Context: an optimization exercise on an open-source flow, tuned for small area and a short achievable clock period. The choices shown serve that exercise and are no tape-out recipe. Only simulation tests tie the RTL to the original design; equivalence was not proved. Some runs may be left out. An edit can pass the tests and still lose a function that they never use.

===== config.mk =====
export PLATFORM = sky130hd
export DESIGN_NAME = softermax
export DESIGN_NICKNAME = softermax
export VERILOG_FILES = /design/flow/design.v
export SDC_FILE = /design/flow/constraint.sdc
export NUM_CORES = 4
export LEC_CHECK = 0
export ABC_AREA = 1
export CAP_MARGIN = 10
export CORE_MARGIN = 2
export CORE_UTILIZATION = 40
export SLEW_MARGIN = 10

===== constraint.sdc =====
create_clock -name core_clock -period 17.5 [get_ports {clk}]
set_input_delay 3.5000 -clock core_clock [delete_from_list [all_inputs] [get_ports {clk}]]
set_output_delay 3.5000 -clock core_clock [all_outputs]
set_load 0.01 [all_outputs]

===== design.v =====
module softermax (
    input clk,
    input  [79:0] unnormed_in,
    output [319:0] final_softmax
);
    function automatic [15:0] pow_val(input [1:0] f, input [3:0] s, input z);
        logic [15:0] h;
        begin
            case (f)
                2'd0: h = 16'h8000;
                2'd1: h = 16'h6BA2;
                2'd2: h = 16'h5A82;
                default: h = 16'h4C1B;
            endcase
            pow_val = z ? 16'd0 : (h >> s);
        end
    endfunction
    function automatic [39:0] rk0(input [5:0] dl);
        case (dl)
            6'd0: rk0 = 40'h0c05e80fc0;
            6'd1: rk0 = 40'h0c30006001;
            6'd2: rk0 = 40'h0c6018c042;
            6'd3: rk0 = 40'h0c90312083;
            6'd4: rk0 = 40'h0cc04980c4;
            6'd5: rk0 = 40'h0cf061e105;
            6'd6: rk0 = 40'h0d207a4146;
            6'd7: rk0 = 40'h0d5092a187;
            6'd8: rk0 = 40'h0d80ab01c8;
            6'd9: rk0 = 40'h0db0c36209;
            6'd10: rk0 = 40'h0de0dbc24a;
            6'd11: rk0 = 40'h0e10f4228b;
            6'd12: rk0 = 40'h0e410c82cc;
            6'd13: rk0 = 40'h0e7124e30d;
            6'd14: rk0 = 40'h0ea13d434e;
            6'd15: rk0 = 40'h0ed155a38f;
            6'd16: rk0 = 40'h0f016e03d0;
            6'd17: rk0 = 40'h0f31866411;
            6'd18: rk0 = 40'h0f619ec452;
            6'd19: rk0 = 40'h0f91b72493;
            6'd20: rk0 = 40'h0fc1cf84d4;
            6'd21: rk0 = 40'h0ff1e7e515;
            6'd22: rk0 = 40'h1022004556;
            6'd23: rk0 = 40'h105218a597;
            6'd24: rk0 = 40'h10823105d8;
            6'd25: rk0 = 40'h10b2496619;
            6'd26: rk0 = 40'h10e261c65a;
            6'd27: rk0 = 40'h11127a269b;
            6'd28: rk0 = 40'h11429286dc;
            6'd29: rk0 = 40'h1172aae71d;
            6'd30: rk0 = 40'h11a2c3475e;
            6'd31: rk0 = 40'h11d2dba79f;
            6'd32: rk0 = 40'h1202f407e0;
            6'd33: rk0 = 40'h12330c6821;
            6'd34: rk0 = 40'h126324c862;
            6'd35: rk0 = 40'h12933d28a3;
            6'd36: rk0 = 40'h12c35588e4;
            6'd37: rk0 = 40'h12f36de925;
            6'd38: rk0 = 40'h1323864966;
            6'd39: rk0 = 40'h13539ea9a7;
            6'd40: rk0 = 40'h1383b709e8;
            6'd41: rk0 = 40'h13b3cf6a29;
            6'd42: rk0 = 40'h13e3e7ca6a;
            6'd43: rk0 = 40'h1414002aab;
            6'd44: rk0 = 40'h1444188aec;
            6'd45: rk0 = 40'h147430eb2d;
            6'd46: rk0 = 40'h14a4494b6e;
            6'd47: rk0 = 40'h14d461abaf;
            6'd48: rk0 = 40'h15047a0bf0;
            6'd49: rk0 = 40'h1534926c31;
            6'd50: rk0 = 40'h1564aacc72;
            6'd51: rk0 = 40'h1594c32cb3;
            6'd52: rk0 = 40'h15c4db8cf4;
            6'd53: rk0 = 40'h15f4f3ed35;
            6'd54: rk0 = 40'h16250c4d76;
            6'd55: rk0 = 40'h165524adb7;
            6'd56: rk0 = 40'h16853d0df8;
            6'd57: rk0 = 40'h16b5556e39;
            6'd58: rk0 = 40'h16e56dce7a;
            6'd59: rk0 = 40'h1715862ebb;
            6'd60: rk0 = 40'h17459e8efc;
            6'd61: rk0 = 40'h1775b6ef3d;
            6'd62: rk0 = 40'h17a5cf4f7e;
            6'd63: rk0 = 40'h17d5e7afbf;
            default: rk0 = 40'h0;
        endcase
    endfunction
    function automatic [39:0] rk1(input [5:0] dl);
        case (dl)
            6'd0: rk1 = 40'h1806001000;
            6'd1: rk1 = 40'h1865f40fe0;
            6'd2: rk1 = 40'h18c5e80fc0;
            6'd3: rk1 = 40'h1925dc0fa0;
            6'd4: rk1 = 40'h1985d00f80;
            6'd5: rk1 = 40'h19e5c40f60;
            6'd6: rk1 = 40'h1a45b80f40;
            6'd7: rk1 = 40'h1aa5ac0f20;
            6'd8: rk1 = 40'h1b05a00f00;
            6'd9: rk1 = 40'h1b65940ee0;
            6'd10: rk1 = 40'h1bc5880ec0;
            6'd11: rk1 = 40'h1c257c0ea0;
            6'd12: rk1 = 40'h1c85700e80;
            6'd13: rk1 = 40'h1ce5640e60;
            6'd14: rk1 = 40'h1d45580e40;
            6'd15: rk1 = 40'h1da54c0e20;
            6'd16: rk1 = 40'h1e05400e00;
            6'd17: rk1 = 40'h1e65340de0;
            6'd18: rk1 = 40'h1ec5280dc0;
            6'd19: rk1 = 40'h1f251c0da0;
            6'd20: rk1 = 40'h1f85100d80;
            6'd21: rk1 = 40'h1fe5040d60;
            6'd22: rk1 = 40'h2044f80d40;
            6'd23: rk1 = 40'h20a4ec0d20;
            6'd24: rk1 = 40'h2104e00d00;
            6'd25: rk1 = 40'h2164d40ce0;
            6'd26: rk1 = 40'h21c4c80cc0;
            6'd27: rk1 = 40'h2224bc0ca0;
            6'd28: rk1 = 40'h2284b00c80;
            6'd29: rk1 = 40'h22e4a40c60;
            6'd30: rk1 = 40'h2344980c40;
            6'd31: rk1 = 40'h23a48c0c20;
            6'd32: rk1 = 40'h2404800c00;
            6'd33: rk1 = 40'h2464740be0;
            6'd34: rk1 = 40'h24c4680bc0;
            6'd35: rk1 = 40'h25245c0ba0;
            6'd36: rk1 = 40'h2584500b80;
            6'd37: rk1 = 40'h25e4440b60;
            6'd38: rk1 = 40'h2644380b40;
            6'd39: rk1 = 40'h26a42c0b20;
            6'd40: rk1 = 40'h2704200b00;
            6'd41: rk1 = 40'h2764140ae0;
            6'd42: rk1 = 40'h27c4080ac0;
            6'd43: rk1 = 40'h2823fc0aa0;
            6'd44: rk1 = 40'h2883f00a80;
            6'd45: rk1 = 40'h28e3e40a60;
            6'd46: rk1 = 40'h2943d80a40;
            6'd47: rk1 = 40'h29a3cc0a20;
            6'd48: rk1 = 40'h2a03c00a00;
            6'd49: rk1 = 40'h2a63b409e0;
            6'd50: rk1 = 40'h2ac3a809c0;
            6'd51: rk1 = 40'h2b239c09a0;
            6'd52: rk1 = 40'h2b83900980;
            6'd53: rk1 = 40'h2be3840960;
            6'd54: rk1 = 40'h2c43780940;
            6'd55: rk1 = 40'h2ca36c0920;
            6'd56: rk1 = 40'h2d03600900;
            6'd57: rk1 = 40'h2d635408e0;
            6'd58: rk1 = 40'h2dc34808c0;
            6'd59: rk1 = 40'h2e233c08a0;
            6'd60: rk1 = 40'h2e83300880;
            6'd61: rk1 = 40'h2ee3240860;
            6'd62: rk1 = 40'h2f43180840;
            6'd63: rk1 = 40'h2fa30c0820;
            default: rk1 = 40'h0;
        endcase
    endfunction
    function automatic [39:0] rk2(input [5:0] dl);
        case (dl)
            6'd0: rk2 = 40'h30031fe855;
            6'd1: rk2 = 40'h30631c284b;
            6'd2: rk2 = 40'h30c3186841;
            6'd3: rk2 = 40'h312314a837;
            6'd4: rk2 = 40'h318310e82d;
            6'd5: rk2 = 40'h31e30d2823;
            6'd6: rk2 = 40'h3243096819;
            6'd7: rk2 = 40'h32a305a80f;
            6'd8: rk2 = 40'h330301e805;
            6'd9: rk2 = 40'h3362fe27fb;
            6'd10: rk2 = 40'h33c2fa67f1;
            6'd11: rk2 = 40'h3422f6a7e7;
            6'd12: rk2 = 40'h3482f2e7dd;
            6'd13: rk2 = 40'h34e2ef27d3;
            6'd14: rk2 = 40'h3542eb67c9;
            6'd15: rk2 = 40'h35a2e7a7bf;
            6'd16: rk2 = 40'h3602e3e7b5;
            6'd17: rk2 = 40'h3662e027ab;
            6'd18: rk2 = 40'h36c2dc67a1;
            6'd19: rk2 = 40'h3722d8a797;
            6'd20: rk2 = 40'h3782d4e78d;
            6'd21: rk2 = 40'h37e2d12783;
            6'd22: rk2 = 40'h3842cd6779;
            6'd23: rk2 = 40'h38a2c9a76f;
            6'd24: rk2 = 40'h3902c5e765;
            6'd25: rk2 = 40'h3962c2275b;
            6'd26: rk2 = 40'h39c2be6751;
            6'd27: rk2 = 40'h3a22baa747;
            6'd28: rk2 = 40'h3a82b6e73d;
            6'd29: rk2 = 40'h3ae2b32733;
            6'd30: rk2 = 40'h3b42af6729;
            6'd31: rk2 = 40'h3ba2aba71f;
            6'd32: rk2 = 40'h3c02a7e715;
            6'd33: rk2 = 40'h3c62a4270b;
            6'd34: rk2 = 40'h3cc2a06701;
            6'd35: rk2 = 40'h3d229ca6f7;
            6'd36: rk2 = 40'h3d8298e6ed;
            6'd37: rk2 = 40'h3de29526e3;
            6'd38: rk2 = 40'h3e429166d9;
            6'd39: rk2 = 40'h3ea28da6cf;
            6'd40: rk2 = 40'h3f0289e6c5;
            6'd41: rk2 = 40'h3f628626bb;
            6'd42: rk2 = 40'h3fc28266b1;
            6'd43: rk2 = 40'h40227ea6a7;
            6'd44: rk2 = 40'h40827ae69d;
            6'd45: rk2 = 40'h40e2772693;
            6'd46: rk2 = 40'h4142736689;
            6'd47: rk2 = 40'h41a26fa67f;
            6'd48: rk2 = 40'h42026be675;
            6'd49: rk2 = 40'h426268266b;
            6'd50: rk2 = 40'h42c2646661;
            6'd51: rk2 = 40'h432260a657;
            6'd52: rk2 = 40'h43825ce64d;
            6'd53: rk2 = 40'h43e2592643;
            6'd54: rk2 = 40'h4442556639;
            6'd55: rk2 = 40'h44a251a62f;
            6'd56: rk2 = 40'h45024de625;
            6'd57: rk2 = 40'h45624a261b;
            6'd58: rk2 = 40'h45c2466611;
            6'd59: rk2 = 40'h462242a607;
            6'd60: rk2 = 40'h46823ee5fd;
            6'd61: rk2 = 40'h46e23b25f3;
            6'd62: rk2 = 40'h47423765e9;
            6'd63: rk2 = 40'h47a233a5df;
            default: rk2 = 40'h0;
        endcase
    endfunction
    function automatic [39:0] rk3(input [5:0] dl);
        case (dl)
            6'd0: rk3 = 40'h480217e595;
            6'd1: rk3 = 40'h4862160590;
            6'd2: rk3 = 40'h48c214258b;
            6'd3: rk3 = 40'h4922124586;
            6'd4: rk3 = 40'h4982106581;
            6'd5: rk3 = 40'h49e20e857c;
            6'd6: rk3 = 40'h4a420ca577;
            6'd7: rk3 = 40'h4aa20ac572;
            6'd8: rk3 = 40'h4b0208e56d;
            6'd9: rk3 = 40'h4b62070568;
            6'd10: rk3 = 40'h4bc2052563;
            6'd11: rk3 = 40'h4c2203455e;
            6'd12: rk3 = 40'h4c82016559;
            6'd13: rk3 = 40'h4ce1ff8554;
            6'd14: rk3 = 40'h4d41fda54f;
            6'd15: rk3 = 40'h4da1fbc54a;
            6'd16: rk3 = 40'h4e01f9e545;
            6'd17: rk3 = 40'h4e61f80540;
            6'd18: rk3 = 40'h4ec1f6253b;
            6'd19: rk3 = 40'h4f21f44536;
            6'd20: rk3 = 40'h4f81f26531;
            6'd21: rk3 = 40'h4fe1f0852c;
            6'd22: rk3 = 40'h5041eea527;
            6'd23: rk3 = 40'h50a1ecc522;
            6'd24: rk3 = 40'h5101eae51d;
            6'd25: rk3 = 40'h5161e90518;
            6'd26: rk3 = 40'h51c1e72513;
            6'd27: rk3 = 40'h5221e5450e;
            6'd28: rk3 = 40'h5281e36509;
            6'd29: rk3 = 40'h52e1e18504;
            6'd30: rk3 = 40'h5341dfa4ff;
            6'd31: rk3 = 40'h53a1ddc4fa;
            6'd32: rk3 = 40'h5401dbe4f5;
            6'd33: rk3 = 40'h5461da04f0;
            6'd34: rk3 = 40'h54c1d824eb;
            6'd35: rk3 = 40'h5521d644e6;
            6'd36: rk3 = 40'h5581d464e1;
            6'd37: rk3 = 40'h55e1d284dc;
            6'd38: rk3 = 40'h5641d0a4d7;
            6'd39: rk3 = 40'h56a1cec4d2;
            6'd40: rk3 = 40'h5701cce4cd;
            6'd41: rk3 = 40'h5761cb04c8;
            6'd42: rk3 = 40'h57c1c924c3;
            6'd43: rk3 = 40'h5821c744be;
            6'd44: rk3 = 40'h5881c564b9;
            6'd45: rk3 = 40'h58e1c384b4;
            6'd46: rk3 = 40'h5941c1a4af;
            6'd47: rk3 = 40'h59a1bfc4aa;
            6'd48: rk3 = 40'h5a01bde4a5;
            6'd49: rk3 = 40'h5a61bc04a0;
            6'd50: rk3 = 40'h5ac1ba249b;
            6'd51: rk3 = 40'h5b21b84496;
            6'd52: rk3 = 40'h5b81b66491;
            6'd53: rk3 = 40'h5be1b4848c;
            6'd54: rk3 = 40'h5c41b2a487;
            6'd55: rk3 = 40'h5ca1b0c482;
            6'd56: rk3 = 40'h5d01aee47d;
            6'd57: rk3 = 40'h5d61ad0478;
            6'd58: rk3 = 40'h5dc1ab2473;
            6'd59: rk3 = 40'h5e21a9446e;
            6'd60: rk3 = 40'h5e81a76469;
            6'd61: rk3 = 40'h5ee1a58464;
            6'd62: rk3 = 40'h5f41a3a45f;
            6'd63: rk3 = 40'h5fa1a1c45a;
            default: rk3 = 40'h0;
        endcase
    endfunction
    function automatic [39:0] rk4(input [5:0] dl);
        case (dl)
            6'd0: rk4 = 40'h6001932433;
            6'd1: rk4 = 40'h6061920430;
            6'd2: rk4 = 40'h60c190e42d;
            6'd3: rk4 = 40'h61218fc42a;
            6'd4: rk4 = 40'h61818ea427;
            6'd5: rk4 = 40'h61e18d8424;
            6'd6: rk4 = 40'h62418c6421;
            6'd7: rk4 = 40'h62a18b441e;
            6'd8: rk4 = 40'h63018a241b;
            6'd9: rk4 = 40'h6361890418;
            6'd10: rk4 = 40'h63c187e415;
            6'd11: rk4 = 40'h642186c412;
            6'd12: rk4 = 40'h648185a40f;
            6'd13: rk4 = 40'h64e184840c;
            6'd14: rk4 = 40'h6541836409;
            6'd15: rk4 = 40'h65a1824406;
            6'd16: rk4 = 40'h6601812403;
            6'd17: rk4 = 40'h6661800400;
            6'd18: rk4 = 40'h66c17ee3fd;
            6'd19: rk4 = 40'h67217dc3fa;
            6'd20: rk4 = 40'h67817ca3f7;
            6'd21: rk4 = 40'h67e17b83f4;
            6'd22: rk4 = 40'h68417a63f1;
            6'd23: rk4 = 40'h68a17943ee;
            6'd24: rk4 = 40'h69017823eb;
            6'd25: rk4 = 40'h69617703e8;
            6'd26: rk4 = 40'h69c175e3e5;
            6'd27: rk4 = 40'h6a2174c3e2;
            6'd28: rk4 = 40'h6a8173a3df;
            6'd29: rk4 = 40'h6ae17283dc;
            6'd30: rk4 = 40'h6b417163d9;
            6'd31: rk4 = 40'h6ba17043d6;
            6'd32: rk4 = 40'h6c016f23d3;
            6'd33: rk4 = 40'h6c616e03d0;
            6'd34: rk4 = 40'h6cc16ce3cd;
            6'd35: rk4 = 40'h6d216bc3ca;
            6'd36: rk4 = 40'h6d816aa3c7;
            6'd37: rk4 = 40'h6de16983c4;
            6'd38: rk4 = 40'h6e416863c1;
            6'd39: rk4 = 40'h6ea16743be;
            6'd40: rk4 = 40'h6f016623bb;
            6'd41: rk4 = 40'h6f616503b8;
            6'd42: rk4 = 40'h6fc163e3b5;
            6'd43: rk4 = 40'h702162c3b2;
            6'd44: rk4 = 40'h708161a3af;
            6'd45: rk4 = 40'h70e16083ac;
            6'd46: rk4 = 40'h71415f63a9;
            6'd47: rk4 = 40'h71a15e43a6;
            6'd48: rk4 = 40'h72015d23a3;
            6'd49: rk4 = 40'h72615c03a0;
            6'd50: rk4 = 40'h72c15ae39d;
            6'd51: rk4 = 40'h732159c39a;
            6'd52: rk4 = 40'h738158a397;
            6'd53: rk4 = 40'h73e1578394;
            6'd54: rk4 = 40'h7441566391;
            6'd55: rk4 = 40'h74a155438e;
            6'd56: rk4 = 40'h750154238b;
            6'd57: rk4 = 40'h7561530388;
            6'd58: rk4 = 40'h75c151e385;
            6'd59: rk4 = 40'h762150c382;
            6'd60: rk4 = 40'h76814fa37f;
            6'd61: rk4 = 40'h76e14e837c;
            6'd62: rk4 = 40'h77414d6379;
            6'd63: rk4 = 40'h77a14c4376;
            default: rk4 = 40'h0;
        endcase
    endfunction
    function automatic [39:0] rk5(input [5:0] dl);
        case (dl)
            6'd0: rk5 = 40'h780142e35d;
            6'd1: rk5 = 40'h786142235b;
            6'd2: rk5 = 40'h78c1416359;
            6'd3: rk5 = 40'h792140a357;
            6'd4: rk5 = 40'h79813fe355;
            6'd5: rk5 = 40'h79e13f2353;
            6'd6: rk5 = 40'h7a413e6351;
            6'd7: rk5 = 40'h7aa13da34f;
            6'd8: rk5 = 40'h7b013ce34d;
            6'd9: rk5 = 40'h7b613c234b;
            6'd10: rk5 = 40'h7bc13b6349;
            6'd11: rk5 = 40'h7c213aa347;
            6'd12: rk5 = 40'h7c8139e345;
            6'd13: rk5 = 40'h7ce1392343;
            6'd14: rk5 = 40'h7d41386341;
            6'd15: rk5 = 40'h7da137a33f;
            6'd16: rk5 = 40'h7e0136e33d;
            6'd17: rk5 = 40'h7e6136233b;
            6'd18: rk5 = 40'h7ec1356339;
            6'd19: rk5 = 40'h7f2134a337;
            6'd20: rk5 = 40'h7f8133e335;
            6'd21: rk5 = 40'h7fe1332333;
            6'd22: rk5 = 40'h8041326331;
            6'd23: rk5 = 40'h80a131a32f;
            6'd24: rk5 = 40'h810130e32d;
            6'd25: rk5 = 40'h816130232b;
            6'd26: rk5 = 40'h81c12f6329;
            6'd27: rk5 = 40'h82212ea327;
            6'd28: rk5 = 40'h82812de325;
            6'd29: rk5 = 40'h82e12d2323;
            6'd30: rk5 = 40'h83412c6321;
            6'd31: rk5 = 40'h83a12ba31f;
            6'd32: rk5 = 40'h84012ae31d;
            6'd33: rk5 = 40'h84612a231b;
            6'd34: rk5 = 40'h84c1296319;
            6'd35: rk5 = 40'h852128a317;
            6'd36: rk5 = 40'h858127e315;
            6'd37: rk5 = 40'h85e1272313;
            6'd38: rk5 = 40'h8641266311;
            6'd39: rk5 = 40'h86a125a30f;
            6'd40: rk5 = 40'h870124e30d;
            6'd41: rk5 = 40'h876124230b;
            6'd42: rk5 = 40'h87c1236309;
            6'd43: rk5 = 40'h882122a307;
            6'd44: rk5 = 40'h888121e305;
            6'd45: rk5 = 40'h88e1212303;
            6'd46: rk5 = 40'h8941206301;
            6'd47: rk5 = 40'h89a11fa2ff;
            6'd48: rk5 = 40'h8a011ee2fd;
            6'd49: rk5 = 40'h8a611e22fb;
            6'd50: rk5 = 40'h8ac11d62f9;
            6'd51: rk5 = 40'h8b211ca2f7;
            6'd52: rk5 = 40'h8b811be2f5;
            6'd53: rk5 = 40'h8be11b22f3;
            6'd54: rk5 = 40'h8c411a62f1;
            6'd55: rk5 = 40'h8ca119a2ef;
            6'd56: rk5 = 40'h8d0118e2ed;
            6'd57: rk5 = 40'h8d611822eb;
            6'd58: rk5 = 40'h8dc11762e9;
            6'd59: rk5 = 40'h8e2116a2e7;
            6'd60: rk5 = 40'h8e8115e2e5;
            6'd61: rk5 = 40'h8ee11522e3;
            6'd62: rk5 = 40'h8f411462e1;
            6'd63: rk5 = 40'h8fa113a2df;
            default: rk5 = 40'h0;
        endcase
    endfunction
    function automatic [39:0] rk6(input [5:0] dl);
        case (dl)
            6'd0: rk6 = 40'h90010b62c9;
            6'd1: rk6 = 40'h90610b02c8;
            6'd2: rk6 = 40'h90c10aa2c7;
            6'd3: rk6 = 40'h91210a42c6;
            6'd4: rk6 = 40'h918109e2c5;
            6'd5: rk6 = 40'h91e10982c4;
            6'd6: rk6 = 40'h92410922c3;
            6'd7: rk6 = 40'h92a108c2c2;
            6'd8: rk6 = 40'h93010862c1;
            6'd9: rk6 = 40'h93610802c0;
            6'd10: rk6 = 40'h93c107a2bf;
            6'd11: rk6 = 40'h94210742be;
            6'd12: rk6 = 40'h948106e2bd;
            6'd13: rk6 = 40'h94e10682bc;
            6'd14: rk6 = 40'h95410622bb;
            6'd15: rk6 = 40'h95a105c2ba;
            6'd16: rk6 = 40'h96010562b9;
            6'd17: rk6 = 40'h96610502b8;
            6'd18: rk6 = 40'h96c104a2b7;
            6'd19: rk6 = 40'h97210442b6;
            6'd20: rk6 = 40'h978103e2b5;
            6'd21: rk6 = 40'h97e10382b4;
            6'd22: rk6 = 40'h98410322b3;
            6'd23: rk6 = 40'h98a102c2b2;
            6'd24: rk6 = 40'h99010262b1;
            6'd25: rk6 = 40'h99610202b0;
            6'd26: rk6 = 40'h99c101a2af;
            6'd27: rk6 = 40'h9a210142ae;
            6'd28: rk6 = 40'h9a8100e2ad;
            6'd29: rk6 = 40'h9ae10082ac;
            6'd30: rk6 = 40'h9b410022ab;
            6'd31: rk6 = 40'h9ba0ffc2aa;
            6'd32: rk6 = 40'h9c00ff62a9;
            6'd33: rk6 = 40'h9c60ff02a8;
            6'd34: rk6 = 40'h9cc0fea2a7;
            6'd35: rk6 = 40'h9d20fe42a6;
            6'd36: rk6 = 40'h9d80fde2a5;
            6'd37: rk6 = 40'h9de0fd82a4;
            6'd38: rk6 = 40'h9e40fd22a3;
            6'd39: rk6 = 40'h9ea0fcc2a2;
            6'd40: rk6 = 40'h9f00fc62a1;
            6'd41: rk6 = 40'h9f60fc02a0;
            6'd42: rk6 = 40'h9fc0fba29f;
            6'd43: rk6 = 40'ha020fb429e;
            6'd44: rk6 = 40'ha080fae29d;
            6'd45: rk6 = 40'ha0e0fa829c;
            6'd46: rk6 = 40'ha140fa229b;
            6'd47: rk6 = 40'ha1a0f9c29a;
            6'd48: rk6 = 40'ha200f96299;
            6'd49: rk6 = 40'ha260f90298;
            6'd50: rk6 = 40'ha2c0f8a297;
            6'd51: rk6 = 40'ha320f84296;
            6'd52: rk6 = 40'ha380f7e295;
            6'd53: rk6 = 40'ha3e0f78294;
            6'd54: rk6 = 40'ha440f72293;
            6'd55: rk6 = 40'ha4a0f6c292;
            6'd56: rk6 = 40'ha500f66291;
            6'd57: rk6 = 40'ha560f60290;
            6'd58: rk6 = 40'ha5c0f5a28f;
            6'd59: rk6 = 40'ha620f5428e;
            6'd60: rk6 = 40'ha680f4e28d;
            6'd61: rk6 = 40'ha6e0f4828c;
            6'd62: rk6 = 40'ha740f4228b;
            6'd63: rk6 = 40'ha7a0f3c28a;
            default: rk6 = 40'h0;
        endcase
    endfunction
    function automatic [39:0] rk7(input [5:0] dl);
        case (dl)
            6'd0: rk7 = 40'ha80457eb95;
            6'd1: rk7 = 40'ha864578b94;
            6'd2: rk7 = 40'ha8c4572b93;
            6'd3: rk7 = 40'ha92456cb92;
            6'd4: rk7 = 40'ha984566b91;
            6'd5: rk7 = 40'ha9e4560b90;
            6'd6: rk7 = 40'haa4455ab8f;
            6'd7: rk7 = 40'haaa4554b8e;
            6'd8: rk7 = 40'hab0454eb8d;
            6'd9: rk7 = 40'hab64548b8c;
            6'd10: rk7 = 40'habc4542b8b;
            6'd11: rk7 = 40'hac2453cb8a;
            6'd12: rk7 = 40'hac84536b89;
            6'd13: rk7 = 40'hace4530b88;
            6'd14: rk7 = 40'had4452ab87;
            6'd15: rk7 = 40'hada4524b86;
            6'd16: rk7 = 40'hae0451eb85;
            6'd17: rk7 = 40'hae64518b84;
            6'd18: rk7 = 40'haec4512b83;
            6'd19: rk7 = 40'haf2450cb82;
            6'd20: rk7 = 40'haf84506b81;
            6'd21: rk7 = 40'hafe4500b80;
            6'd22: rk7 = 40'hb0444fab7f;
            6'd23: rk7 = 40'hb0a44f4b7e;
            6'd24: rk7 = 40'hb1044eeb7d;
            6'd25: rk7 = 40'hb1644e8b7c;
            6'd26: rk7 = 40'hb1c44e2b7b;
            6'd27: rk7 = 40'hb2244dcb7a;
            6'd28: rk7 = 40'hb2844d6b79;
            6'd29: rk7 = 40'hb2e44d0b78;
            6'd30: rk7 = 40'hb3444cab77;
            6'd31: rk7 = 40'hb3a44c4b76;
            6'd32: rk7 = 40'hb4044beb75;
            6'd33: rk7 = 40'hb4644b8b74;
            6'd34: rk7 = 40'hb4c44b2b73;
            6'd35: rk7 = 40'hb5244acb72;
            6'd36: rk7 = 40'hb5844a6b71;
            6'd37: rk7 = 40'hb5e44a0b70;
            6'd38: rk7 = 40'hb64449ab6f;
            6'd39: rk7 = 40'hb6a4494b6e;
            6'd40: rk7 = 40'hb70448eb6d;
            6'd41: rk7 = 40'hb764488b6c;
            6'd42: rk7 = 40'hb7c4482b6b;
            6'd43: rk7 = 40'hb82447cb6a;
            6'd44: rk7 = 40'hb884476b69;
            6'd45: rk7 = 40'hb8e4470b68;
            6'd46: rk7 = 40'hb94446ab67;
            6'd47: rk7 = 40'hb9a4464b66;
            6'd48: rk7 = 40'hba0445eb65;
            6'd49: rk7 = 40'hba64458b64;
            6'd50: rk7 = 40'hbac4452b63;
            6'd51: rk7 = 40'hbb2444cb62;
            6'd52: rk7 = 40'hbb84446b61;
            6'd53: rk7 = 40'hbbe4440b60;
            6'd54: rk7 = 40'hbc4443ab5f;
            6'd55: rk7 = 40'hbca4434b5e;
            6'd56: rk7 = 40'hbd0442eb5d;
            6'd57: rk7 = 40'hbd64428b5c;
            6'd58: rk7 = 40'hbdc4422b5b;
            6'd59: rk7 = 40'hbe2441cb5a;
            6'd60: rk7 = 40'hbe84416b59;
            6'd61: rk7 = 40'hbee4410b58;
            6'd62: rk7 = 40'hbf4440ab57;
            6'd63: rk7 = 40'hbfa4404b56;
            default: rk7 = 40'h0;
        endcase
    endfunction
    genvar i, j;
    logic [9:0][6:0] key0;
    logic [9:0][5:0] u0;
    logic [9:0][1:0] f0;
    generate
        for (i = 0; i < 10; i++) begin : g_in
            wire [5:0] w = unnormed_in[8*i+2 +: 6] ^ 6'h20;
            wire       nz = |unnormed_in[8*i +: 2];
            wire       wrap = (&w) & nz;
            assign key0[i] = wrap ? 7'd0 : {w, nz};
            assign u0[i] = w + {5'd0, nz};
            assign f0[i] = 2'd0 - unnormed_in[8*i +: 2];
        end
    endgenerate
    logic [9:0] top;
    logic [9:0][9:0] gt;    
    generate
        for (i = 0; i < 10; i++) begin : g_gt
            for (j = i + 1; j < 10; j++) begin : g_pair
                assign gt[j][i] = key0[j] > key0[i];
            end
        end
        for (i = 0; i < 10; i++) begin : g_top
            wire [9:0] ok;
            for (j = 0; j < 10; j++) begin : g_ok
                if (j < i) begin : g_before
                    assign ok[j] = gt[i][j];
                end else if (j > i) begin : g_after
                    assign ok[j] = ~gt[j][i];
                end else begin : g_self
                    assign ok[j] = 1'b1;
                end
            end
            assign top[i] = &ok;
        end
    endgenerate
    logic [5:0] m0;
    always_comb begin
        m0 = 6'd0;
        for (int k = 0; k < 10; k++) m0 = m0 | ({6{top[k]}} & u0[k]);
    end
    logic [9:0][3:0] s0;
    logic [9:0]      z0;
    generate
        for (i = 0; i < 10; i++) begin : g_s
            wire [6:0] u16 = {1'b0, u0[i]} + 7'd16;
            assign s0[i] = m0[3:0] - u0[i][3:0];
            assign z0[i] = {1'b0, m0} >= u16;
        end
    endgenerate
    logic [9:0][1:0] f_q;
    logic [9:0][3:0] s_q;
    logic [9:0]      z_q;
    always_ff @(posedge clk) begin
        f_q <= f0;
        s_q <= s0;
        z_q <= z0;
    end
    logic [9:0][15:0] p1;
    generate
        for (i = 0; i < 10; i++) begin : g_p
            assign p1[i] = pow_val(f_q[i], s_q[i], z_q[i]);
        end
    endgenerate
    wire [18:0] sum1 = p1[0] + p1[1] + p1[2] + p1[3] + p1[4]
                     + p1[5] + p1[6] + p1[7] + p1[8] + p1[9];
    wire [9:0] d1 = sum1[18:9];
    wire [3:0] k1 = d1[9:6];
    wire [5:0] dl1 = d1[5:0];
    logic [7:0][39:0] tk1;
    assign tk1[0] = rk0(dl1);
    assign tk1[1] = rk1(dl1);
    assign tk1[2] = rk2(dl1);
    assign tk1[3] = rk3(dl1);
    assign tk1[4] = rk4(dl1);
    assign tk1[5] = rk5(dl1);
    assign tk1[6] = rk6(dl1);
    assign tk1[7] = rk7(dl1);
    logic [9:0]  rh;
    logic [12:0] rl;
    logic [11:0] rh3;
    logic [14:0] rl3;
    always_comb begin
        rh = 10'd0;
        {rh3, rl3, rl} = 40'd0;
        if (k1 <= 4'd7) begin
            rh = (k1 == 4'd0) ? {4'd1, dl1} : {d1[8:0], 1'b0};
            {rh3, rl3, rl} = tk1[k1[2:0]];
        end else if (k1 == 4'd8) begin
            rl3 = 15'd2901;
            rl  = 13'd967;
        end else if (k1 == 4'd9) begin
            rl3 = 15'd2592;
            rl  = 13'd864;
        end
    end
    logic [9:0][15:0] p_q;
    logic [9:0]  rh_q;
    logic [12:0] rl_q;
    logic [11:0] rh3_q;
    logic [14:0] rl3_q;
    always_ff @(posedge clk) begin
        p_q   <= p1;
        rh_q  <= rh;
        rl_q  <= rl;
        rh3_q <= rh3;
        rl3_q <= rl3;
    end
    wire [24:0] r2 = {rh_q, 2'b00, rl_q};
    wire [26:0] r3 = {rh3_q, rl3_q};
    logic [9:0][31:0] y2;
    logic [9:0][7:0][31:0] rows;
    generate
        for (i = 0; i < 10; i++) begin : g_mul
            genvar t;
            for (t = 0; t < 8; t++) begin : g_row
                wire [1:0] dg = p_q[i][2*t+1 -: 2];
                wire sel1 = dg == 2'd1;
                wire sel2 = dg == 2'd2;
                wire sel3 = dg == 2'd3;
                wire [26:0] m = ({27{sel1}} & {2'b00, r2})
                              | ({27{sel2}} & {1'b0, r2, 1'b0})
                              | ({27{sel3}} & r3);
                assign rows[i][t] = {5'd0, m} << (2*t);
            end
            assign y2[i] = rows[i][0] + rows[i][1] + rows[i][2] + rows[i][3]
                         + rows[i][4] + rows[i][5] + rows[i][6] + rows[i][7];
        end
    endgenerate
    logic [319:0] y_q;
    always_ff @(posedge clk) y_q <= y2;
    assign final_softmax = y_q;
endmodule

===== flow/run.sh =====
#!/bin/bash
# The standard layout (standard.sh: the standard synthesis, then ORFS from
# floorplan to finish) with these changes to how it is made:
#  - after the standard synthesis, fapol.py sets the polarity of each full adder
#    (a full adder is self-dual) so that fewer inverters sit between adders; it
#    touches only inverters and adder input wiring, never a register or port;
#  - every port is still buffered, but with a plain buffer cell rather than the
#    delay cell buffer_ports picks on its own;
#  - ORFS's timing repair is asked to keep a setup margin, so that it sizes and
#    buffers the worst paths (the SDC and clock period stay the design's).
# Each tool's output goes to a log of its own here (synth.log, fapol.log,
# layout.log) and to ORFS's logs under orfs/logs.
set -euo pipefail
RES=orfs/results/${FLOW_PLATFORM:-sky130hd}/softermax/base
bash standard.sh synth > synth.log 2>&1
if python3 flow/fapol.py "$RES/1_2_yosys.v" "$RES/1_2_yosys.fapol.v" > fapol.log 2>&1; then
  cp "$RES/1_2_yosys.v" "$RES/1_2_yosys.standard.v"
  mv "$RES/1_2_yosys.fapol.v" "$RES/1_2_yosys.v"
  rm -f "$RES/1_synth.odb" "$RES/1_synth.sdc"
fi
bash standard.sh SETUP_SLACK_MARGIN=11 TNS_END_PERCENT=0 \
  "BUFFER_PORTS_ARGS=-buffer_cell sky130_fd_sc_hd__buf_1" finish > layout.log 2>&1

===== flow/fapol.py =====
#!/usr/bin/env python3
"""Re-balance the polarity of full adders in a flat gate netlist.

A full adder is self-dual: FA(~a, ~b, ~c) = (~sum, ~cout). Yosys' adder
extraction leaves an inverter between many adders. This script removes every
inverter, picks for each full adder whether it works on true or complemented
signals (greedy local search that lowers the number of signals needed in both
polarities), and puts back one inverter for each signal that some pin needs
complemented. Registers, ports and all other cells are kept as they are.

usage: fapol.py IN.v OUT.v  (used by run.sh on the standard synthesis netlist)
"""
import re, sys, random

src = open(sys.argv[1]).read()
cell_re = re.compile(r'^  (sky130_fd_sc_hd__\w+) (\S+)\s+\((.*?)\n  \);\n', re.S | re.M)
pin_re = re.compile(r'\.(\w+)\(([^()]*)\)')
OUTPINS = {'X', 'Y', 'Q', 'Q_N', 'SUM', 'COUT', 'HI', 'LO'}

cells = []
for m in cell_re.finditer(src):
    typ, name, body = m.group(1), m.group(2), m.group(3)
    pins = [(p, n.strip()) for p, n in pin_re.findall(body)]
    cells.append([typ, name, pins, m.start(), m.end()])

def is_inv(typ):
    return re.fullmatch(r'sky130_fd_sc_hd__(inv|clkinv)_\d+', typ) is not None
def is_fa(typ):
    return typ == 'sky130_fd_sc_hd__fa_1' or re.fullmatch(r'sky130_fd_sc_hd__fa_\d+', typ)

hdr = src[:src.index(');') + 2]
portnames = set(re.findall(r'\b(\w+)\b', hdr.split('(', 1)[1]))
def is_port_net(n):
    base = n.split('[')[0].strip().lstrip('\\')
    return base in portnames

driver = {}
loads = {}
for ci, (typ, name, pins, s, e) in enumerate(cells):
    for p, n in pins:
        if p in OUTPINS:
            driver[n] = (ci, p)
        else:
            loads.setdefault(n, []).append((ci, p))

inv_cells = set()
for ci, c in enumerate(cells):
    if is_inv(c[0]):
        outn = dict(c[2])['Y']
        if is_port_net(outn):
            continue  # keep inverters that drive ports
        inv_cells.add(ci)

# root and parity of each net seen through removable inverters
memo = {}
def root(n):
    if n in memo:
        return memo[n]
    seen = 0
    r, par = n, 0
    while r in driver and driver[r][0] in inv_cells:
        ci = driver[r][0]
        r = dict(cells[ci][2])['A']
        par ^= 1
        seen += 1
        if seen > 1000:
            raise SystemExit('inverter loop')
    memo[n] = (r, par)
    return memo[n]

fa_cells = [ci for ci, c in enumerate(cells) if is_fa(c[0])]
fa_set = set(fa_cells)
mode = {ci: 0 for ci in fa_cells}

# consumers of each root: list of (ci, pin, parity)
cons = {}
for ci, c in enumerate(cells):
    if ci in inv_cells:
        continue
    for p, n in c[2]:
        if p in OUTPINS:
            continue
        r, par = root(n)
        cons.setdefault(r, []).append((ci, p, par))
# ports that read a net (outputs): nets that are ports and are read through inverters
# are handled by keeping such inverters (above); a port net read directly is a root.

def drv_q(r):
    d = driver.get(r)
    if d and d[0] in fa_set:
        return mode[d[0]]
    return 0

def root_cost(r):
    q = drv_q(r)
    for ci, p, par in cons.get(r, ()):
        m = mode[ci] if ci in fa_set else 0
        if par ^ m ^ q:
            return 1
    return 0

# roots touched by each FA (its inputs' roots and its outputs)
touch = {}
for ci in fa_cells:
    rs = set()
    for p, n in cells[ci][2]:
        if p in OUTPINS:
            rs.add(n)
        else:
            rs.add(root(n)[0])
    touch[ci] = rs

before = sum(root_cost(r) for r in cons)
random.seed(1)
for it in range(20):
    changed = 0
    order = fa_cells[:]
    random.shuffle(order)
    for ci in order:
        rs = touch[ci]
        c0 = sum(root_cost(r) for r in rs)
        mode[ci] ^= 1
        c1 = sum(root_cost(r) for r in rs)
        if c1 < c0:
            changed += 1
        else:
            mode[ci] ^= 1
    if not changed:
        break
after = sum(root_cost(r) for r in cons)
sys.stderr.write(f'inverters kept for ports: {sum(1 for ci, c in enumerate(cells) if is_inv(c[0])) - len(inv_cells)}; removable {len(inv_cells)}; '
                 f'signals needing an inverter: before {before}, after {after}; adders flipped {sum(mode.values())}\n')

# rewrite
def esc(n):
    return n + ' ' if n.startswith('\\') else n
newnets = []
newcells = []
neg = {}
def negnet(r):
    if r not in neg:
        base = r.lstrip('\\').replace('[', '_').replace(']', '_').replace('.', '_').replace(' ', '')
        nn = f'_fapol_n{len(neg)}_'
        neg[r] = nn
        newnets.append(nn)
        newcells.append(f'  sky130_fd_sc_hd__inv_1 _fapol_i{len(neg)}_ (\n    .A({esc(r)}),\n    .Y({nn})\n  );\n')
    return neg[r]

out = []
pos = 0
for ci, (typ, name, pins, s, e) in enumerate(cells):
    out.append(src[pos:s])
    pos = e
    if ci in inv_cells:
        continue
    newpins = []
    for p, n in pins:
        if p in OUTPINS:
            newpins.append((p, n))
        else:
            r, par = root(n)
            m = mode[ci] if ci in fa_set else 0
            need = par ^ m ^ drv_q(r)
            newpins.append((p, negnet(r) if need else r))
    body = ',\n'.join(f'    .{p}({esc(n)})' for p, n in newpins)
    out.append(f'  {typ} {esc(name)} (\n{body}\n  );\n')
out.append(src[pos:])
res = ''.join(out)
# declare new nets and add new cells before endmodule
decl = ''.join(f'  wire {n};\n' for n in newnets)
i = res.index(';', res.index('module')) + 1
res = res[:i] + '\n' + decl + res[i + 1:]
j = res.rindex('endmodule')
res = res[:j] + ''.join(newcells) + res[j:]
open(sys.argv[2], 'w').write(res)

===== standard.sh =====
#!/bin/bash
# synth_recipe.tcl (not shown) runs the flow's synth.tcl, then flattens the netlist and writes it again
# the make line also repeats each setting of config.mk as NAME=value (left out here)
make -C /OpenROAD-flow-scripts/flow DESIGN_CONFIG=/design/flow/config.mk WORK_HOME=/design/flow/orfs CLKGATE_MAP_FILE= SYNTH_SCRIPT=/design/flow/synth_recipe.tcl "${@:-finish}"

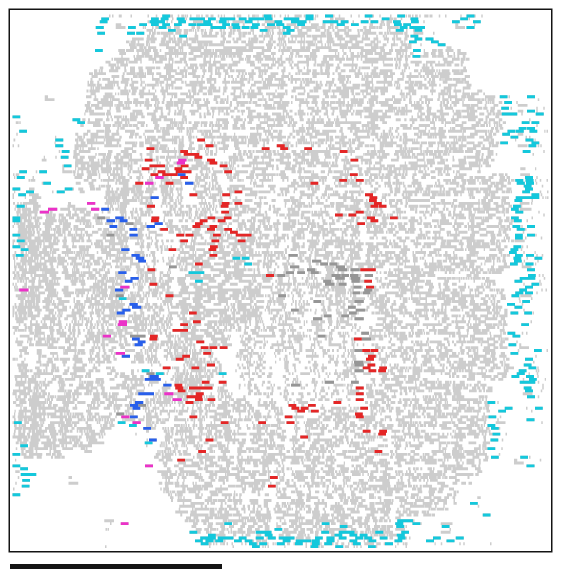
Run 1: sequential cells grouped by signal name
The bar under the picture is 200 µm long.
Key: f_q = magenta [placed flops 20]; y_q = cyan [placed flops 320, where widely spread]; p_q = red [placed flops 160]; s_q = blue [placed flops 40, where middle left]
final design utilization: 0.456
flip-flop and latch area: 0.0121 mm²

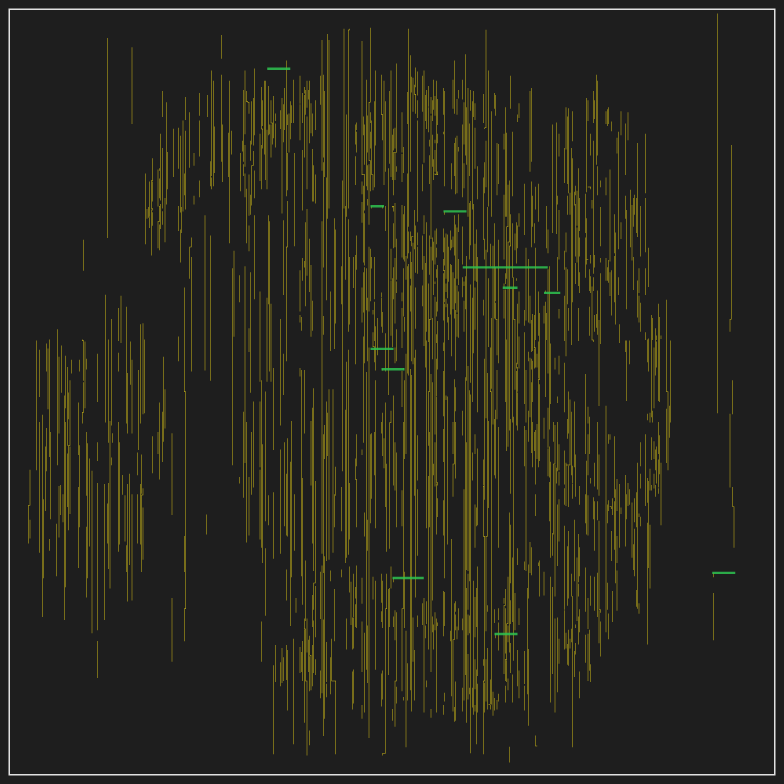
Run 1: metal layers overlaid
Two of the layers only.
Key: M4 = yellow [wire length 42.8 mm]; M5 = green [wire length 182 µm]

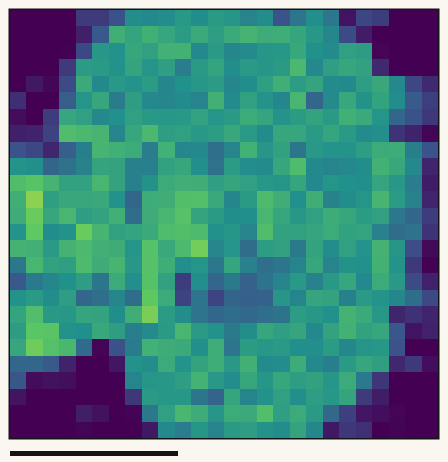
Run 1: cell area per tile
The bar under the picture is 200 µm long. 26 x 26 tiles, from dark purple (low) to yellow (high), 0 to 100% covered.
0.90% of the tiles are over 75% full. The mean over all tiles is 43%. 11% of the tiles are nearly empty.

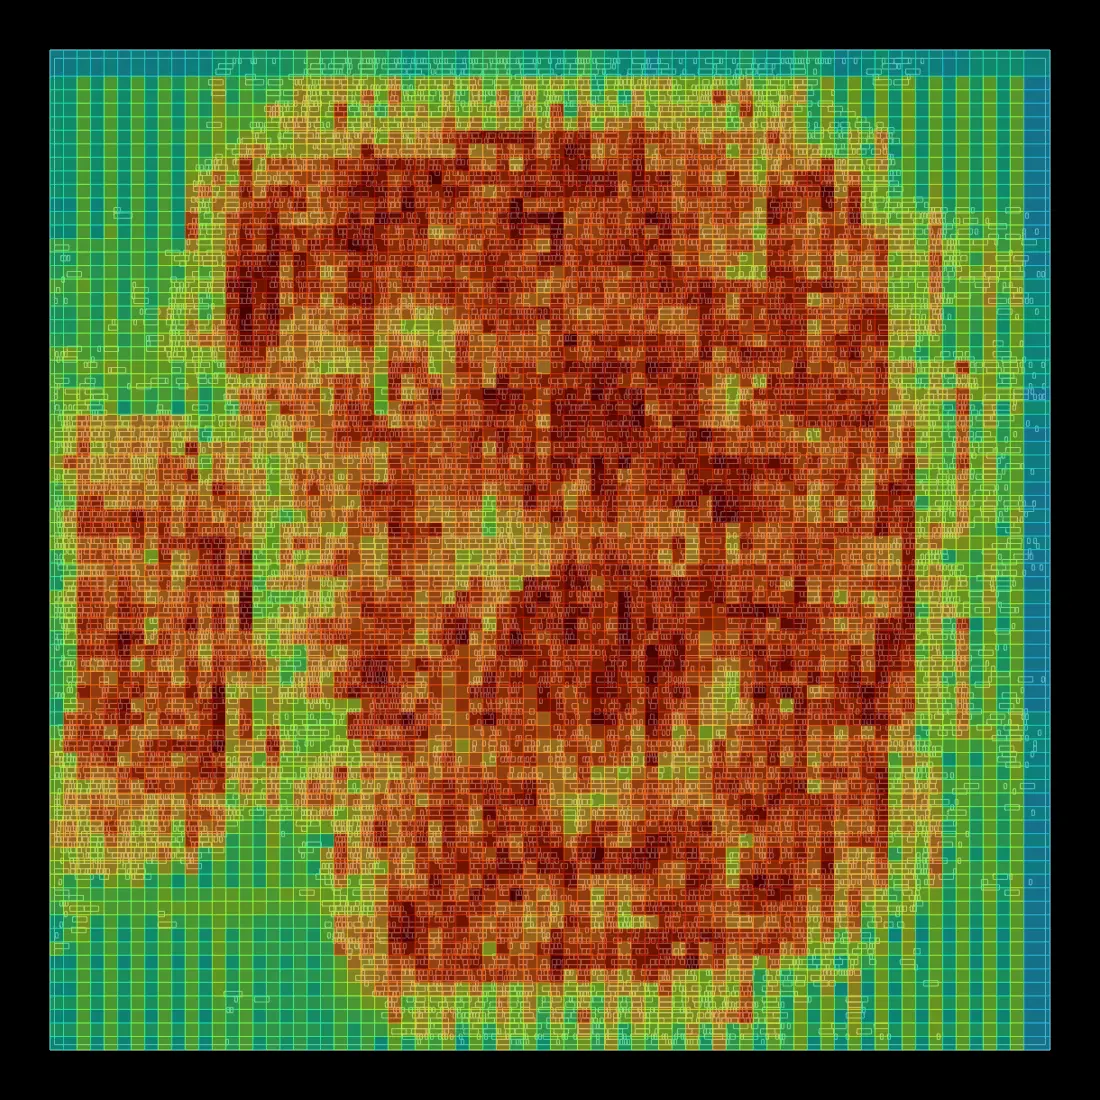
Run 1: routing congestion map
wire length per cell after detailed routing: 29.5 µm
met2 routing resource usage after global routing: 0.512
met1 demand-to-capacity share in global routing: 0.457
highest-utilization routing layer at the global route stage: met2
global routing usage summed across all routing layers: 0.366

==> results.rst, run 1 <==
.. list-table::
   :header-rows: 1

   * - Metric
     - Value
   * - Path type of the worst min-delay path
     - reg -> reg
   * - Final weighted congestion of routability-driven global placement
     - 1.12
   * - Layout Nets
     - 15,700
   * - Data required time at the worst endpoint
     - 18.04 ns
   * - Number of endpoints failing setup at the final stage
     - 0
   * - Fraction of layout cells with a size suffix above 1
     - 0.112
   * - Vertical die dimension
     - 510 µm
   * - Number of top-level pins
     - 401
   * - Vias after detailed routing
     - 108,000
   * - HPWL after detailed placement
     - 347,000 µm
   * - CTS Buf Count
     - 81
   * - Share of the clock period used by the worst path after layout
     - 0.417
   * - Standard-cell row count
     - 185
   * - Maximum frequency from static timing analysis
     - 0.137 GHz
   * - Crit path arrival time
     - 7.84 ns
   * - Placed cell areas
     - 0.107 mm²
   * - Status
     - complete, no violations
   * - Antenna violations before repair
     - 39
   * - Worst Path Class, Setup
     - reg -> reg
   * - Warnings, synthesis
     - 1
   * - Starting density of the core
     - 0.403
   * - Bufs on Longest Clock Path
     - 3
   * - First-pass GRT wire length
     - 713,000 µm
   * - Clk Tree Root Cell
     - sky130_fd_sc_hd__clkbuf_16
   * - Clock insertion delay at the later pin of the skew report
     - 0.78 ns
   * - Slew headroom
     - 0.0458
[run 1: routing by layer]
layer,GRT usage,vias to the layer above,wire (µm)
li1,-,45700,-
met2,0.512,9089,194000
met3,0.150,2544,75200
met4,0.253,22,42800
met5,0.000365,-,182
met1,0.457,50600,182000
[run 1: registers in the layout, summed over array words and instances (netlist names)]
name	cells
rl_q	13
z_q	10
rh3_q	12
rh_q	10
f_q	20
p_q	160
s_q	40
y_q	320
rl3_q	13
[run 1: per-stage QoR]
stage	hold slack, ns	instances
final	0.498	16700
after global routing	0.529	16700
after CTS	0.494	16600
after detailed placement	0.498	16300
after global placement	0.518	16300
after floorplan	0.430	13200
[run 1: layout by cell type (no fill, tap or decap), types with 26 or more instances in the layout]
cell	count
sky130_fd_sc_hd__a21oi_1	1461
sky130_fd_sc_hd__a21oi_2	26
sky130_fd_sc_hd__a31oi_1	53
sky130_fd_sc_hd__buf_1	361
sky130_fd_sc_hd__buf_12	39
sky130_fd_sc_hd__buf_2	28
sky130_fd_sc_hd__buf_4	497
sky130_fd_sc_hd__buf_6	30
sky130_fd_sc_hd__clkbuf_16	85
sky130_fd_sc_hd__clkinvlp_4	37
sky130_fd_sc_hd__dfxtp_1	534
sky130_fd_sc_hd__dfxtp_2	34
sky130_fd_sc_hd__dfxtp_4	30
sky130_fd_sc_hd__diode_2	44
sky130_fd_sc_hd__fa_1	1300
sky130_fd_sc_hd__ha_1	1020
sky130_fd_sc_hd__ha_4	38
sky130_fd_sc_hd__inv_1	1547
sky130_fd_sc_hd__inv_2	69
sky130_fd_sc_hd__nand2_1	1980
sky130_fd_sc_hd__nand2_2	64
sky130_fd_sc_hd__nand2_4	63
sky130_fd_sc_hd__nand3_1	298
sky130_fd_sc_hd__nand4_1	70
sky130_fd_sc_hd__nor2_1	422
sky130_fd_sc_hd__nor2_2	71
sky130_fd_sc_hd__nor3_1	57
sky130_fd_sc_hd__o211ai_1	46
sky130_fd_sc_hd__o21ai_0	323
sky130_fd_sc_hd__o21ai_1	73
sky130_fd_sc_hd__o21ai_2	40
sky130_fd_sc_hd__o221ai_1	602
sky130_fd_sc_hd__o22ai_1	1125
sky130_fd_sc_hd__xnor2_1	144
sky130_fd_sc_hd__xor2_1	232
[run 1: worst max-delay path: cells and delay by family, from the launching register on]
kind,cells,cell delay (ns)
buffers and inverters,6,1.72
adders and majority gates,5,2.22
xor gates and xnor gates,1,0.54
DFF,1,0.50
AOI/OAI and AO/OA,5,2.02
[run 1: worst paths after layout]
check	from	to	cells after the start
setup / recovery	rl_q[11]	y_q[91]	17
hold / removal	z_q[2]	p_q[38]	1
setup reg to reg	rl_q[11]	y_q[91]	17
hold reg to reg	z_q[2]	p_q[38]	1
[run 1: layout make-up]
type                    instances  area share
repair buffers                978      0.0579
clock inverters                43     0.00478
well taps                    3366      0.0363
diodes                         44    0.000949
clock buffers                 105      0.0198
inverters                    1682      0.0561
multi-input cells            9925       0.720
flip-flops and latches        598       0.104
[run 1: repair_timing]
action / 4_1_cts / 5_1_grt
cloned: 8 / 3
pin swaps: 128 / 109
setup buffers: 179 / 74
gates resized for setup: 680 / 308
endpoints found under the setup margin: 181 / 186
==> inputs of run 2 (changes only) <==
--- a/design.v
+++ b/design.v
@@ -686,7 +686,7 @@
                 wire [1:0] dg = p_q[i][2*t+1 -: 2];
                 wire sel1 = dg == 2'd1;
                 wire sel2 = dg == 2'd2;
-                wire sel3 = dg == 2'd3;
+                wire sel3 = (t < 7) && (dg == 2'd3);
                 wire [26:0] m = ({27{sel1}} & {2'b00, r2})
                               | ({27{sel2}} & {1'b0, r2, 1'b0})
                               | ({27{sel3}} & r3);
--- a/config.mk
+++ b/config.mk
@@ -6,7 +6,7 @@
 export NUM_CORES = 4
 export LEC_CHECK = 0
 export ABC_AREA = 1
-export CAP_MARGIN = 10
+export CAP_MARGIN = 20
 export CORE_MARGIN = 2
 export CORE_UTILIZATION = 40
-export SLEW_MARGIN = 10
+export SLEW_MARGIN = 20
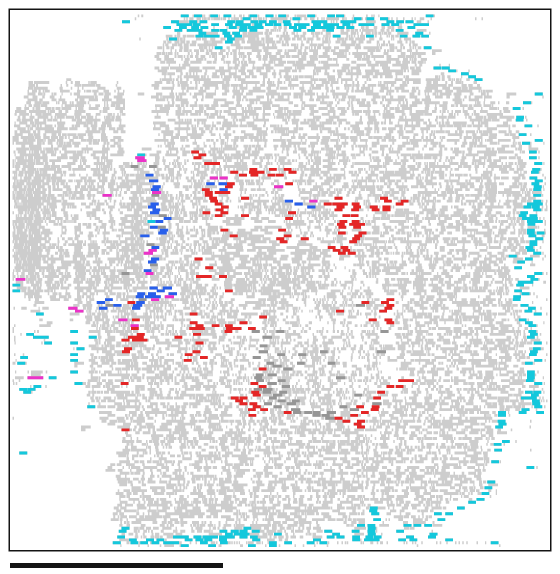
Run 2: sequential cells grouped by signal name
The bar under the picture is 200 µm long.
Key: y_q = cyan [placed flops 320, where widely spread]; s_q = blue [placed flops 40, where middle left]; f_q = magenta [placed flops 20]; p_q = red [placed flops 160]

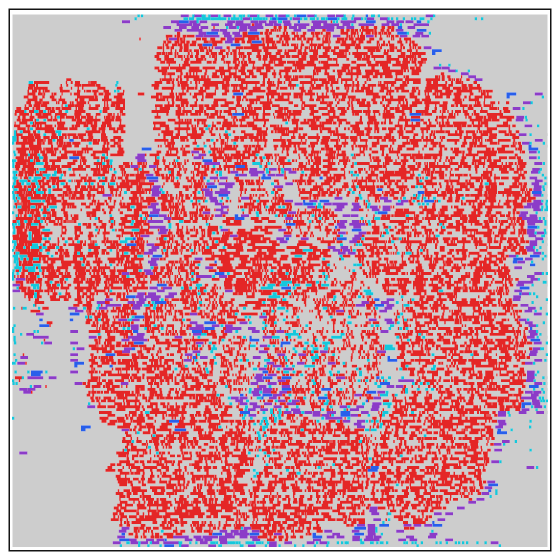
Run 2: cell classes on the final placement
Fill, decap, tap and diode cells in gray.
Key: clock drivers and dummy loads = blue [cells 142, share of their area 2.5%]; sequential cells = purple [cells 598, share of their area 11%]; remaining logic cells = red [cells 11,459, share of their area 81%]; remaining buffers and delay cells = cyan [cells 990, share of their area 6.0%]
area inside the core boundary: 0.252 mm²
standard-cell row count: 184
final design utilization: 0.462
proportion of cell area occupied by registers: 0.104
Layout Cell Area excl Fill: 0.116 mm²

==> results.rst, run 2 <==
.. list-table::
   :header-rows: 1

   * - Metric
     - Value
   * - Bufs on Longest Clock Path
     - 3 (unchanged)
   * - Number of port buffers
     - 400
   * - First-pass GRT wire length
     - 703,000 µm (-1.4%)
   * - Average cell area after synthesis
     - 7.78 µm²
   * - Final hold violations
     - 0
   * - Total negative slack for setup checks
     - 0 ns
   * - Critical-path maximum fanout
     - 10
   * - Vias after detailed routing
     - 107,000 (-1.2%)
   * - Number of global-route vias before repair
     - 104,000
   * - Final weighted congestion of routability-driven global placement
     - 1.07 (-4.7%)
   * - Crit path arrival time
     - 7.67 ns (-0.17 ns)
   * - Highest-count cells in the layout ignoring fill and taps
     - 1,853 x sky130_fd_sc_hd__nand2_1, 1,563 x sky130_fd_sc_hd__inv_1, 1,390 x sky130_fd_sc_hd__a21oi_1
   * - CP max-delay cell
     - sky130_fd_sc_hd__fa_2
   * - Largest register by flop count
     - y_q
   * - Antenna violations before repair
     - 33 (-15%)
   * - CTS Buf Count
     - 79 (-2.5%)
   * - Warnings, synthesis
     - 1 (unchanged)
   * - Final setup slack of the worst path
     - 10.51 ns
   * - Number of top-level pins
     - 401 (unchanged)
   * - Die X
     - 507 µm
   * - Fraction of layout cells with a size suffix above 1
     - 0.130 (+0.0188)
   * - Slew headroom
     - 0.212 (+0.166)
   * - Clk Tree Root Cell
     - sky130_fd_sc_hd__clkbuf_16
   * - Starting density of the core
     - 0.403 (about the same)
   * - Worst Path Class, Setup
     - in -> reg
   * - Crit path buf inv count
     - 9 (+3)
   * - Wire length per cell after detailed routing
     - 29.5 µm (+0.10%)
   * - Registers with the most flip-flops
     - y_q: 320 flops, p_q: 160 flops, s_q: 40 flops
   * - Vertical die dimension
     - 507 µm (-0.54%)
   * - Maximum number of pins on one net before global-route repair
     - 64
   * - Layout Nets
     - 15,600 (-0.88%)
   * - HPWL after detailed placement
     - 338,000 µm (-2.4%)
   * - Flip-flop and latch area
     - 0.0121 mm² (about the same)
   * - Number of nets in the synthesized netlist
     - 15,500
   * - Data required time at the worst endpoint
     - 18.17 ns (+0.13 ns)
   * - Most frequent standard cell in the layout excluding fill and tap cells
     - sky130_fd_sc_hd__nand2_1
   * - Status
     - complete, no violations
   * - CP delay by family, top
     - simple AND/OR/NAND/NOR gates
   * - Placed cell areas
     - 0.106 mm² (-1.2%)
   * - Flip-flop count of the largest register, all copies and words added
     - 320 (unchanged)
   * - Total wirelength of the detailed-routed design
     - 489,000 µm
   * - Number of standard cells after synthesis
     - 13,000
   * - Path type of the worst min-delay path
     - reg -> reg
   * - Maximum frequency from static timing analysis
     - 0.143 GHz (+4.4%)
   * - Number of endpoints failing setup at the final stage
     - 0 (unchanged)
   * - Clock insertion delay at the later pin of the skew report
     - 0.82 ns (+0.04 ns)
   * - Global routing usage summed across all routing layers
     - 0.365 (-0.00101)
   * - Clock tree from TritonCTS
     - yes
   * - Share of the clock period used by the worst path after layout
     - 0.400 (-0.0174)
==> run 2: worst paths after layout <==
check,start,to,slack [ns],cells past startpoint
max,unnormed_in[48],s_q[1],10.51,28
min,z_q[5],p_q[83],0.54,1
max reg2reg,f_q[6],rl_q[7],10.61,33
min reg2reg,z_q[5],p_q[83],0.54,1
==> run 2: cell type report <==
class / count / area share
multi-input combinational: 9730 / 0.718
timing repair inverter: 5 / 0.000291
clock buffer: 90 / 0.0184
timing repair buffer: 990 / 0.0579
antenna: 42 / 0.000905
tap: 3348 / 0.0361
inverter: 1724 / 0.0583
sequential: 598 / 0.104
clock inverter: 52 / 0.00563
==> run 2: repair_timing <==
item | 4_1_cts | 5_1_grt
gates resized for setup | 784 | 524
pin swaps | 129 | 201
hold endpoints to repair | 0 | 0
buffers inserted | 204 | 109
gates cloned | 10 | 5
endpoints found under the setup margin | 175 | 174
==> run 2: routing by layer <==
metal | global-route usage | part of all wire | vias up | wire length (µm)
li1 | - | - | 45000 | -
met1 | 0.466 | 0.37 | 50200 | 183000
met2 | 0.514 | 0.40 | 8953 | 195000
met3 | 0.134 | 0.15 | 2507 | 71700
met4 | 0.242 | 0.082 | 20 | 40000
met5 | 0.000741 | 0.00025 | - | 121
==> run 2: metrics by stage <==
step,util,hold WS (ns),std cells
global placement,0.420,0.565,16100
global route,0.461,0.557,16600
floorplan,-,0.430,13000
CTS,0.450,0.548,16400
detailed placement,0.420,0.571,16100
finish,0.462,0.544,16600
==> run 2: worst reg2reg max path: cells and delay by family (launching register included) <==
kind / cells / cell delay, ns
AO/OA/AOI/OAI: 5 / 0.85
adder cells (fa/ha/maj): 6 / 2.87
buffers and inverters: 7 / 0.89
flip-flops: 1 / 0.35
AND/OR/NAND/NOR: 15 / 1.82
==> inputs of run 3 (changes only) <==
--- a/config.mk
+++ b/config.mk
@@ -9,4 +9,5 @@
 export CAP_MARGIN = 20
 export CORE_MARGIN = 2
 export CORE_UTILIZATION = 40
+export CTS_BUF_LIST = sky130_fd_sc_hd__clkbuf_8
 export SLEW_MARGIN = 20
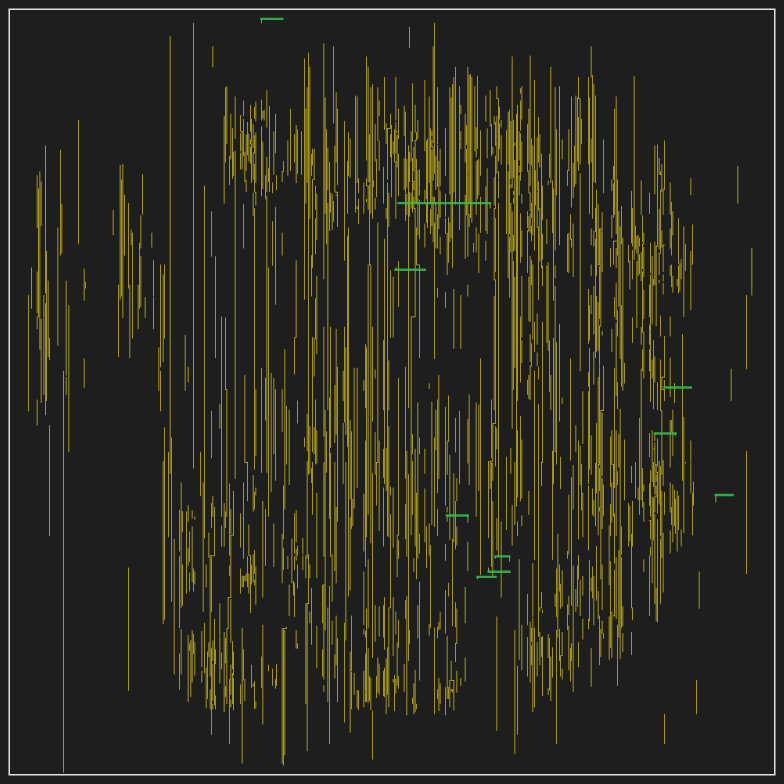
Run 3: metal layers overlaid
Two of the layers only.
Key: M4 = yellow [wire length 41.6 mm]; M5 = green [wire length 185 µm]

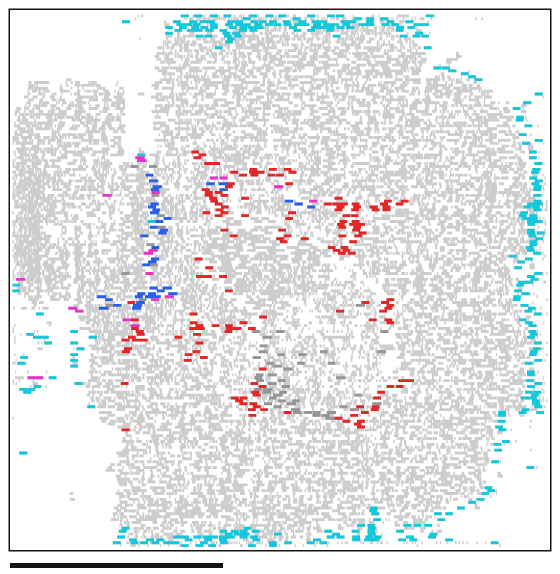
Run 3: sequential cells grouped by signal name
The bar under the picture is 200 µm long.
Key: y_q = cyan [placed flops 320, where widely spread]; s_q = blue [placed flops 40, where middle left]; f_q = magenta [placed flops 20]; p_q = red [placed flops 160]
Another 58 sequential cells are not colored.
proportion of cell area occupied by registers: 0.106
final design utilization: 0.457
flip-flop and latch area: 0.0121 mm²

==> results.rst, run 3 <==
.. list-table::
   :header-rows: 1

   * - Metric
     - Value
   * - Layout Nets
     - 15,600 (+0.013%)
   * - Status
     - complete, no violations
   * - Maximum frequency from static timing analysis
     - 0.145 GHz (+1.5%)
   * - Most frequent standard cell in the layout excluding fill and tap cells
     - sky130_fd_sc_hd__nand2_1
   * - Data required time at the worst endpoint
     - 18.34 ns (+0.17 ns)
   * - Global routing usage summed across all routing layers
     - 0.367 (+0.00151)
   * - Maximum number of pins on one net before global-route repair
     - 64 (unchanged)
   * - Registers with the most flip-flops
     - y_q: 320 flops, p_q: 160 flops, s_q: 40 flops
   * - Largest register by flop count
     - y_q
   * - Wire length on met1
     - 184,000 µm (+0.41%)
   * - Fraction of layout cells with a size suffix above 1
     - 0.123 (-0.00750)
   * - Clock insertion delay at the later pin of the skew report
     - 1.00 ns (+0.18 ns)
   * - Total wirelength of the detailed-routed design
     - 488,000 µm (-0.18%)
   * - Number of cells on the worst hold path
     - 1 (unchanged)
   * - Die X
     - 507 µm (unchanged)
   * - Average cell area after synthesis
     - 7.78 µm² (unchanged)
   * - Post-route insts no fill
     - 16,600 (+0.16%)
   * - First-pass GRT wire length
     - 706,000 µm (+0.41%)
   * - Vias after detailed routing
     - 107,000 (-0.20%)
   * - CP delay by family, top
     - adder cells
   * - Slew headroom
     - 0.218 (+0.00623)
   * - Number of top-level pins
     - 401 (unchanged)
   * - Total negative slack for setup checks
     - 0 ns (unchanged)
   * - Vertical die dimension
     - 507 µm (unchanged)
   * - HPWL after detailed placement
     - 338,000 µm (unchanged)
   * - Worst Path Class, Setup
     - reg -> reg
   * - Crit path arrival time
     - 7.73 ns (+0.06 ns)
   * - Antenna violations before repair
     - 33 (unchanged)
   * - Clock tree from TritonCTS
     - yes
   * - Number of global-route vias before repair
     - 104,000 (+0.45%)
   * - Layout Cell Area excl Fill
     - 0.115 mm² (-1.0%)
   * - Warnings, synthesis
     - 1 (unchanged)
   * - CTS Buf Count
     - 112 (+42%)
   * - Final weighted congestion of routability-driven global placement
     - 1.07 (unchanged)
   * - Depth of the most critical reg-to-reg path
     - 19 (-42%)
   * - Number of endpoints failing setup at the final stage
     - 0 (unchanged)
   * - Placed cell areas
     - 0.106 mm² (unchanged)
   * - Share of the clock period used by the worst path after layout
     - 0.394 (-0.00574)
   * - Cell count along the critical path
     - 19 (-32%)
   * - Routed wire length on met3
     - 70,000 µm (-2.4%)
   * - Bufs on Longest Clock Path
     - 3 (unchanged)
   * - Number of instances in the placed design
     - 16,100 (unchanged)
   * - Routed wl met2
     - 193,000 µm (-0.79%)
   * - Crit path buf inv count
     - 4 (-5)
   * - Critical-path maximum fanout
     - 29 (+19)
   * - Number of nets in the synthesized netlist
     - 15,500 (unchanged)
   * - Number of standard cells after synthesis
     - 13,000 (unchanged)
## run 3: repair_timing
item / 4_1_cts / 5_1_grt
cloned: 13 / 0
setup buffers: 229 / 53
resized for setup: 881 / 236
endpoints found under the setup margin: 177 / 162
pin swaps: 183 / 81
hold buffers: 0 / 0
## run 3: per-layer routing
| metal | vias to the layer above | global-route usage |
|---|---|---|
| met5 | - | 0.00204 |
| met4 | 20 | 0.251 |
| met3 | 2464 | 0.129 |
| met2 | 8880 | 0.514 |
| met1 | 50100 | 0.470 |
| li1 | 45000 | - |
## run 3: stage by stage
step | hold slack (ns) | setup slack, ns
6_report | 0.549 | 10.61
3_5_place_dp | 0.571 | 8.66
3_3_place_gp | 0.565 | 8.67
4_1_cts | 0.545 | 10.78
2_1_floorplan | 0.430 | 10.34
5_1_grt | 0.557 | 10.37
## run 3: final timing paths
kind                                 to     from  slack, ns
worst max-delay path            y_q[61]  rl_q[9]      10.61
worst min register to register  p_q[83]   z_q[5]       0.55
worst min-delay path            p_q[83]   z_q[5]       0.55
worst max register to register  y_q[61]  rl_q[9]      10.61
## run 3: area by class of cell
cell class | count | area [µm²]
Timing Repair inverter | 1 | 7.51
Inverter | 1724 | 6780
Timing Repair Buffer | 962 | 6520
Clock inverter | 75 | 686
Clock buffer | 130 | 1790
Sequential cell | 598 | 12100
Antenna cell | 37 | 92.6
Multi-Input combinational cell | 9731 | 82700
Fill cell | 25100 | 137000
Tap cell | 3348 | 4190
## run 3: worst reg2reg max path: cells and delay by family, from the launching register on
kind / cells / cell delay, ns
xor gates and xnor gates: 1 / 0.41
DFF: 1 / 0.63
and+or+nand+nor: 1 / 0.08
adders and majority gates: 5 / 2.39
buffers and inverters: 4 / 1.19
AOI/OAI and AO/OA: 8 / 2.07
==> inputs of run 4 (changes only) <==
--- a/flow/run.sh
+++ b/flow/run.sh
@@ -18,5 +18,5 @@
   mv "$RES/1_2_yosys.fapol.v" "$RES/1_2_yosys.v"
   rm -f "$RES/1_synth.odb" "$RES/1_synth.sdc"
 fi
-bash standard.sh SETUP_SLACK_MARGIN=11 TNS_END_PERCENT=0 \
+bash standard.sh SETUP_SLACK_MARGIN=11.5 TNS_END_PERCENT=5 \
   "BUFFER_PORTS_ARGS=-buffer_cell sky130_fd_sc_hd__buf_1" finish > layout.log 2>&1
--- a/config.mk
+++ b/config.mk
@@ -9,5 +9,4 @@
 export CAP_MARGIN = 20
 export CORE_MARGIN = 2
 export CORE_UTILIZATION = 40
-export CTS_BUF_LIST = sky130_fd_sc_hd__clkbuf_8
 export SLEW_MARGIN = 20
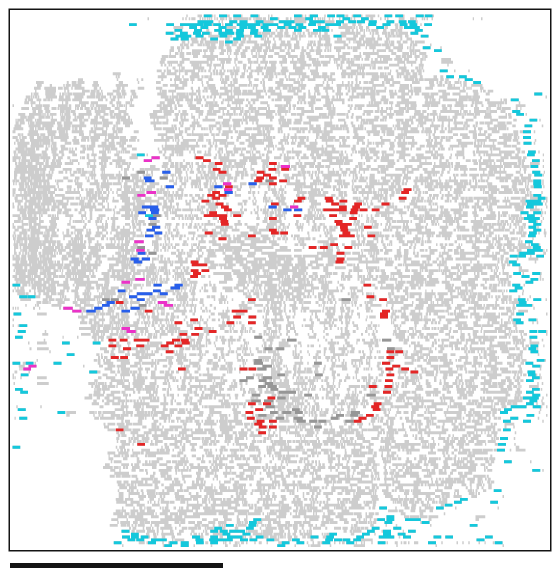
Run 4: sequential cells grouped by signal name
The bar under the picture is 200 µm long.
Key: y_q = cyan [placed flops 320, where widely spread]; f_q = magenta [placed flops 20, where middle left]; p_q = red [placed flops 160, where center]; s_q = blue [placed flops 40, where middle left]
Another 58 sequential cells are not colored.
flip-flop and latch area: 0.0121 mm²
final design utilization: 0.460

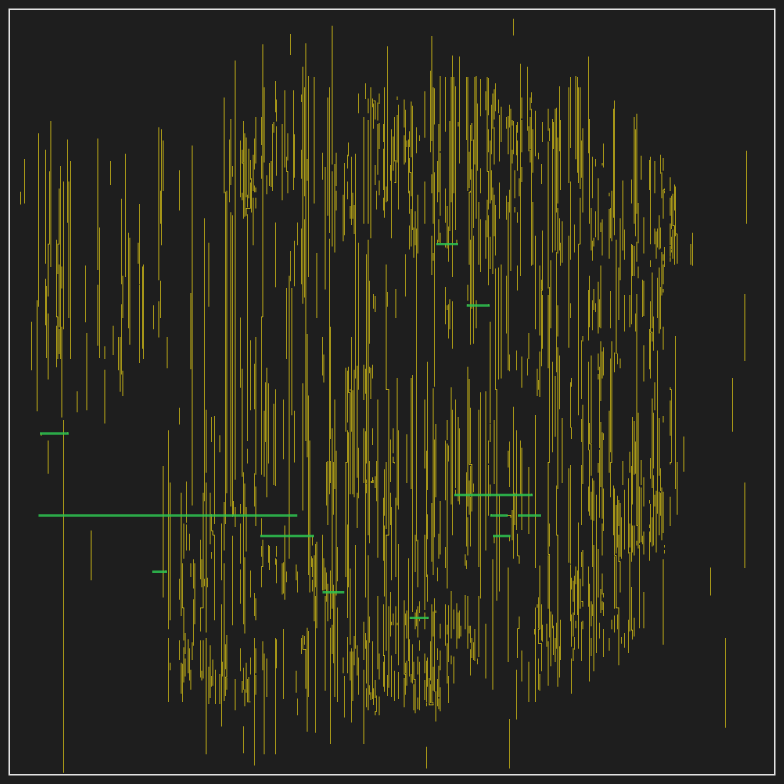
Run 4: metal layers overlaid
Two of the layers only.
Key: M4 = yellow [wire length 38.1 mm]; M5 = green [wire length 365 µm]

==> results.rst, run 4 <==
.. list-table::
   :header-rows: 1

   * - Metric
     - Value
   * - Status
     - complete, no violations
   * - Post-route insts no fill
     - 16,600 (-0.34%)
   * - Most frequent standard cell in the layout excluding fill and tap cells
     - sky130_fd_sc_hd__nand2_1
   * - Number of endpoints failing setup at the final stage
     - 0 (unchanged)
   * - Total wirelength of the detailed-routed design
     - 482,000 µm (-1.2%)
   * - Number of top-level pins
     - 401 (unchanged)
   * - Final weighted congestion of routability-driven global placement
     - 1.06 (-0.55%)
   * - Registers with the most flip-flops
     - y_q: 320 flops, p_q: 160 flops, s_q: 40 flops
   * - Clock tree from TritonCTS
     - yes
   * - CP delay by family, top
     - simple AND/OR/NAND/NOR gates
   * - Layout Nets
     - 15,600 (-0.19%)
   * - Global routing usage summed across all routing layers
     - 0.359 (-0.00778)
   * - Biggest cell delay along the critical path
     - 0.41 ns
   * - Data required time at the worst endpoint
     - 18.10 ns (-0.24 ns)
   * - Antenna violations before repair
     - 32 (-3.0%)
   * - Wire length per cell after detailed routing
     - 29.1 µm
   * - First-pass GRT wire length
     - 694,000 µm (-1.6%)
   * - HPWL after detailed placement
     - 338,000 µm (-0.11%)
   * - Number of instances in the placed design
     - 16,100 (+0.012%)
   * - Average cell area after synthesis
     - 7.78 µm² (unchanged)
   * - Post-synth design cell area
     - 0.101 mm²
   * - Bufs on Longest Clock Path
     - 3 (unchanged)
   * - Vias after detailed routing
     - 106,000 (-0.67%)
   * - Total negative slack for setup checks
     - 0 ns (unchanged)
   * - Crit path buf inv count
     - 7 (+3)
   * - Warnings, synthesis
     - 1 (unchanged)
   * - Number of standard cells after synthesis
     - 13,000 (unchanged)
   * - Number of global-route vias before repair
     - 102,000 (-1.6%)
   * - Largest register by flop count
     - y_q
   * - Worst Path Class, Setup
     - in -> reg
   * - Placed cell areas
     - 0.106 mm² (about the same)
   * - H-Tree Level Count
     - 3
   * - Slew @ Worst Pin
     - 1.20 ns
   * - Clock insertion delay at the later pin of the skew report
     - 0.76 ns (-0.24 ns)
   * - CTS Buf Count
     - 76 (-32%)
   * - CP max-delay cell
     - sky130_fd_sc_hd__fa_2
   * - Fraction of layout cells with a size suffix above 1
     - 0.128 (+0.00475)
   * - Share of the clock period used by the worst path after layout
     - 0.409 (+0.0154)
   * - Worst hold slack after final layout
     - 0.517 ns (-0.0321 ns)
   * - Slew headroom
     - 0.200 (-0.0185)
   * - Maximum frequency from static timing analysis
     - 0.140 GHz (-3.8%)
   * - First-pass iteration count of the detailed router
     - 10
   * - Maximum number of pins on one net before global-route repair
     - 69 (+7.8%)
   * - Layout Cell Area excl Fill
     - 0.116 mm² (+0.76%)
   * - Crit path arrival time
     - 7.76 ns (+0.03 ns)
   * - Number of nets in the synthesized netlist
     - 15,500 (unchanged)
   * - Vertical die dimension
     - 507 µm (unchanged)
   * - Hold Buf Count CTS
     - 0 (unchanged)
   * - Critical-path maximum fanout
     - 10 (-66%)
   * - Die X
     - 507 µm (unchanged)
[run 4: cell types whose count changed in the layout (fill, tap and decap cells not counted), moves of 16 or more]
cell,previous run,this run
sky130_fd_sc_hd__clkbuf_16,0,84
sky130_fd_sc_hd__clkbuf_8,131,7
sky130_fd_sc_hd__ha_4,51,67
sky130_fd_sc_hd__inv_1,1603,1560
sky130_fd_sc_hd__inv_2,58,78
sky130_fd_sc_hd__nand2_4,75,59
sky130_fd_sc_hd__nand2_8,14,44
[run 4: timing repair]
item	CTS	global route
pin swaps	79	211
setup endpoints to repair	234	241
cloned	8	6
gates resized for setup	652	607
setup buffers	169	118
[run 4: path summary, 6_finish.rpt]
check	from	end	cells past startpoint	slack, ns
min	z_q[5]	p_q[83]	1	0.52
min reg2reg	z_q[5]	p_q[83]	1	0.52
max	unnormed_in[39]	s_q[2]	25	10.34
max reg2reg	f_q[6]	rl_q[2]	31	10.47
[run 4: cell type report]
type	count	area, µm²
Clock inverter	45	504
Antenna cell	42	105
Timing Repair Buffer	968	6650
Inverter	1724	6760
Sequential cell	598	12100
Clock buffer	93	2090
Timing Repair inverter	3	23.8
Multi-Input combinational cell	9729	83400
Tap cell	3348	4190
Fill cell	25100	136000
[run 4: metal layers]
layer  GRT usage  routed length, µm
met2       0.506             193000
met1       0.466             183000
met5     0.00463                365
met4       0.228              38100
met3       0.124              67900
[run 4: per-stage QoR]
step	setup WS [ns]	util
CTS	10.54	0.446
detailed placement	8.64	0.420
finish	10.34	0.460
global placement	8.70	0.420
global route	10.26	0.460
floorplan	10.34	-
[run 4: worst reg2reg max path, delay by kind of cell (launching register included)]
kind | cells | cell delay (ns)
flip-flops | 1 | 0.37
adder cells (fa/ha/maj) | 6 | 2.91
buffers and inverters | 4 | 0.67
AND/OR/NAND/NOR | 16 | 1.90
AO/OA/AOI/OAI | 5 | 1.04
==> inputs of run 5 (changes only) <==
--- a/design.v
+++ b/design.v
@@ -686,7 +686,7 @@
                 wire [1:0] dg = p_q[i][2*t+1 -: 2];
                 wire sel1 = dg == 2'd1;
                 wire sel2 = dg == 2'd2;
-                wire sel3 = (t < 7) && (dg == 2'd3);
+                wire sel3 = dg == 2'd3;
                 wire [26:0] m = ({27{sel1}} & {2'b00, r2})
                               | ({27{sel2}} & {1'b0, r2, 1'b0})
                               | ({27{sel3}} & r3);
--- a/flow/run.sh
+++ b/flow/run.sh
@@ -18,5 +18,5 @@
   mv "$RES/1_2_yosys.fapol.v" "$RES/1_2_yosys.v"
   rm -f "$RES/1_synth.odb" "$RES/1_synth.sdc"
 fi
-bash standard.sh SETUP_SLACK_MARGIN=11.5 TNS_END_PERCENT=5 \
+bash standard.sh SETUP_SLACK_MARGIN=12 TNS_END_PERCENT=0 \
   "BUFFER_PORTS_ARGS=-buffer_cell sky130_fd_sc_hd__buf_1" finish > layout.log 2>&1
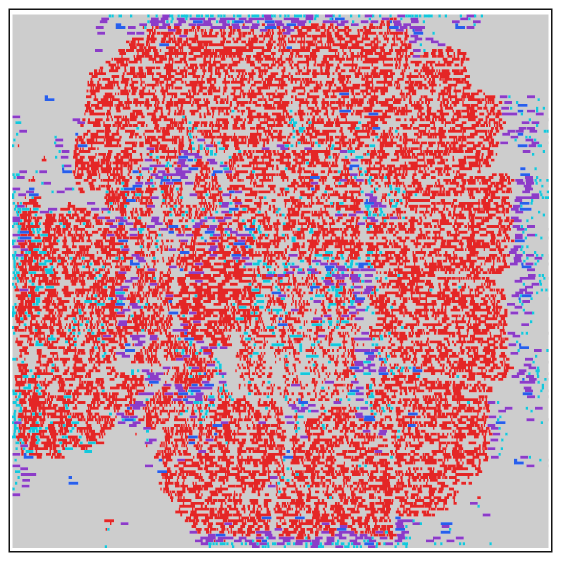
Run 5: cell classes on the final placement
Fill, decap, tap and diode cells in gray.
Key: remaining logic cells = red [cells 11,607, share of their area 81%]; clock drivers and dummy loads = blue [cells 148, share of their area 2.6%]; remaining buffers and delay cells = cyan [cells 979, share of their area 6.0%]; sequential cells = purple [cells 598, share of their area 11%]
standard-cell row count: 185
area inside the core boundary: 0.254 mm²
Layout Cell Area excl Fill: 0.116 mm²
proportion of cell area occupied by registers: 0.104
final design utilization: 0.456

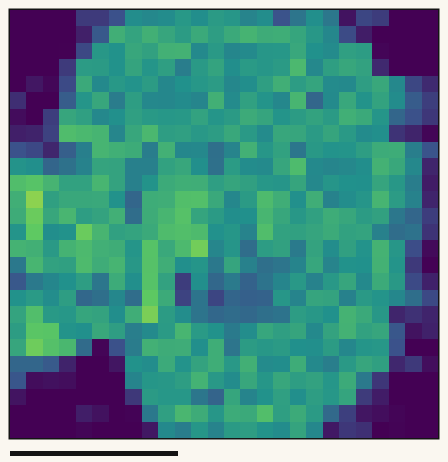
Run 5: cell area per tile
The bar under the picture is 200 µm long. 26 x 26 tiles, from dark purple (low) to yellow (high), 0 to 100% covered.
0.90% of the tiles are over 75% full. 11% of the tiles are nearly empty. The fullest tile reaches 82%. The mean over all tiles is 43%.

==> results.rst, run 5 <==
.. list-table::
   :header-rows: 1

   * - Metric
     - Value
   * - Layout Nets
     - 15,700 (+1.1%)
   * - Slew @ Worst Pin
     - 1.36 ns (+0.156 ns)
   * - Post-synth design cell area
     - 0.102 mm² (+1.1%)
   * - Worst slack, placed
     - 8.61 ns (-0.0349 ns)
   * - Placed cell areas
     - 0.107 mm² (+1.2%)
   * - Fraction of layout cells with a size suffix above 1
     - 0.112 (-0.0160)
   * - Die X
     - 510 µm (+0.55%)
   * - Hold Buf Count CTS
     - 0 (unchanged)
   * - Bufs on Longest Clock Path
     - 3 (unchanged)
   * - Number of instances in the placed design
     - 16,300 (+1.3%)
   * - Clock tree from TritonCTS
     - yes
   * - Antenna violations before repair
     - 39 (+22%)
   * - Number of cells on the worst hold path
     - 1 (unchanged)
   * - Total negative slack for setup checks
     - 0 ns (unchanged)
   * - Final weighted congestion of routability-driven global placement
     - 1.12 (+5.5%)
   * - Number of standard cells after synthesis
     - 13,200 (+1.3%)
   * - Number of nets in the synthesized netlist
     - 15,700 (+1.1%)
   * - Worst Path Class, Setup
     - reg -> reg
   * - HPWL after detailed placement
     - 347,000 µm (+2.5%)
   * - Final setup slack of the worst path
     - 10.34 ns (+0.00250 ns)
   * - Depth of the most critical reg-to-reg path
     - 20 (-35%)
   * - Multi-input gate area
     - 0.0835 mm² (+0.21%)
   * - Share of the clock period used by the worst path after layout
     - 0.409 (about the same)
   * - Status
     - complete, no violations
   * - Number of global-route vias before repair
     - 105,000 (+2.9%)
   * - Largest register by flop count
     - y_q
   * - CTS Buf Count
     - 81 (+6.6%)
   * - Worst hold slack after final layout
     - 0.502 ns (-0.0156 ns)
   * - Vias after detailed routing
     - 108,000 (+1.9%)
   * - Warnings, synthesis
     - 1 (unchanged)
   * - Maximum frequency from static timing analysis
     - 0.140 GHz (about the same)
   * - Critical-path maximum fanout
     - 28 (+18)
   * - Total wirelength of the detailed-routed design
     - 494,000 µm (+2.4%)
   * - First-pass GRT wire length
     - 713,000 µm (+2.7%)
   * - H-Tree Level Count
     - 3 (unchanged)
   * - Number of endpoints failing setup at the final stage
     - 0 (unchanged)
   * - Most frequent standard cell in the layout excluding fill and tap cells
     - sky130_fd_sc_hd__nand2_1
   * - Wire length per cell after detailed routing
     - 29.5 µm (+1.3%)
   * - Crit path buf inv count
     - 5 (-2)
   * - Flip-flop and latch area
     - 0.0121 mm² (about the same)
   * - Post-route insts no fill
     - 16,700 (+1.1%)
   * - Registers with the most flip-flops
     - y_q: 320 flops, p_q: 160 flops, s_q: 40 flops
   * - Biggest cell delay along the critical path
     - 0.91 ns (+0.50 ns)
   * - Slew headroom
     - 0.0959 (-0.104)
## run 5: metal layers
layer | wire length, µm | GRT usage | share of wire
met1 | 181000 | 0.457 | 0.37
met4 | 42200 | 0.253 | 0.085
met5 | 173 | 0.000365 | 0.00035
met2 | 195000 | 0.512 | 0.39
met3 | 75800 | 0.150 | 0.15
## run 5: layout make-up
type                            instances  area share
Multi-Input combinational cell       9925       0.720
Sequential cell                       598       0.104
Timing Repair Buffer                  979      0.0579
Inverter                             1682      0.0561
Tap cell                             3366      0.0363
Clock buffer                          105      0.0198
Clock inverter                         43     0.00478
Antenna cell                           40    0.000862
## run 5: final timing paths
| check | from | end | slack [ns] |
|---|---|---|---|
| setup / recovery | rl_q[10] | y_q[94] | 10.34 |
| hold / removal | z_q[2] | p_q[38] | 0.50 |
| setup reg to reg | rl_q[10] | y_q[94] | 10.34 |
| hold reg to reg | z_q[2] | p_q[38] | 0.50 |
## run 5: worst register-to-register path, delay by kind of cell (launching register included)
family          cells  cell delay, ns
fa+ha+maj           5            2.43
compound gates      2            0.33
simple gates        7            1.28
flops               1            0.49
buf+inv             5            1.50
xor+xnor            1            0.91
## run 5: what timing repair did
item                       4_1_cts  5_1_grt
setup buffers                  179       74
setup endpoints to repair      288      287
gates resized for setup        680      308
pin swaps                      128      109
cloned                           8        3
==> inputs of run 6 (changes only) <==
--- a/design.v
+++ b/design.v
@@ -686,7 +686,7 @@
                 wire [1:0] dg = p_q[i][2*t+1 -: 2];
                 wire sel1 = dg == 2'd1;
                 wire sel2 = dg == 2'd2;
-                wire sel3 = dg == 2'd3;
+                wire sel3 = (t < 7) && (dg == 2'd3);
                 wire [26:0] m = ({27{sel1}} & {2'b00, r2})
                               | ({27{sel2}} & {1'b0, r2, 1'b0})
                               | ({27{sel3}} & r3);
--- a/flow/run.sh
+++ b/flow/run.sh
@@ -18,5 +18,5 @@
   mv "$RES/1_2_yosys.fapol.v" "$RES/1_2_yosys.v"
   rm -f "$RES/1_synth.odb" "$RES/1_synth.sdc"
 fi
-bash standard.sh SETUP_SLACK_MARGIN=12 TNS_END_PERCENT=0 \
+bash standard.sh SETUP_SLACK_MARGIN=11 TNS_END_PERCENT=0 \
   "BUFFER_PORTS_ARGS=-buffer_cell sky130_fd_sc_hd__buf_1" finish > layout.log 2>&1
--- a/flow/fapol.py
+++ b/flow/fapol.py
@@ -4,7 +4,7 @@
 A full adder is self-dual: FA(~a, ~b, ~c) = (~sum, ~cout). Yosys' adder
 extraction leaves an inverter between many adders. This script removes every
 inverter, picks for each full adder whether it works on true or complemented
-signals (greedy local search that lowers the number of signals needed in both
+signals (greedy local search, then a short annealing that lowers the number of signals needed in both
 polarities), and puts back one inverter for each signal that some pin needs
 complemented. Registers, ports and all other cells are kept as they are.
 
@@ -127,6 +127,25 @@
             mode[ci] ^= 1
     if not changed:
         break
+# a little annealing after the greedy passes; keep the best modes seen
+import math
+cur = sum(root_cost(r) for r in cons)
+best, best_mode = cur, dict(mode)
+steps = 300000
+for step in range(steps):
+    ci = random.choice(fa_cells)
+    rs = touch[ci]
+    c0 = sum(root_cost(r) for r in rs)
+    mode[ci] ^= 1
+    dlt = sum(root_cost(r) for r in rs) - c0
+    temp = max(0.05, 1.0 - step / steps)
+    if dlt <= 0 or random.random() < math.exp(-dlt / temp):
+        cur += dlt
+        if cur < best:
+            best, best_mode = cur, dict(mode)
+    else:
+        mode[ci] ^= 1
+mode = best_mode
 after = sum(root_cost(r) for r in cons)
 sys.stderr.write(f'inverters kept for ports: {sum(1 for ci, c in enumerate(cells) if is_inv(c[0])) - len(inv_cells)}; removable {len(inv_cells)}; '
                  f'signals needing an inverter: before {before}, after {after}; adders flipped {sum(mode.values())}\n')
--- a/config.mk
+++ b/config.mk
@@ -6,7 +6,8 @@
 export NUM_CORES = 4
 export LEC_CHECK = 0
 export ABC_AREA = 1
-export CAP_MARGIN = 20
+export CAP_MARGIN = 10
 export CORE_MARGIN = 2
 export CORE_UTILIZATION = 40
-export SLEW_MARGIN = 20
+export CTS_BUF_LIST = sky130_fd_sc_hd__clkbuf_8
+export SLEW_MARGIN = 10
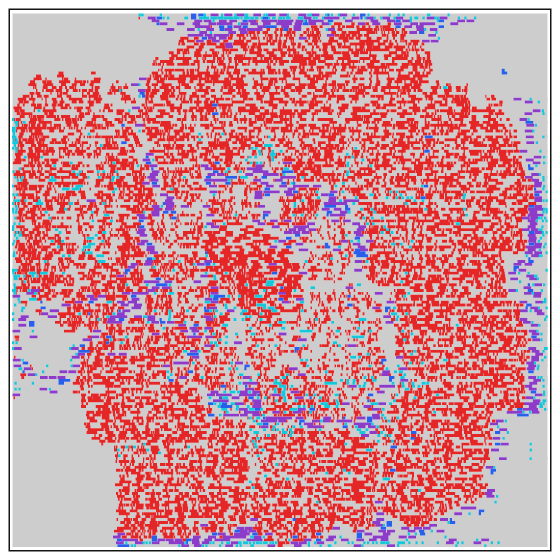
Run 6: cell classes on the final placement
Fill, decap, tap and diode cells in gray.
Key: remaining buffers and delay cells = cyan [cells 874, share of their area 5.2%]; clock drivers and dummy loads = blue [cells 204, share of their area 2.4%]; remaining logic cells = red [cells 11,370, share of their area 81%]; sequential cells = purple [cells 598, share of their area 11%]
proportion of cell area occupied by registers: 0.107
area inside the core boundary: 0.251 mm²

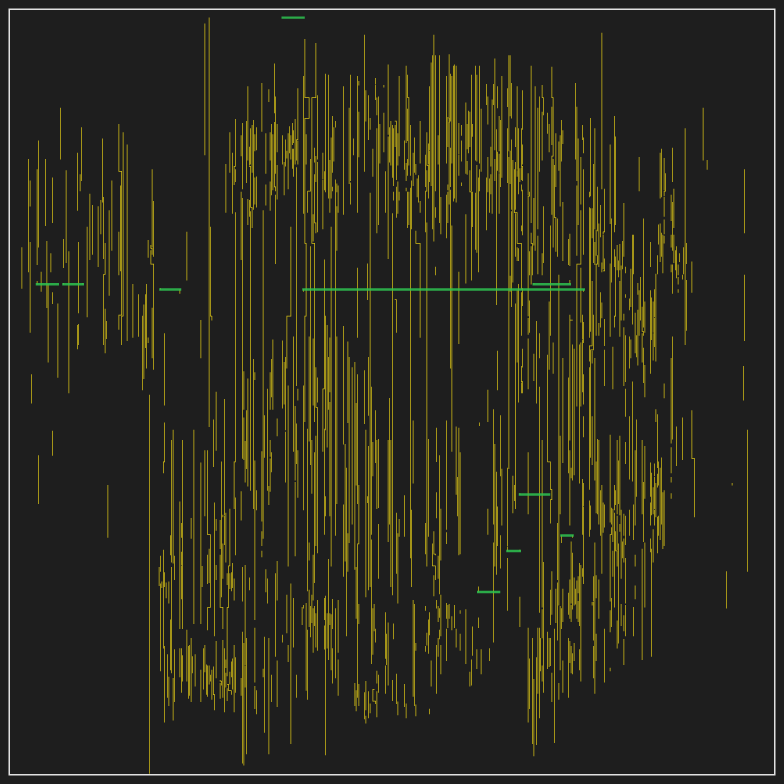
Run 6: metal layers overlaid
Two of the layers only.
Key: M5 = green [wire length 312 µm]; M4 = yellow [wire length 37.0 mm]

==> results.rst, run 6 <==
.. list-table::
   :header-rows: 1

   * - Metric
     - Value
   * - Status
     - complete, no violations
   * - Highest-utilization routing layer at the global route stage
     - met2
   * - Number of nets in the synthesized netlist
     - 15,400 (-1.6%)
   * - Clock tree from TritonCTS
     - yes
   * - First-pass iteration count of the detailed router
     - 10
   * - Standard-cell row count
     - 184 (-0.54%)
   * - CTS Buf Count
     - 110 (+36%)
   * - GR Util met3
     - 0.134 (-0.0163)
   * - H-Tree Level Count
     - 3 (unchanged)
   * - Slew headroom
     - 0.0793 (-0.0166)
   * - Number of global-route vias before repair
     - 102,000 (-3.1%)
   * - Total wirelength of the detailed-routed design
     - 483,000 µm (-2.2%)
   * - Vias after detailed routing
     - 105,000 (-2.6%)
   * - Antenna violations before repair
     - 34 (-13%)
   * - Hold Buf Count CTS
     - 0 (unchanged)
   * - Slew @ Worst Pin
     - 1.38 ns (+0.0250 ns)
   * - Total negative slack for setup checks
     - 0 ns (unchanged)
   * - Placed cell areas
     - 0.105 mm² (-1.5%)
   * - Number of endpoints failing setup at the final stage
     - 0 (unchanged)
   * - Layout Nets
     - 15,400 (-2.0%)
   * - Die X
     - 507 µm (-0.70%)
   * - Met1 demand-to-capacity share in global routing
     - 0.471 (+0.0138)
   * - Registers with the most flip-flops
     - y_q: 320 flops, p_q: 160 flops, s_q: 40 flops
   * - Post-synth design cell area
     - 0.101 mm² (-1.4%)
   * - HPWL after detailed placement
     - 345,000 µm (-0.55%)
   * - Final setup slack of the worst path
     - 10.41 ns (+0.0680 ns)
   * - Met2 routing resource usage after global routing
     - 0.509 (-0.00220)
   * - Final design utilization
     - 0.450 (-0.00605)
   * - Number of instances in the placed design
     - 16,000 (-1.9%)
   * - First-pass GRT wire length
     - 698,000 µm (-2.1%)
   * - Worst Path Class, Setup
     - reg -> reg
   * - Bufs on Longest Clock Path
     - 3 (unchanged)
   * - Wire length per cell after detailed routing
     - 29.4 µm (-0.37%)
   * - Critical-path maximum fanout
     - 39 (+39%)
   * - Maximum frequency from static timing analysis
     - 0.141 GHz (+0.96%)
   * - Warnings, synthesis
     - 1 (unchanged)
   * - RSZ-0062 raised after global routing
     - true
   * - Number of standard cells after synthesis
     - 12,900 (-1.9%)
   * - Worst slack, placed
     - 8.76 ns (+0.151 ns)
   * - Most frequent standard cell in the layout excluding fill and tap cells
     - sky130_fd_sc_hd__nand2_1
   * - Final weighted congestion of routability-driven global placement
     - 1.05 (-6.0%)
   * - Layout Cell Area excl Fill
     - 0.113 mm² (-2.6%)
   * - Fraction of layout cells with a size suffix above 1
     - 0.109 (-0.00284)
   * - Share of the clock period used by the worst path after layout
     - 0.405 (-0.00389)
   * - Post-route insts no fill
     - 16,400 (-1.8%)
   * - Largest register by flop count
     - y_q
-- run 6: metal layers --
| layer | vias up | wire (µm) |
|---|---|---|
| li1 | 44700 | - |
| met3 | 2189 | 70300 |
| met1 | 49800 | 185000 |
| met2 | 8401 | 191000 |
| met5 | - | 311 |
| met4 | 20 | 37000 |
-- run 6: area by class of cell --
type | instances | area [µm²]
antenna | 41 | 103
clock buffer | 132 | 1820
clock inverter | 72 | 802
fill | 25400 | 138000
inverter | 1637 | 6410
multi-input combinational | 9730 | 82000
sequential | 598 | 12100
tap | 3348 | 4190
timing repair buffer | 874 | 5640
timing repair inverter | 3 | 22.5
-- run 6: metrics by stage --
step                      hold slack (ns)
after detailed placement            0.549
after global routing                0.564
after global placement              0.561
after floorplan                     0.430
after CTS                           0.536
final                               0.537
-- run 6: what timing repair did --
item,CTS,global route
resized for setup,700,209
cloned,11,3
setup buffers,158,36
hold endpoints to repair,0,0
endpoints found under the setup margin,174,176
pin swaps,129,81
-- run 6: final timing paths --
| kind | from | to | slack (ns) | depth (start not counted) |
|---|---|---|---|---|
| min | z_q[3] | p_q[51] | 0.54 | 1 |
| max reg2reg | rl_q[0] | y_q[254] | 10.41 | 22 |
| min reg2reg | z_q[3] | p_q[51] | 0.54 | 1 |
| max | rl_q[0] | y_q[254] | 10.41 | 22 |
-- run 6: worst max-delay path, stage by stage, from the launching register on --
cell and delay (ns):
sky130_fd_sc_hd__dfxtp_4 0.60, sky130_fd_sc_hd__inv_4 0.47, sky130_fd_sc_hd__buf_4 0.48, sky130_fd_sc_hd__buf_6 0.41, sky130_fd_sc_hd__o22ai_1 0.15, sky130_fd_sc_hd__a21oi_1 0.22, sky130_fd_sc_hd__fa_1 0.45, sky130_fd_sc_hd__fa_1 0.57
sky130_fd_sc_hd__inv_1 0.05, sky130_fd_sc_hd__fa_1 0.46, sky130_fd_sc_hd__ha_1 0.30, sky130_fd_sc_hd__ha_1 0.33, sky130_fd_sc_hd__a21oi_1 0.14, sky130_fd_sc_hd__inv_1 0.05, sky130_fd_sc_hd__a31oi_1 0.21, sky130_fd_sc_hd__o21ai_1 0.16
sky130_fd_sc_hd__a21oi_1 0.26, sky130_fd_sc_hd__o21ai_1 0.15, sky130_fd_sc_hd__a21boi_0 0.48, sky130_fd_sc_hd__o21ai_0 0.24, sky130_fd_sc_hd__a21boi_1 0.31, sky130_fd_sc_hd__o21ai_0 0.14, sky130_fd_sc_hd__xor2_1 0.25
==> inputs of run 7 (changes only) <==
--- a/config.mk
+++ b/config.mk
@@ -10,4 +10,6 @@
 export CORE_MARGIN = 2
 export CORE_UTILIZATION = 40
 export CTS_BUF_LIST = sky130_fd_sc_hd__clkbuf_8
+export CTS_CLUSTER_DIAMETER = 60
+export CTS_CLUSTER_SIZE = 12
 export SLEW_MARGIN = 10
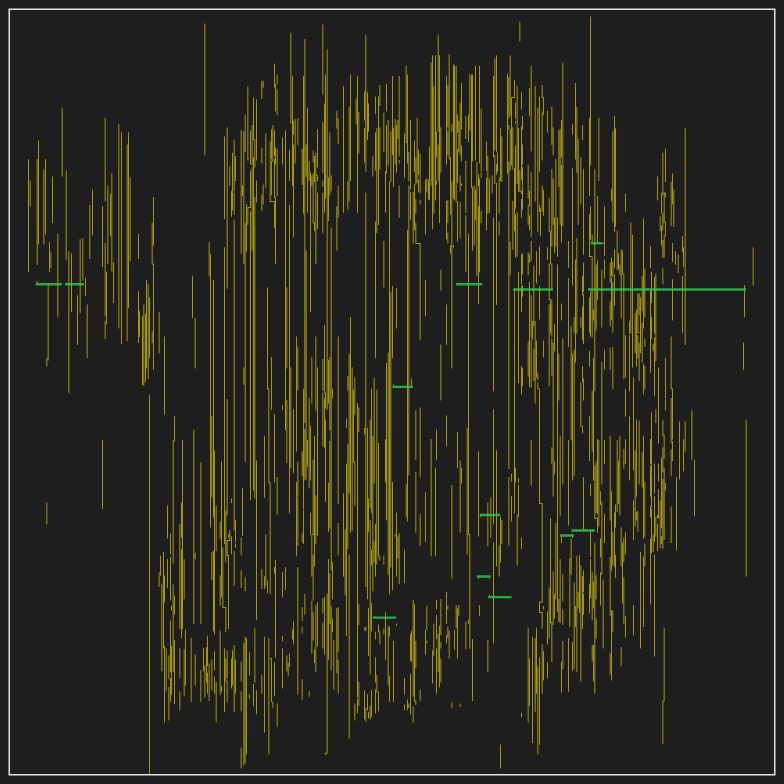
Run 7: metal layers overlaid
Two of the layers only.
Key: M5 = green [wire length 256 µm]; M4 = yellow [wire length 37.3 mm]

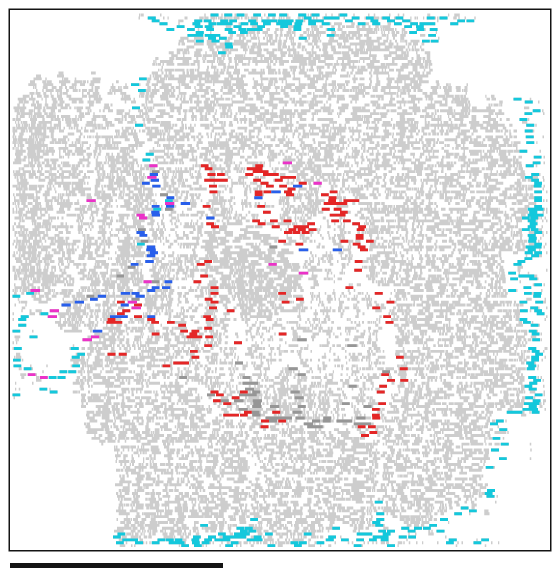
Run 7: sequential cells grouped by signal name
The bar under the picture is 200 µm long.
Key: y_q = cyan [placed flops 320, where widely spread]; s_q = blue [placed flops 40]; p_q = red [placed flops 160]; f_q = magenta [placed flops 20]
flip-flop and latch area: 0.0122 mm²
final design utilization: 0.452
proportion of cell area occupied by registers: 0.107

==> results.rst, run 7 <==
.. list-table::
   :header-rows: 1

   * - Metric
     - Value
   * - Standard-cell row count
     - 184 (unchanged)
   * - Clock tree from TritonCTS
     - yes
   * - Warnings, synthesis
     - 1 (unchanged)
   * - Most frequent standard cell in the layout excluding fill and tap cells
     - sky130_fd_sc_hd__nand2_1
   * - Vias after detailed routing
     - 105,000 (+0.14%)
   * - Registers with the most flip-flops
     - y_q: 320 flops, p_q: 160 flops, s_q: 40 flops
   * - Wire length per cell after detailed routing
     - 29.5 µm (+0.46%)
   * - Slew @ Worst Pin
     - 1.37 ns (-0.00964 ns)
   * - Worst slack, placed
     - 8.76 ns (unchanged)
   * - Max-Cap Viols
     - 0
   * - Number of standard cells after synthesis
     - 12,900 (unchanged)
   * - First-pass GRT wire length
     - 698,000 µm (about the same)
   * - Area enclosed by the die boundary
     - 0.257 mm²
   * - Antenna violations before repair
     - 39 (+15%)
   * - HPWL after detailed placement
     - 345,000 µm (unchanged)
   * - Sort of element at the end of the critical path
     - register
   * - Number of instances in the placed design
     - 16,000 (unchanged)
   * - Worst Path Class, Setup
     - reg -> reg
   * - Post-route insts no fill
     - 16,400 (-0.10%)
   * - Number of top-level pins
     - 401
   * - Maximum frequency from static timing analysis
     - 0.144 GHz (+1.8%)
   * - Die X
     - 507 µm (unchanged)
   * - Status
     - complete, no violations
   * - H-Tree Level Count
     - 3 (unchanged)
   * - First-pass iteration count of the detailed router
     - 9 (-1)
   * - Final Max Slew Viols
     - 0
   * - Critical-path maximum fanout
     - 30 (-23%)
   * - Share of the clock period used by the worst path after layout
     - 0.398 (-0.00735)
   * - Bufs on Longest Clock Path
     - 3 (unchanged)
   * - Largest register by flop count
     - y_q
   * - Average cell area after synthesis
     - 7.81 µm²
   * - Area inside the core boundary
     - 0.251 mm² (unchanged)
   * - RSZ-0062 raised after global routing
     - true
   * - Number of global-route vias before repair
     - 102,000 (-0.33%)
   * - Final setup slack of the worst path
     - 10.54 ns (+0.129 ns)
   * - Layout Nets
     - 15,400 (+0.13%)
   * - Total negative slack for setup checks
     - 0 ns (unchanged)
   * - Number of nets in the synthesized netlist
     - 15,400 (unchanged)
   * - Number of endpoints failing setup at the final stage
     - 0 (unchanged)
   * - Final weighted congestion of routability-driven global placement
     - 1.05 (unchanged)
   * - Total wirelength of the detailed-routed design
     - 485,000 µm (+0.36%)
   * - Fraction of layout cells with a size suffix above 1
     - 0.120 (+0.0110)
   * - Hold Buf Count CTS
     - 0 (unchanged)
   * - Slew headroom
     - 0.0857 (+0.00643)
   * - Post-synth design cell area
     - 0.101 mm² (unchanged)
   * - CTS Buf Count
     - 80 (-27%)
run 7: what timing repair did:
| item | 4_1_cts | 5_1_grt |
|---|---|---|
| setup buffers | 153 | 91 |
| pin swaps | 135 | 169 |
| cloned | 9 | 5 |
| resized for setup | 767 | 383 |
| setup endpoints to repair | 168 | 173 |
run 7: area by class of cell:
| cell class | count | area [µm²] |
|---|---|---|
| multi-input combinational | 9730 | 82700 |
| timing repair buffer | 924 | 6130 |
| clock buffer | 88 | 1210 |
| tap | 3348 | 4190 |
| antenna | 41 | 103 |
| sequential | 598 | 12200 |
| inverter | 1637 | 6430 |
| fill | 25300 | 138000 |
| clock inverter | 49 | 519 |
| timing repair inverter | 3 | 20.0 |
run 7: worst paths after layout:
kind | endpoint | slack, ns | cells after the start | startpoint
max | y_q[29] | 10.54 | 21 | rh_q[2]
min | p_q[51] | 0.52 | 1 | z_q[3]
max reg2reg | y_q[29] | 10.54 | 21 | rh_q[2]
min reg2reg | p_q[51] | 0.52 | 1 | z_q[3]
run 7: critical path, stage by stage (launching register included):
cell	delay (ns)
sky130_fd_sc_hd__dfxtp_4	0.74
sky130_fd_sc_hd__clkinv_2	0.83
sky130_fd_sc_hd__buf_4	0.57
sky130_fd_sc_hd__buf_4	0.38
sky130_fd_sc_hd__o221ai_1	0.33
sky130_fd_sc_hd__fa_1	0.50
sky130_fd_sc_hd__fa_1	0.49
sky130_fd_sc_hd__fa_1	0.54
sky130_fd_sc_hd__fa_1	0.43
sky130_fd_sc_hd__ha_1	0.38
sky130_fd_sc_hd__nand2_1	0.07
sky130_fd_sc_hd__inv_1	0.06
sky130_fd_sc_hd__nand3_1	0.08
sky130_fd_sc_hd__o221ai_1	0.19
sky130_fd_sc_hd__a21oi_1	0.10
sky130_fd_sc_hd__o21ai_0	0.33
sky130_fd_sc_hd__nand3_1	0.12
sky130_fd_sc_hd__nand2_1	0.11
sky130_fd_sc_hd__nand3_1	0.07
sky130_fd_sc_hd__nand2_1	0.13
sky130_fd_sc_hd__a21oi_1	0.10
sky130_fd_sc_hd__xnor2_1	0.14
run 7: routing by layer:
layer / up-vias / GRT usage / part of all wire
met5: - / 0.00426 / 0.00053
met4: 26 / 0.222 / 0.077
met3: 2212 / 0.131 / 0.14
met2: 8566 / 0.509 / 0.40
met1: 49800 / 0.473 / 0.38
li1: 44700 / - / -
run 7: through the flow:
stage | hold slack [ns] | utilization | instance area (µm²)
2_1_floorplan | 0.430 | - | 101000
3_3_place_gp | 0.561 | 0.420 | 105000
3_5_place_dp | 0.549 | 0.420 | 105000
4_1_cts | 0.532 | 0.443 | 111000
5_1_grt | 0.556 | 0.452 | 113000
6_report | 0.523 | 0.452 | 114000

==> static timing again, ports no longer ideal <==
Ports are ideal in the flow. The routed layouts listed here were re-timed in OpenROAD.
Step 1: set_driving_cell puts a clkbuf_16 on clk and a buf_2 on each other input, an assumption about the parent block.
Step 2 moves the port delays by t, midway between the first and last clock arrival at a register: inputs arrive t later, outputs are due t later. That takes back most of the time a late clock gives input paths.
Slacks: no drivers / after step 1 / after step 2; pairs: no drivers / after step 1.
run	t, ns	setup slack, ns	worst setup path after step 2	latest minus earliest clock arrival (ns)	worst slew at a driven data input, ns
run 1	0.855	10.202 / 10.202 / 9.700	input to register	0.071 / 0.072	0.05
run 2	0.873	10.506 / 10.579 / 9.706	input to register	0.088 / 0.088	0.11
run 3	1.042	10.606 / 10.606 / 9.648	input to register	0.114 / 0.114	0.10
run 4	0.837	10.336 / 10.375 / 9.537	input to register	0.049 / 0.049	0.12
run 5	0.854	10.339 / 10.339 / 9.695	input to register	0.073 / 0.072	0.05
run 6	1.006	10.407 / 10.407 / 9.513	input to register	0.097 / 0.096	0.10
run 7	1.009	10.536 / 10.536 / 9.614	input to register	0.054 / 0.054	0.10
After both steps every run listed still meets setup and hold. The setup slack of run 3, which loses most, moves by 0.000 ns with the drivers and by -0.958 ns with both steps.
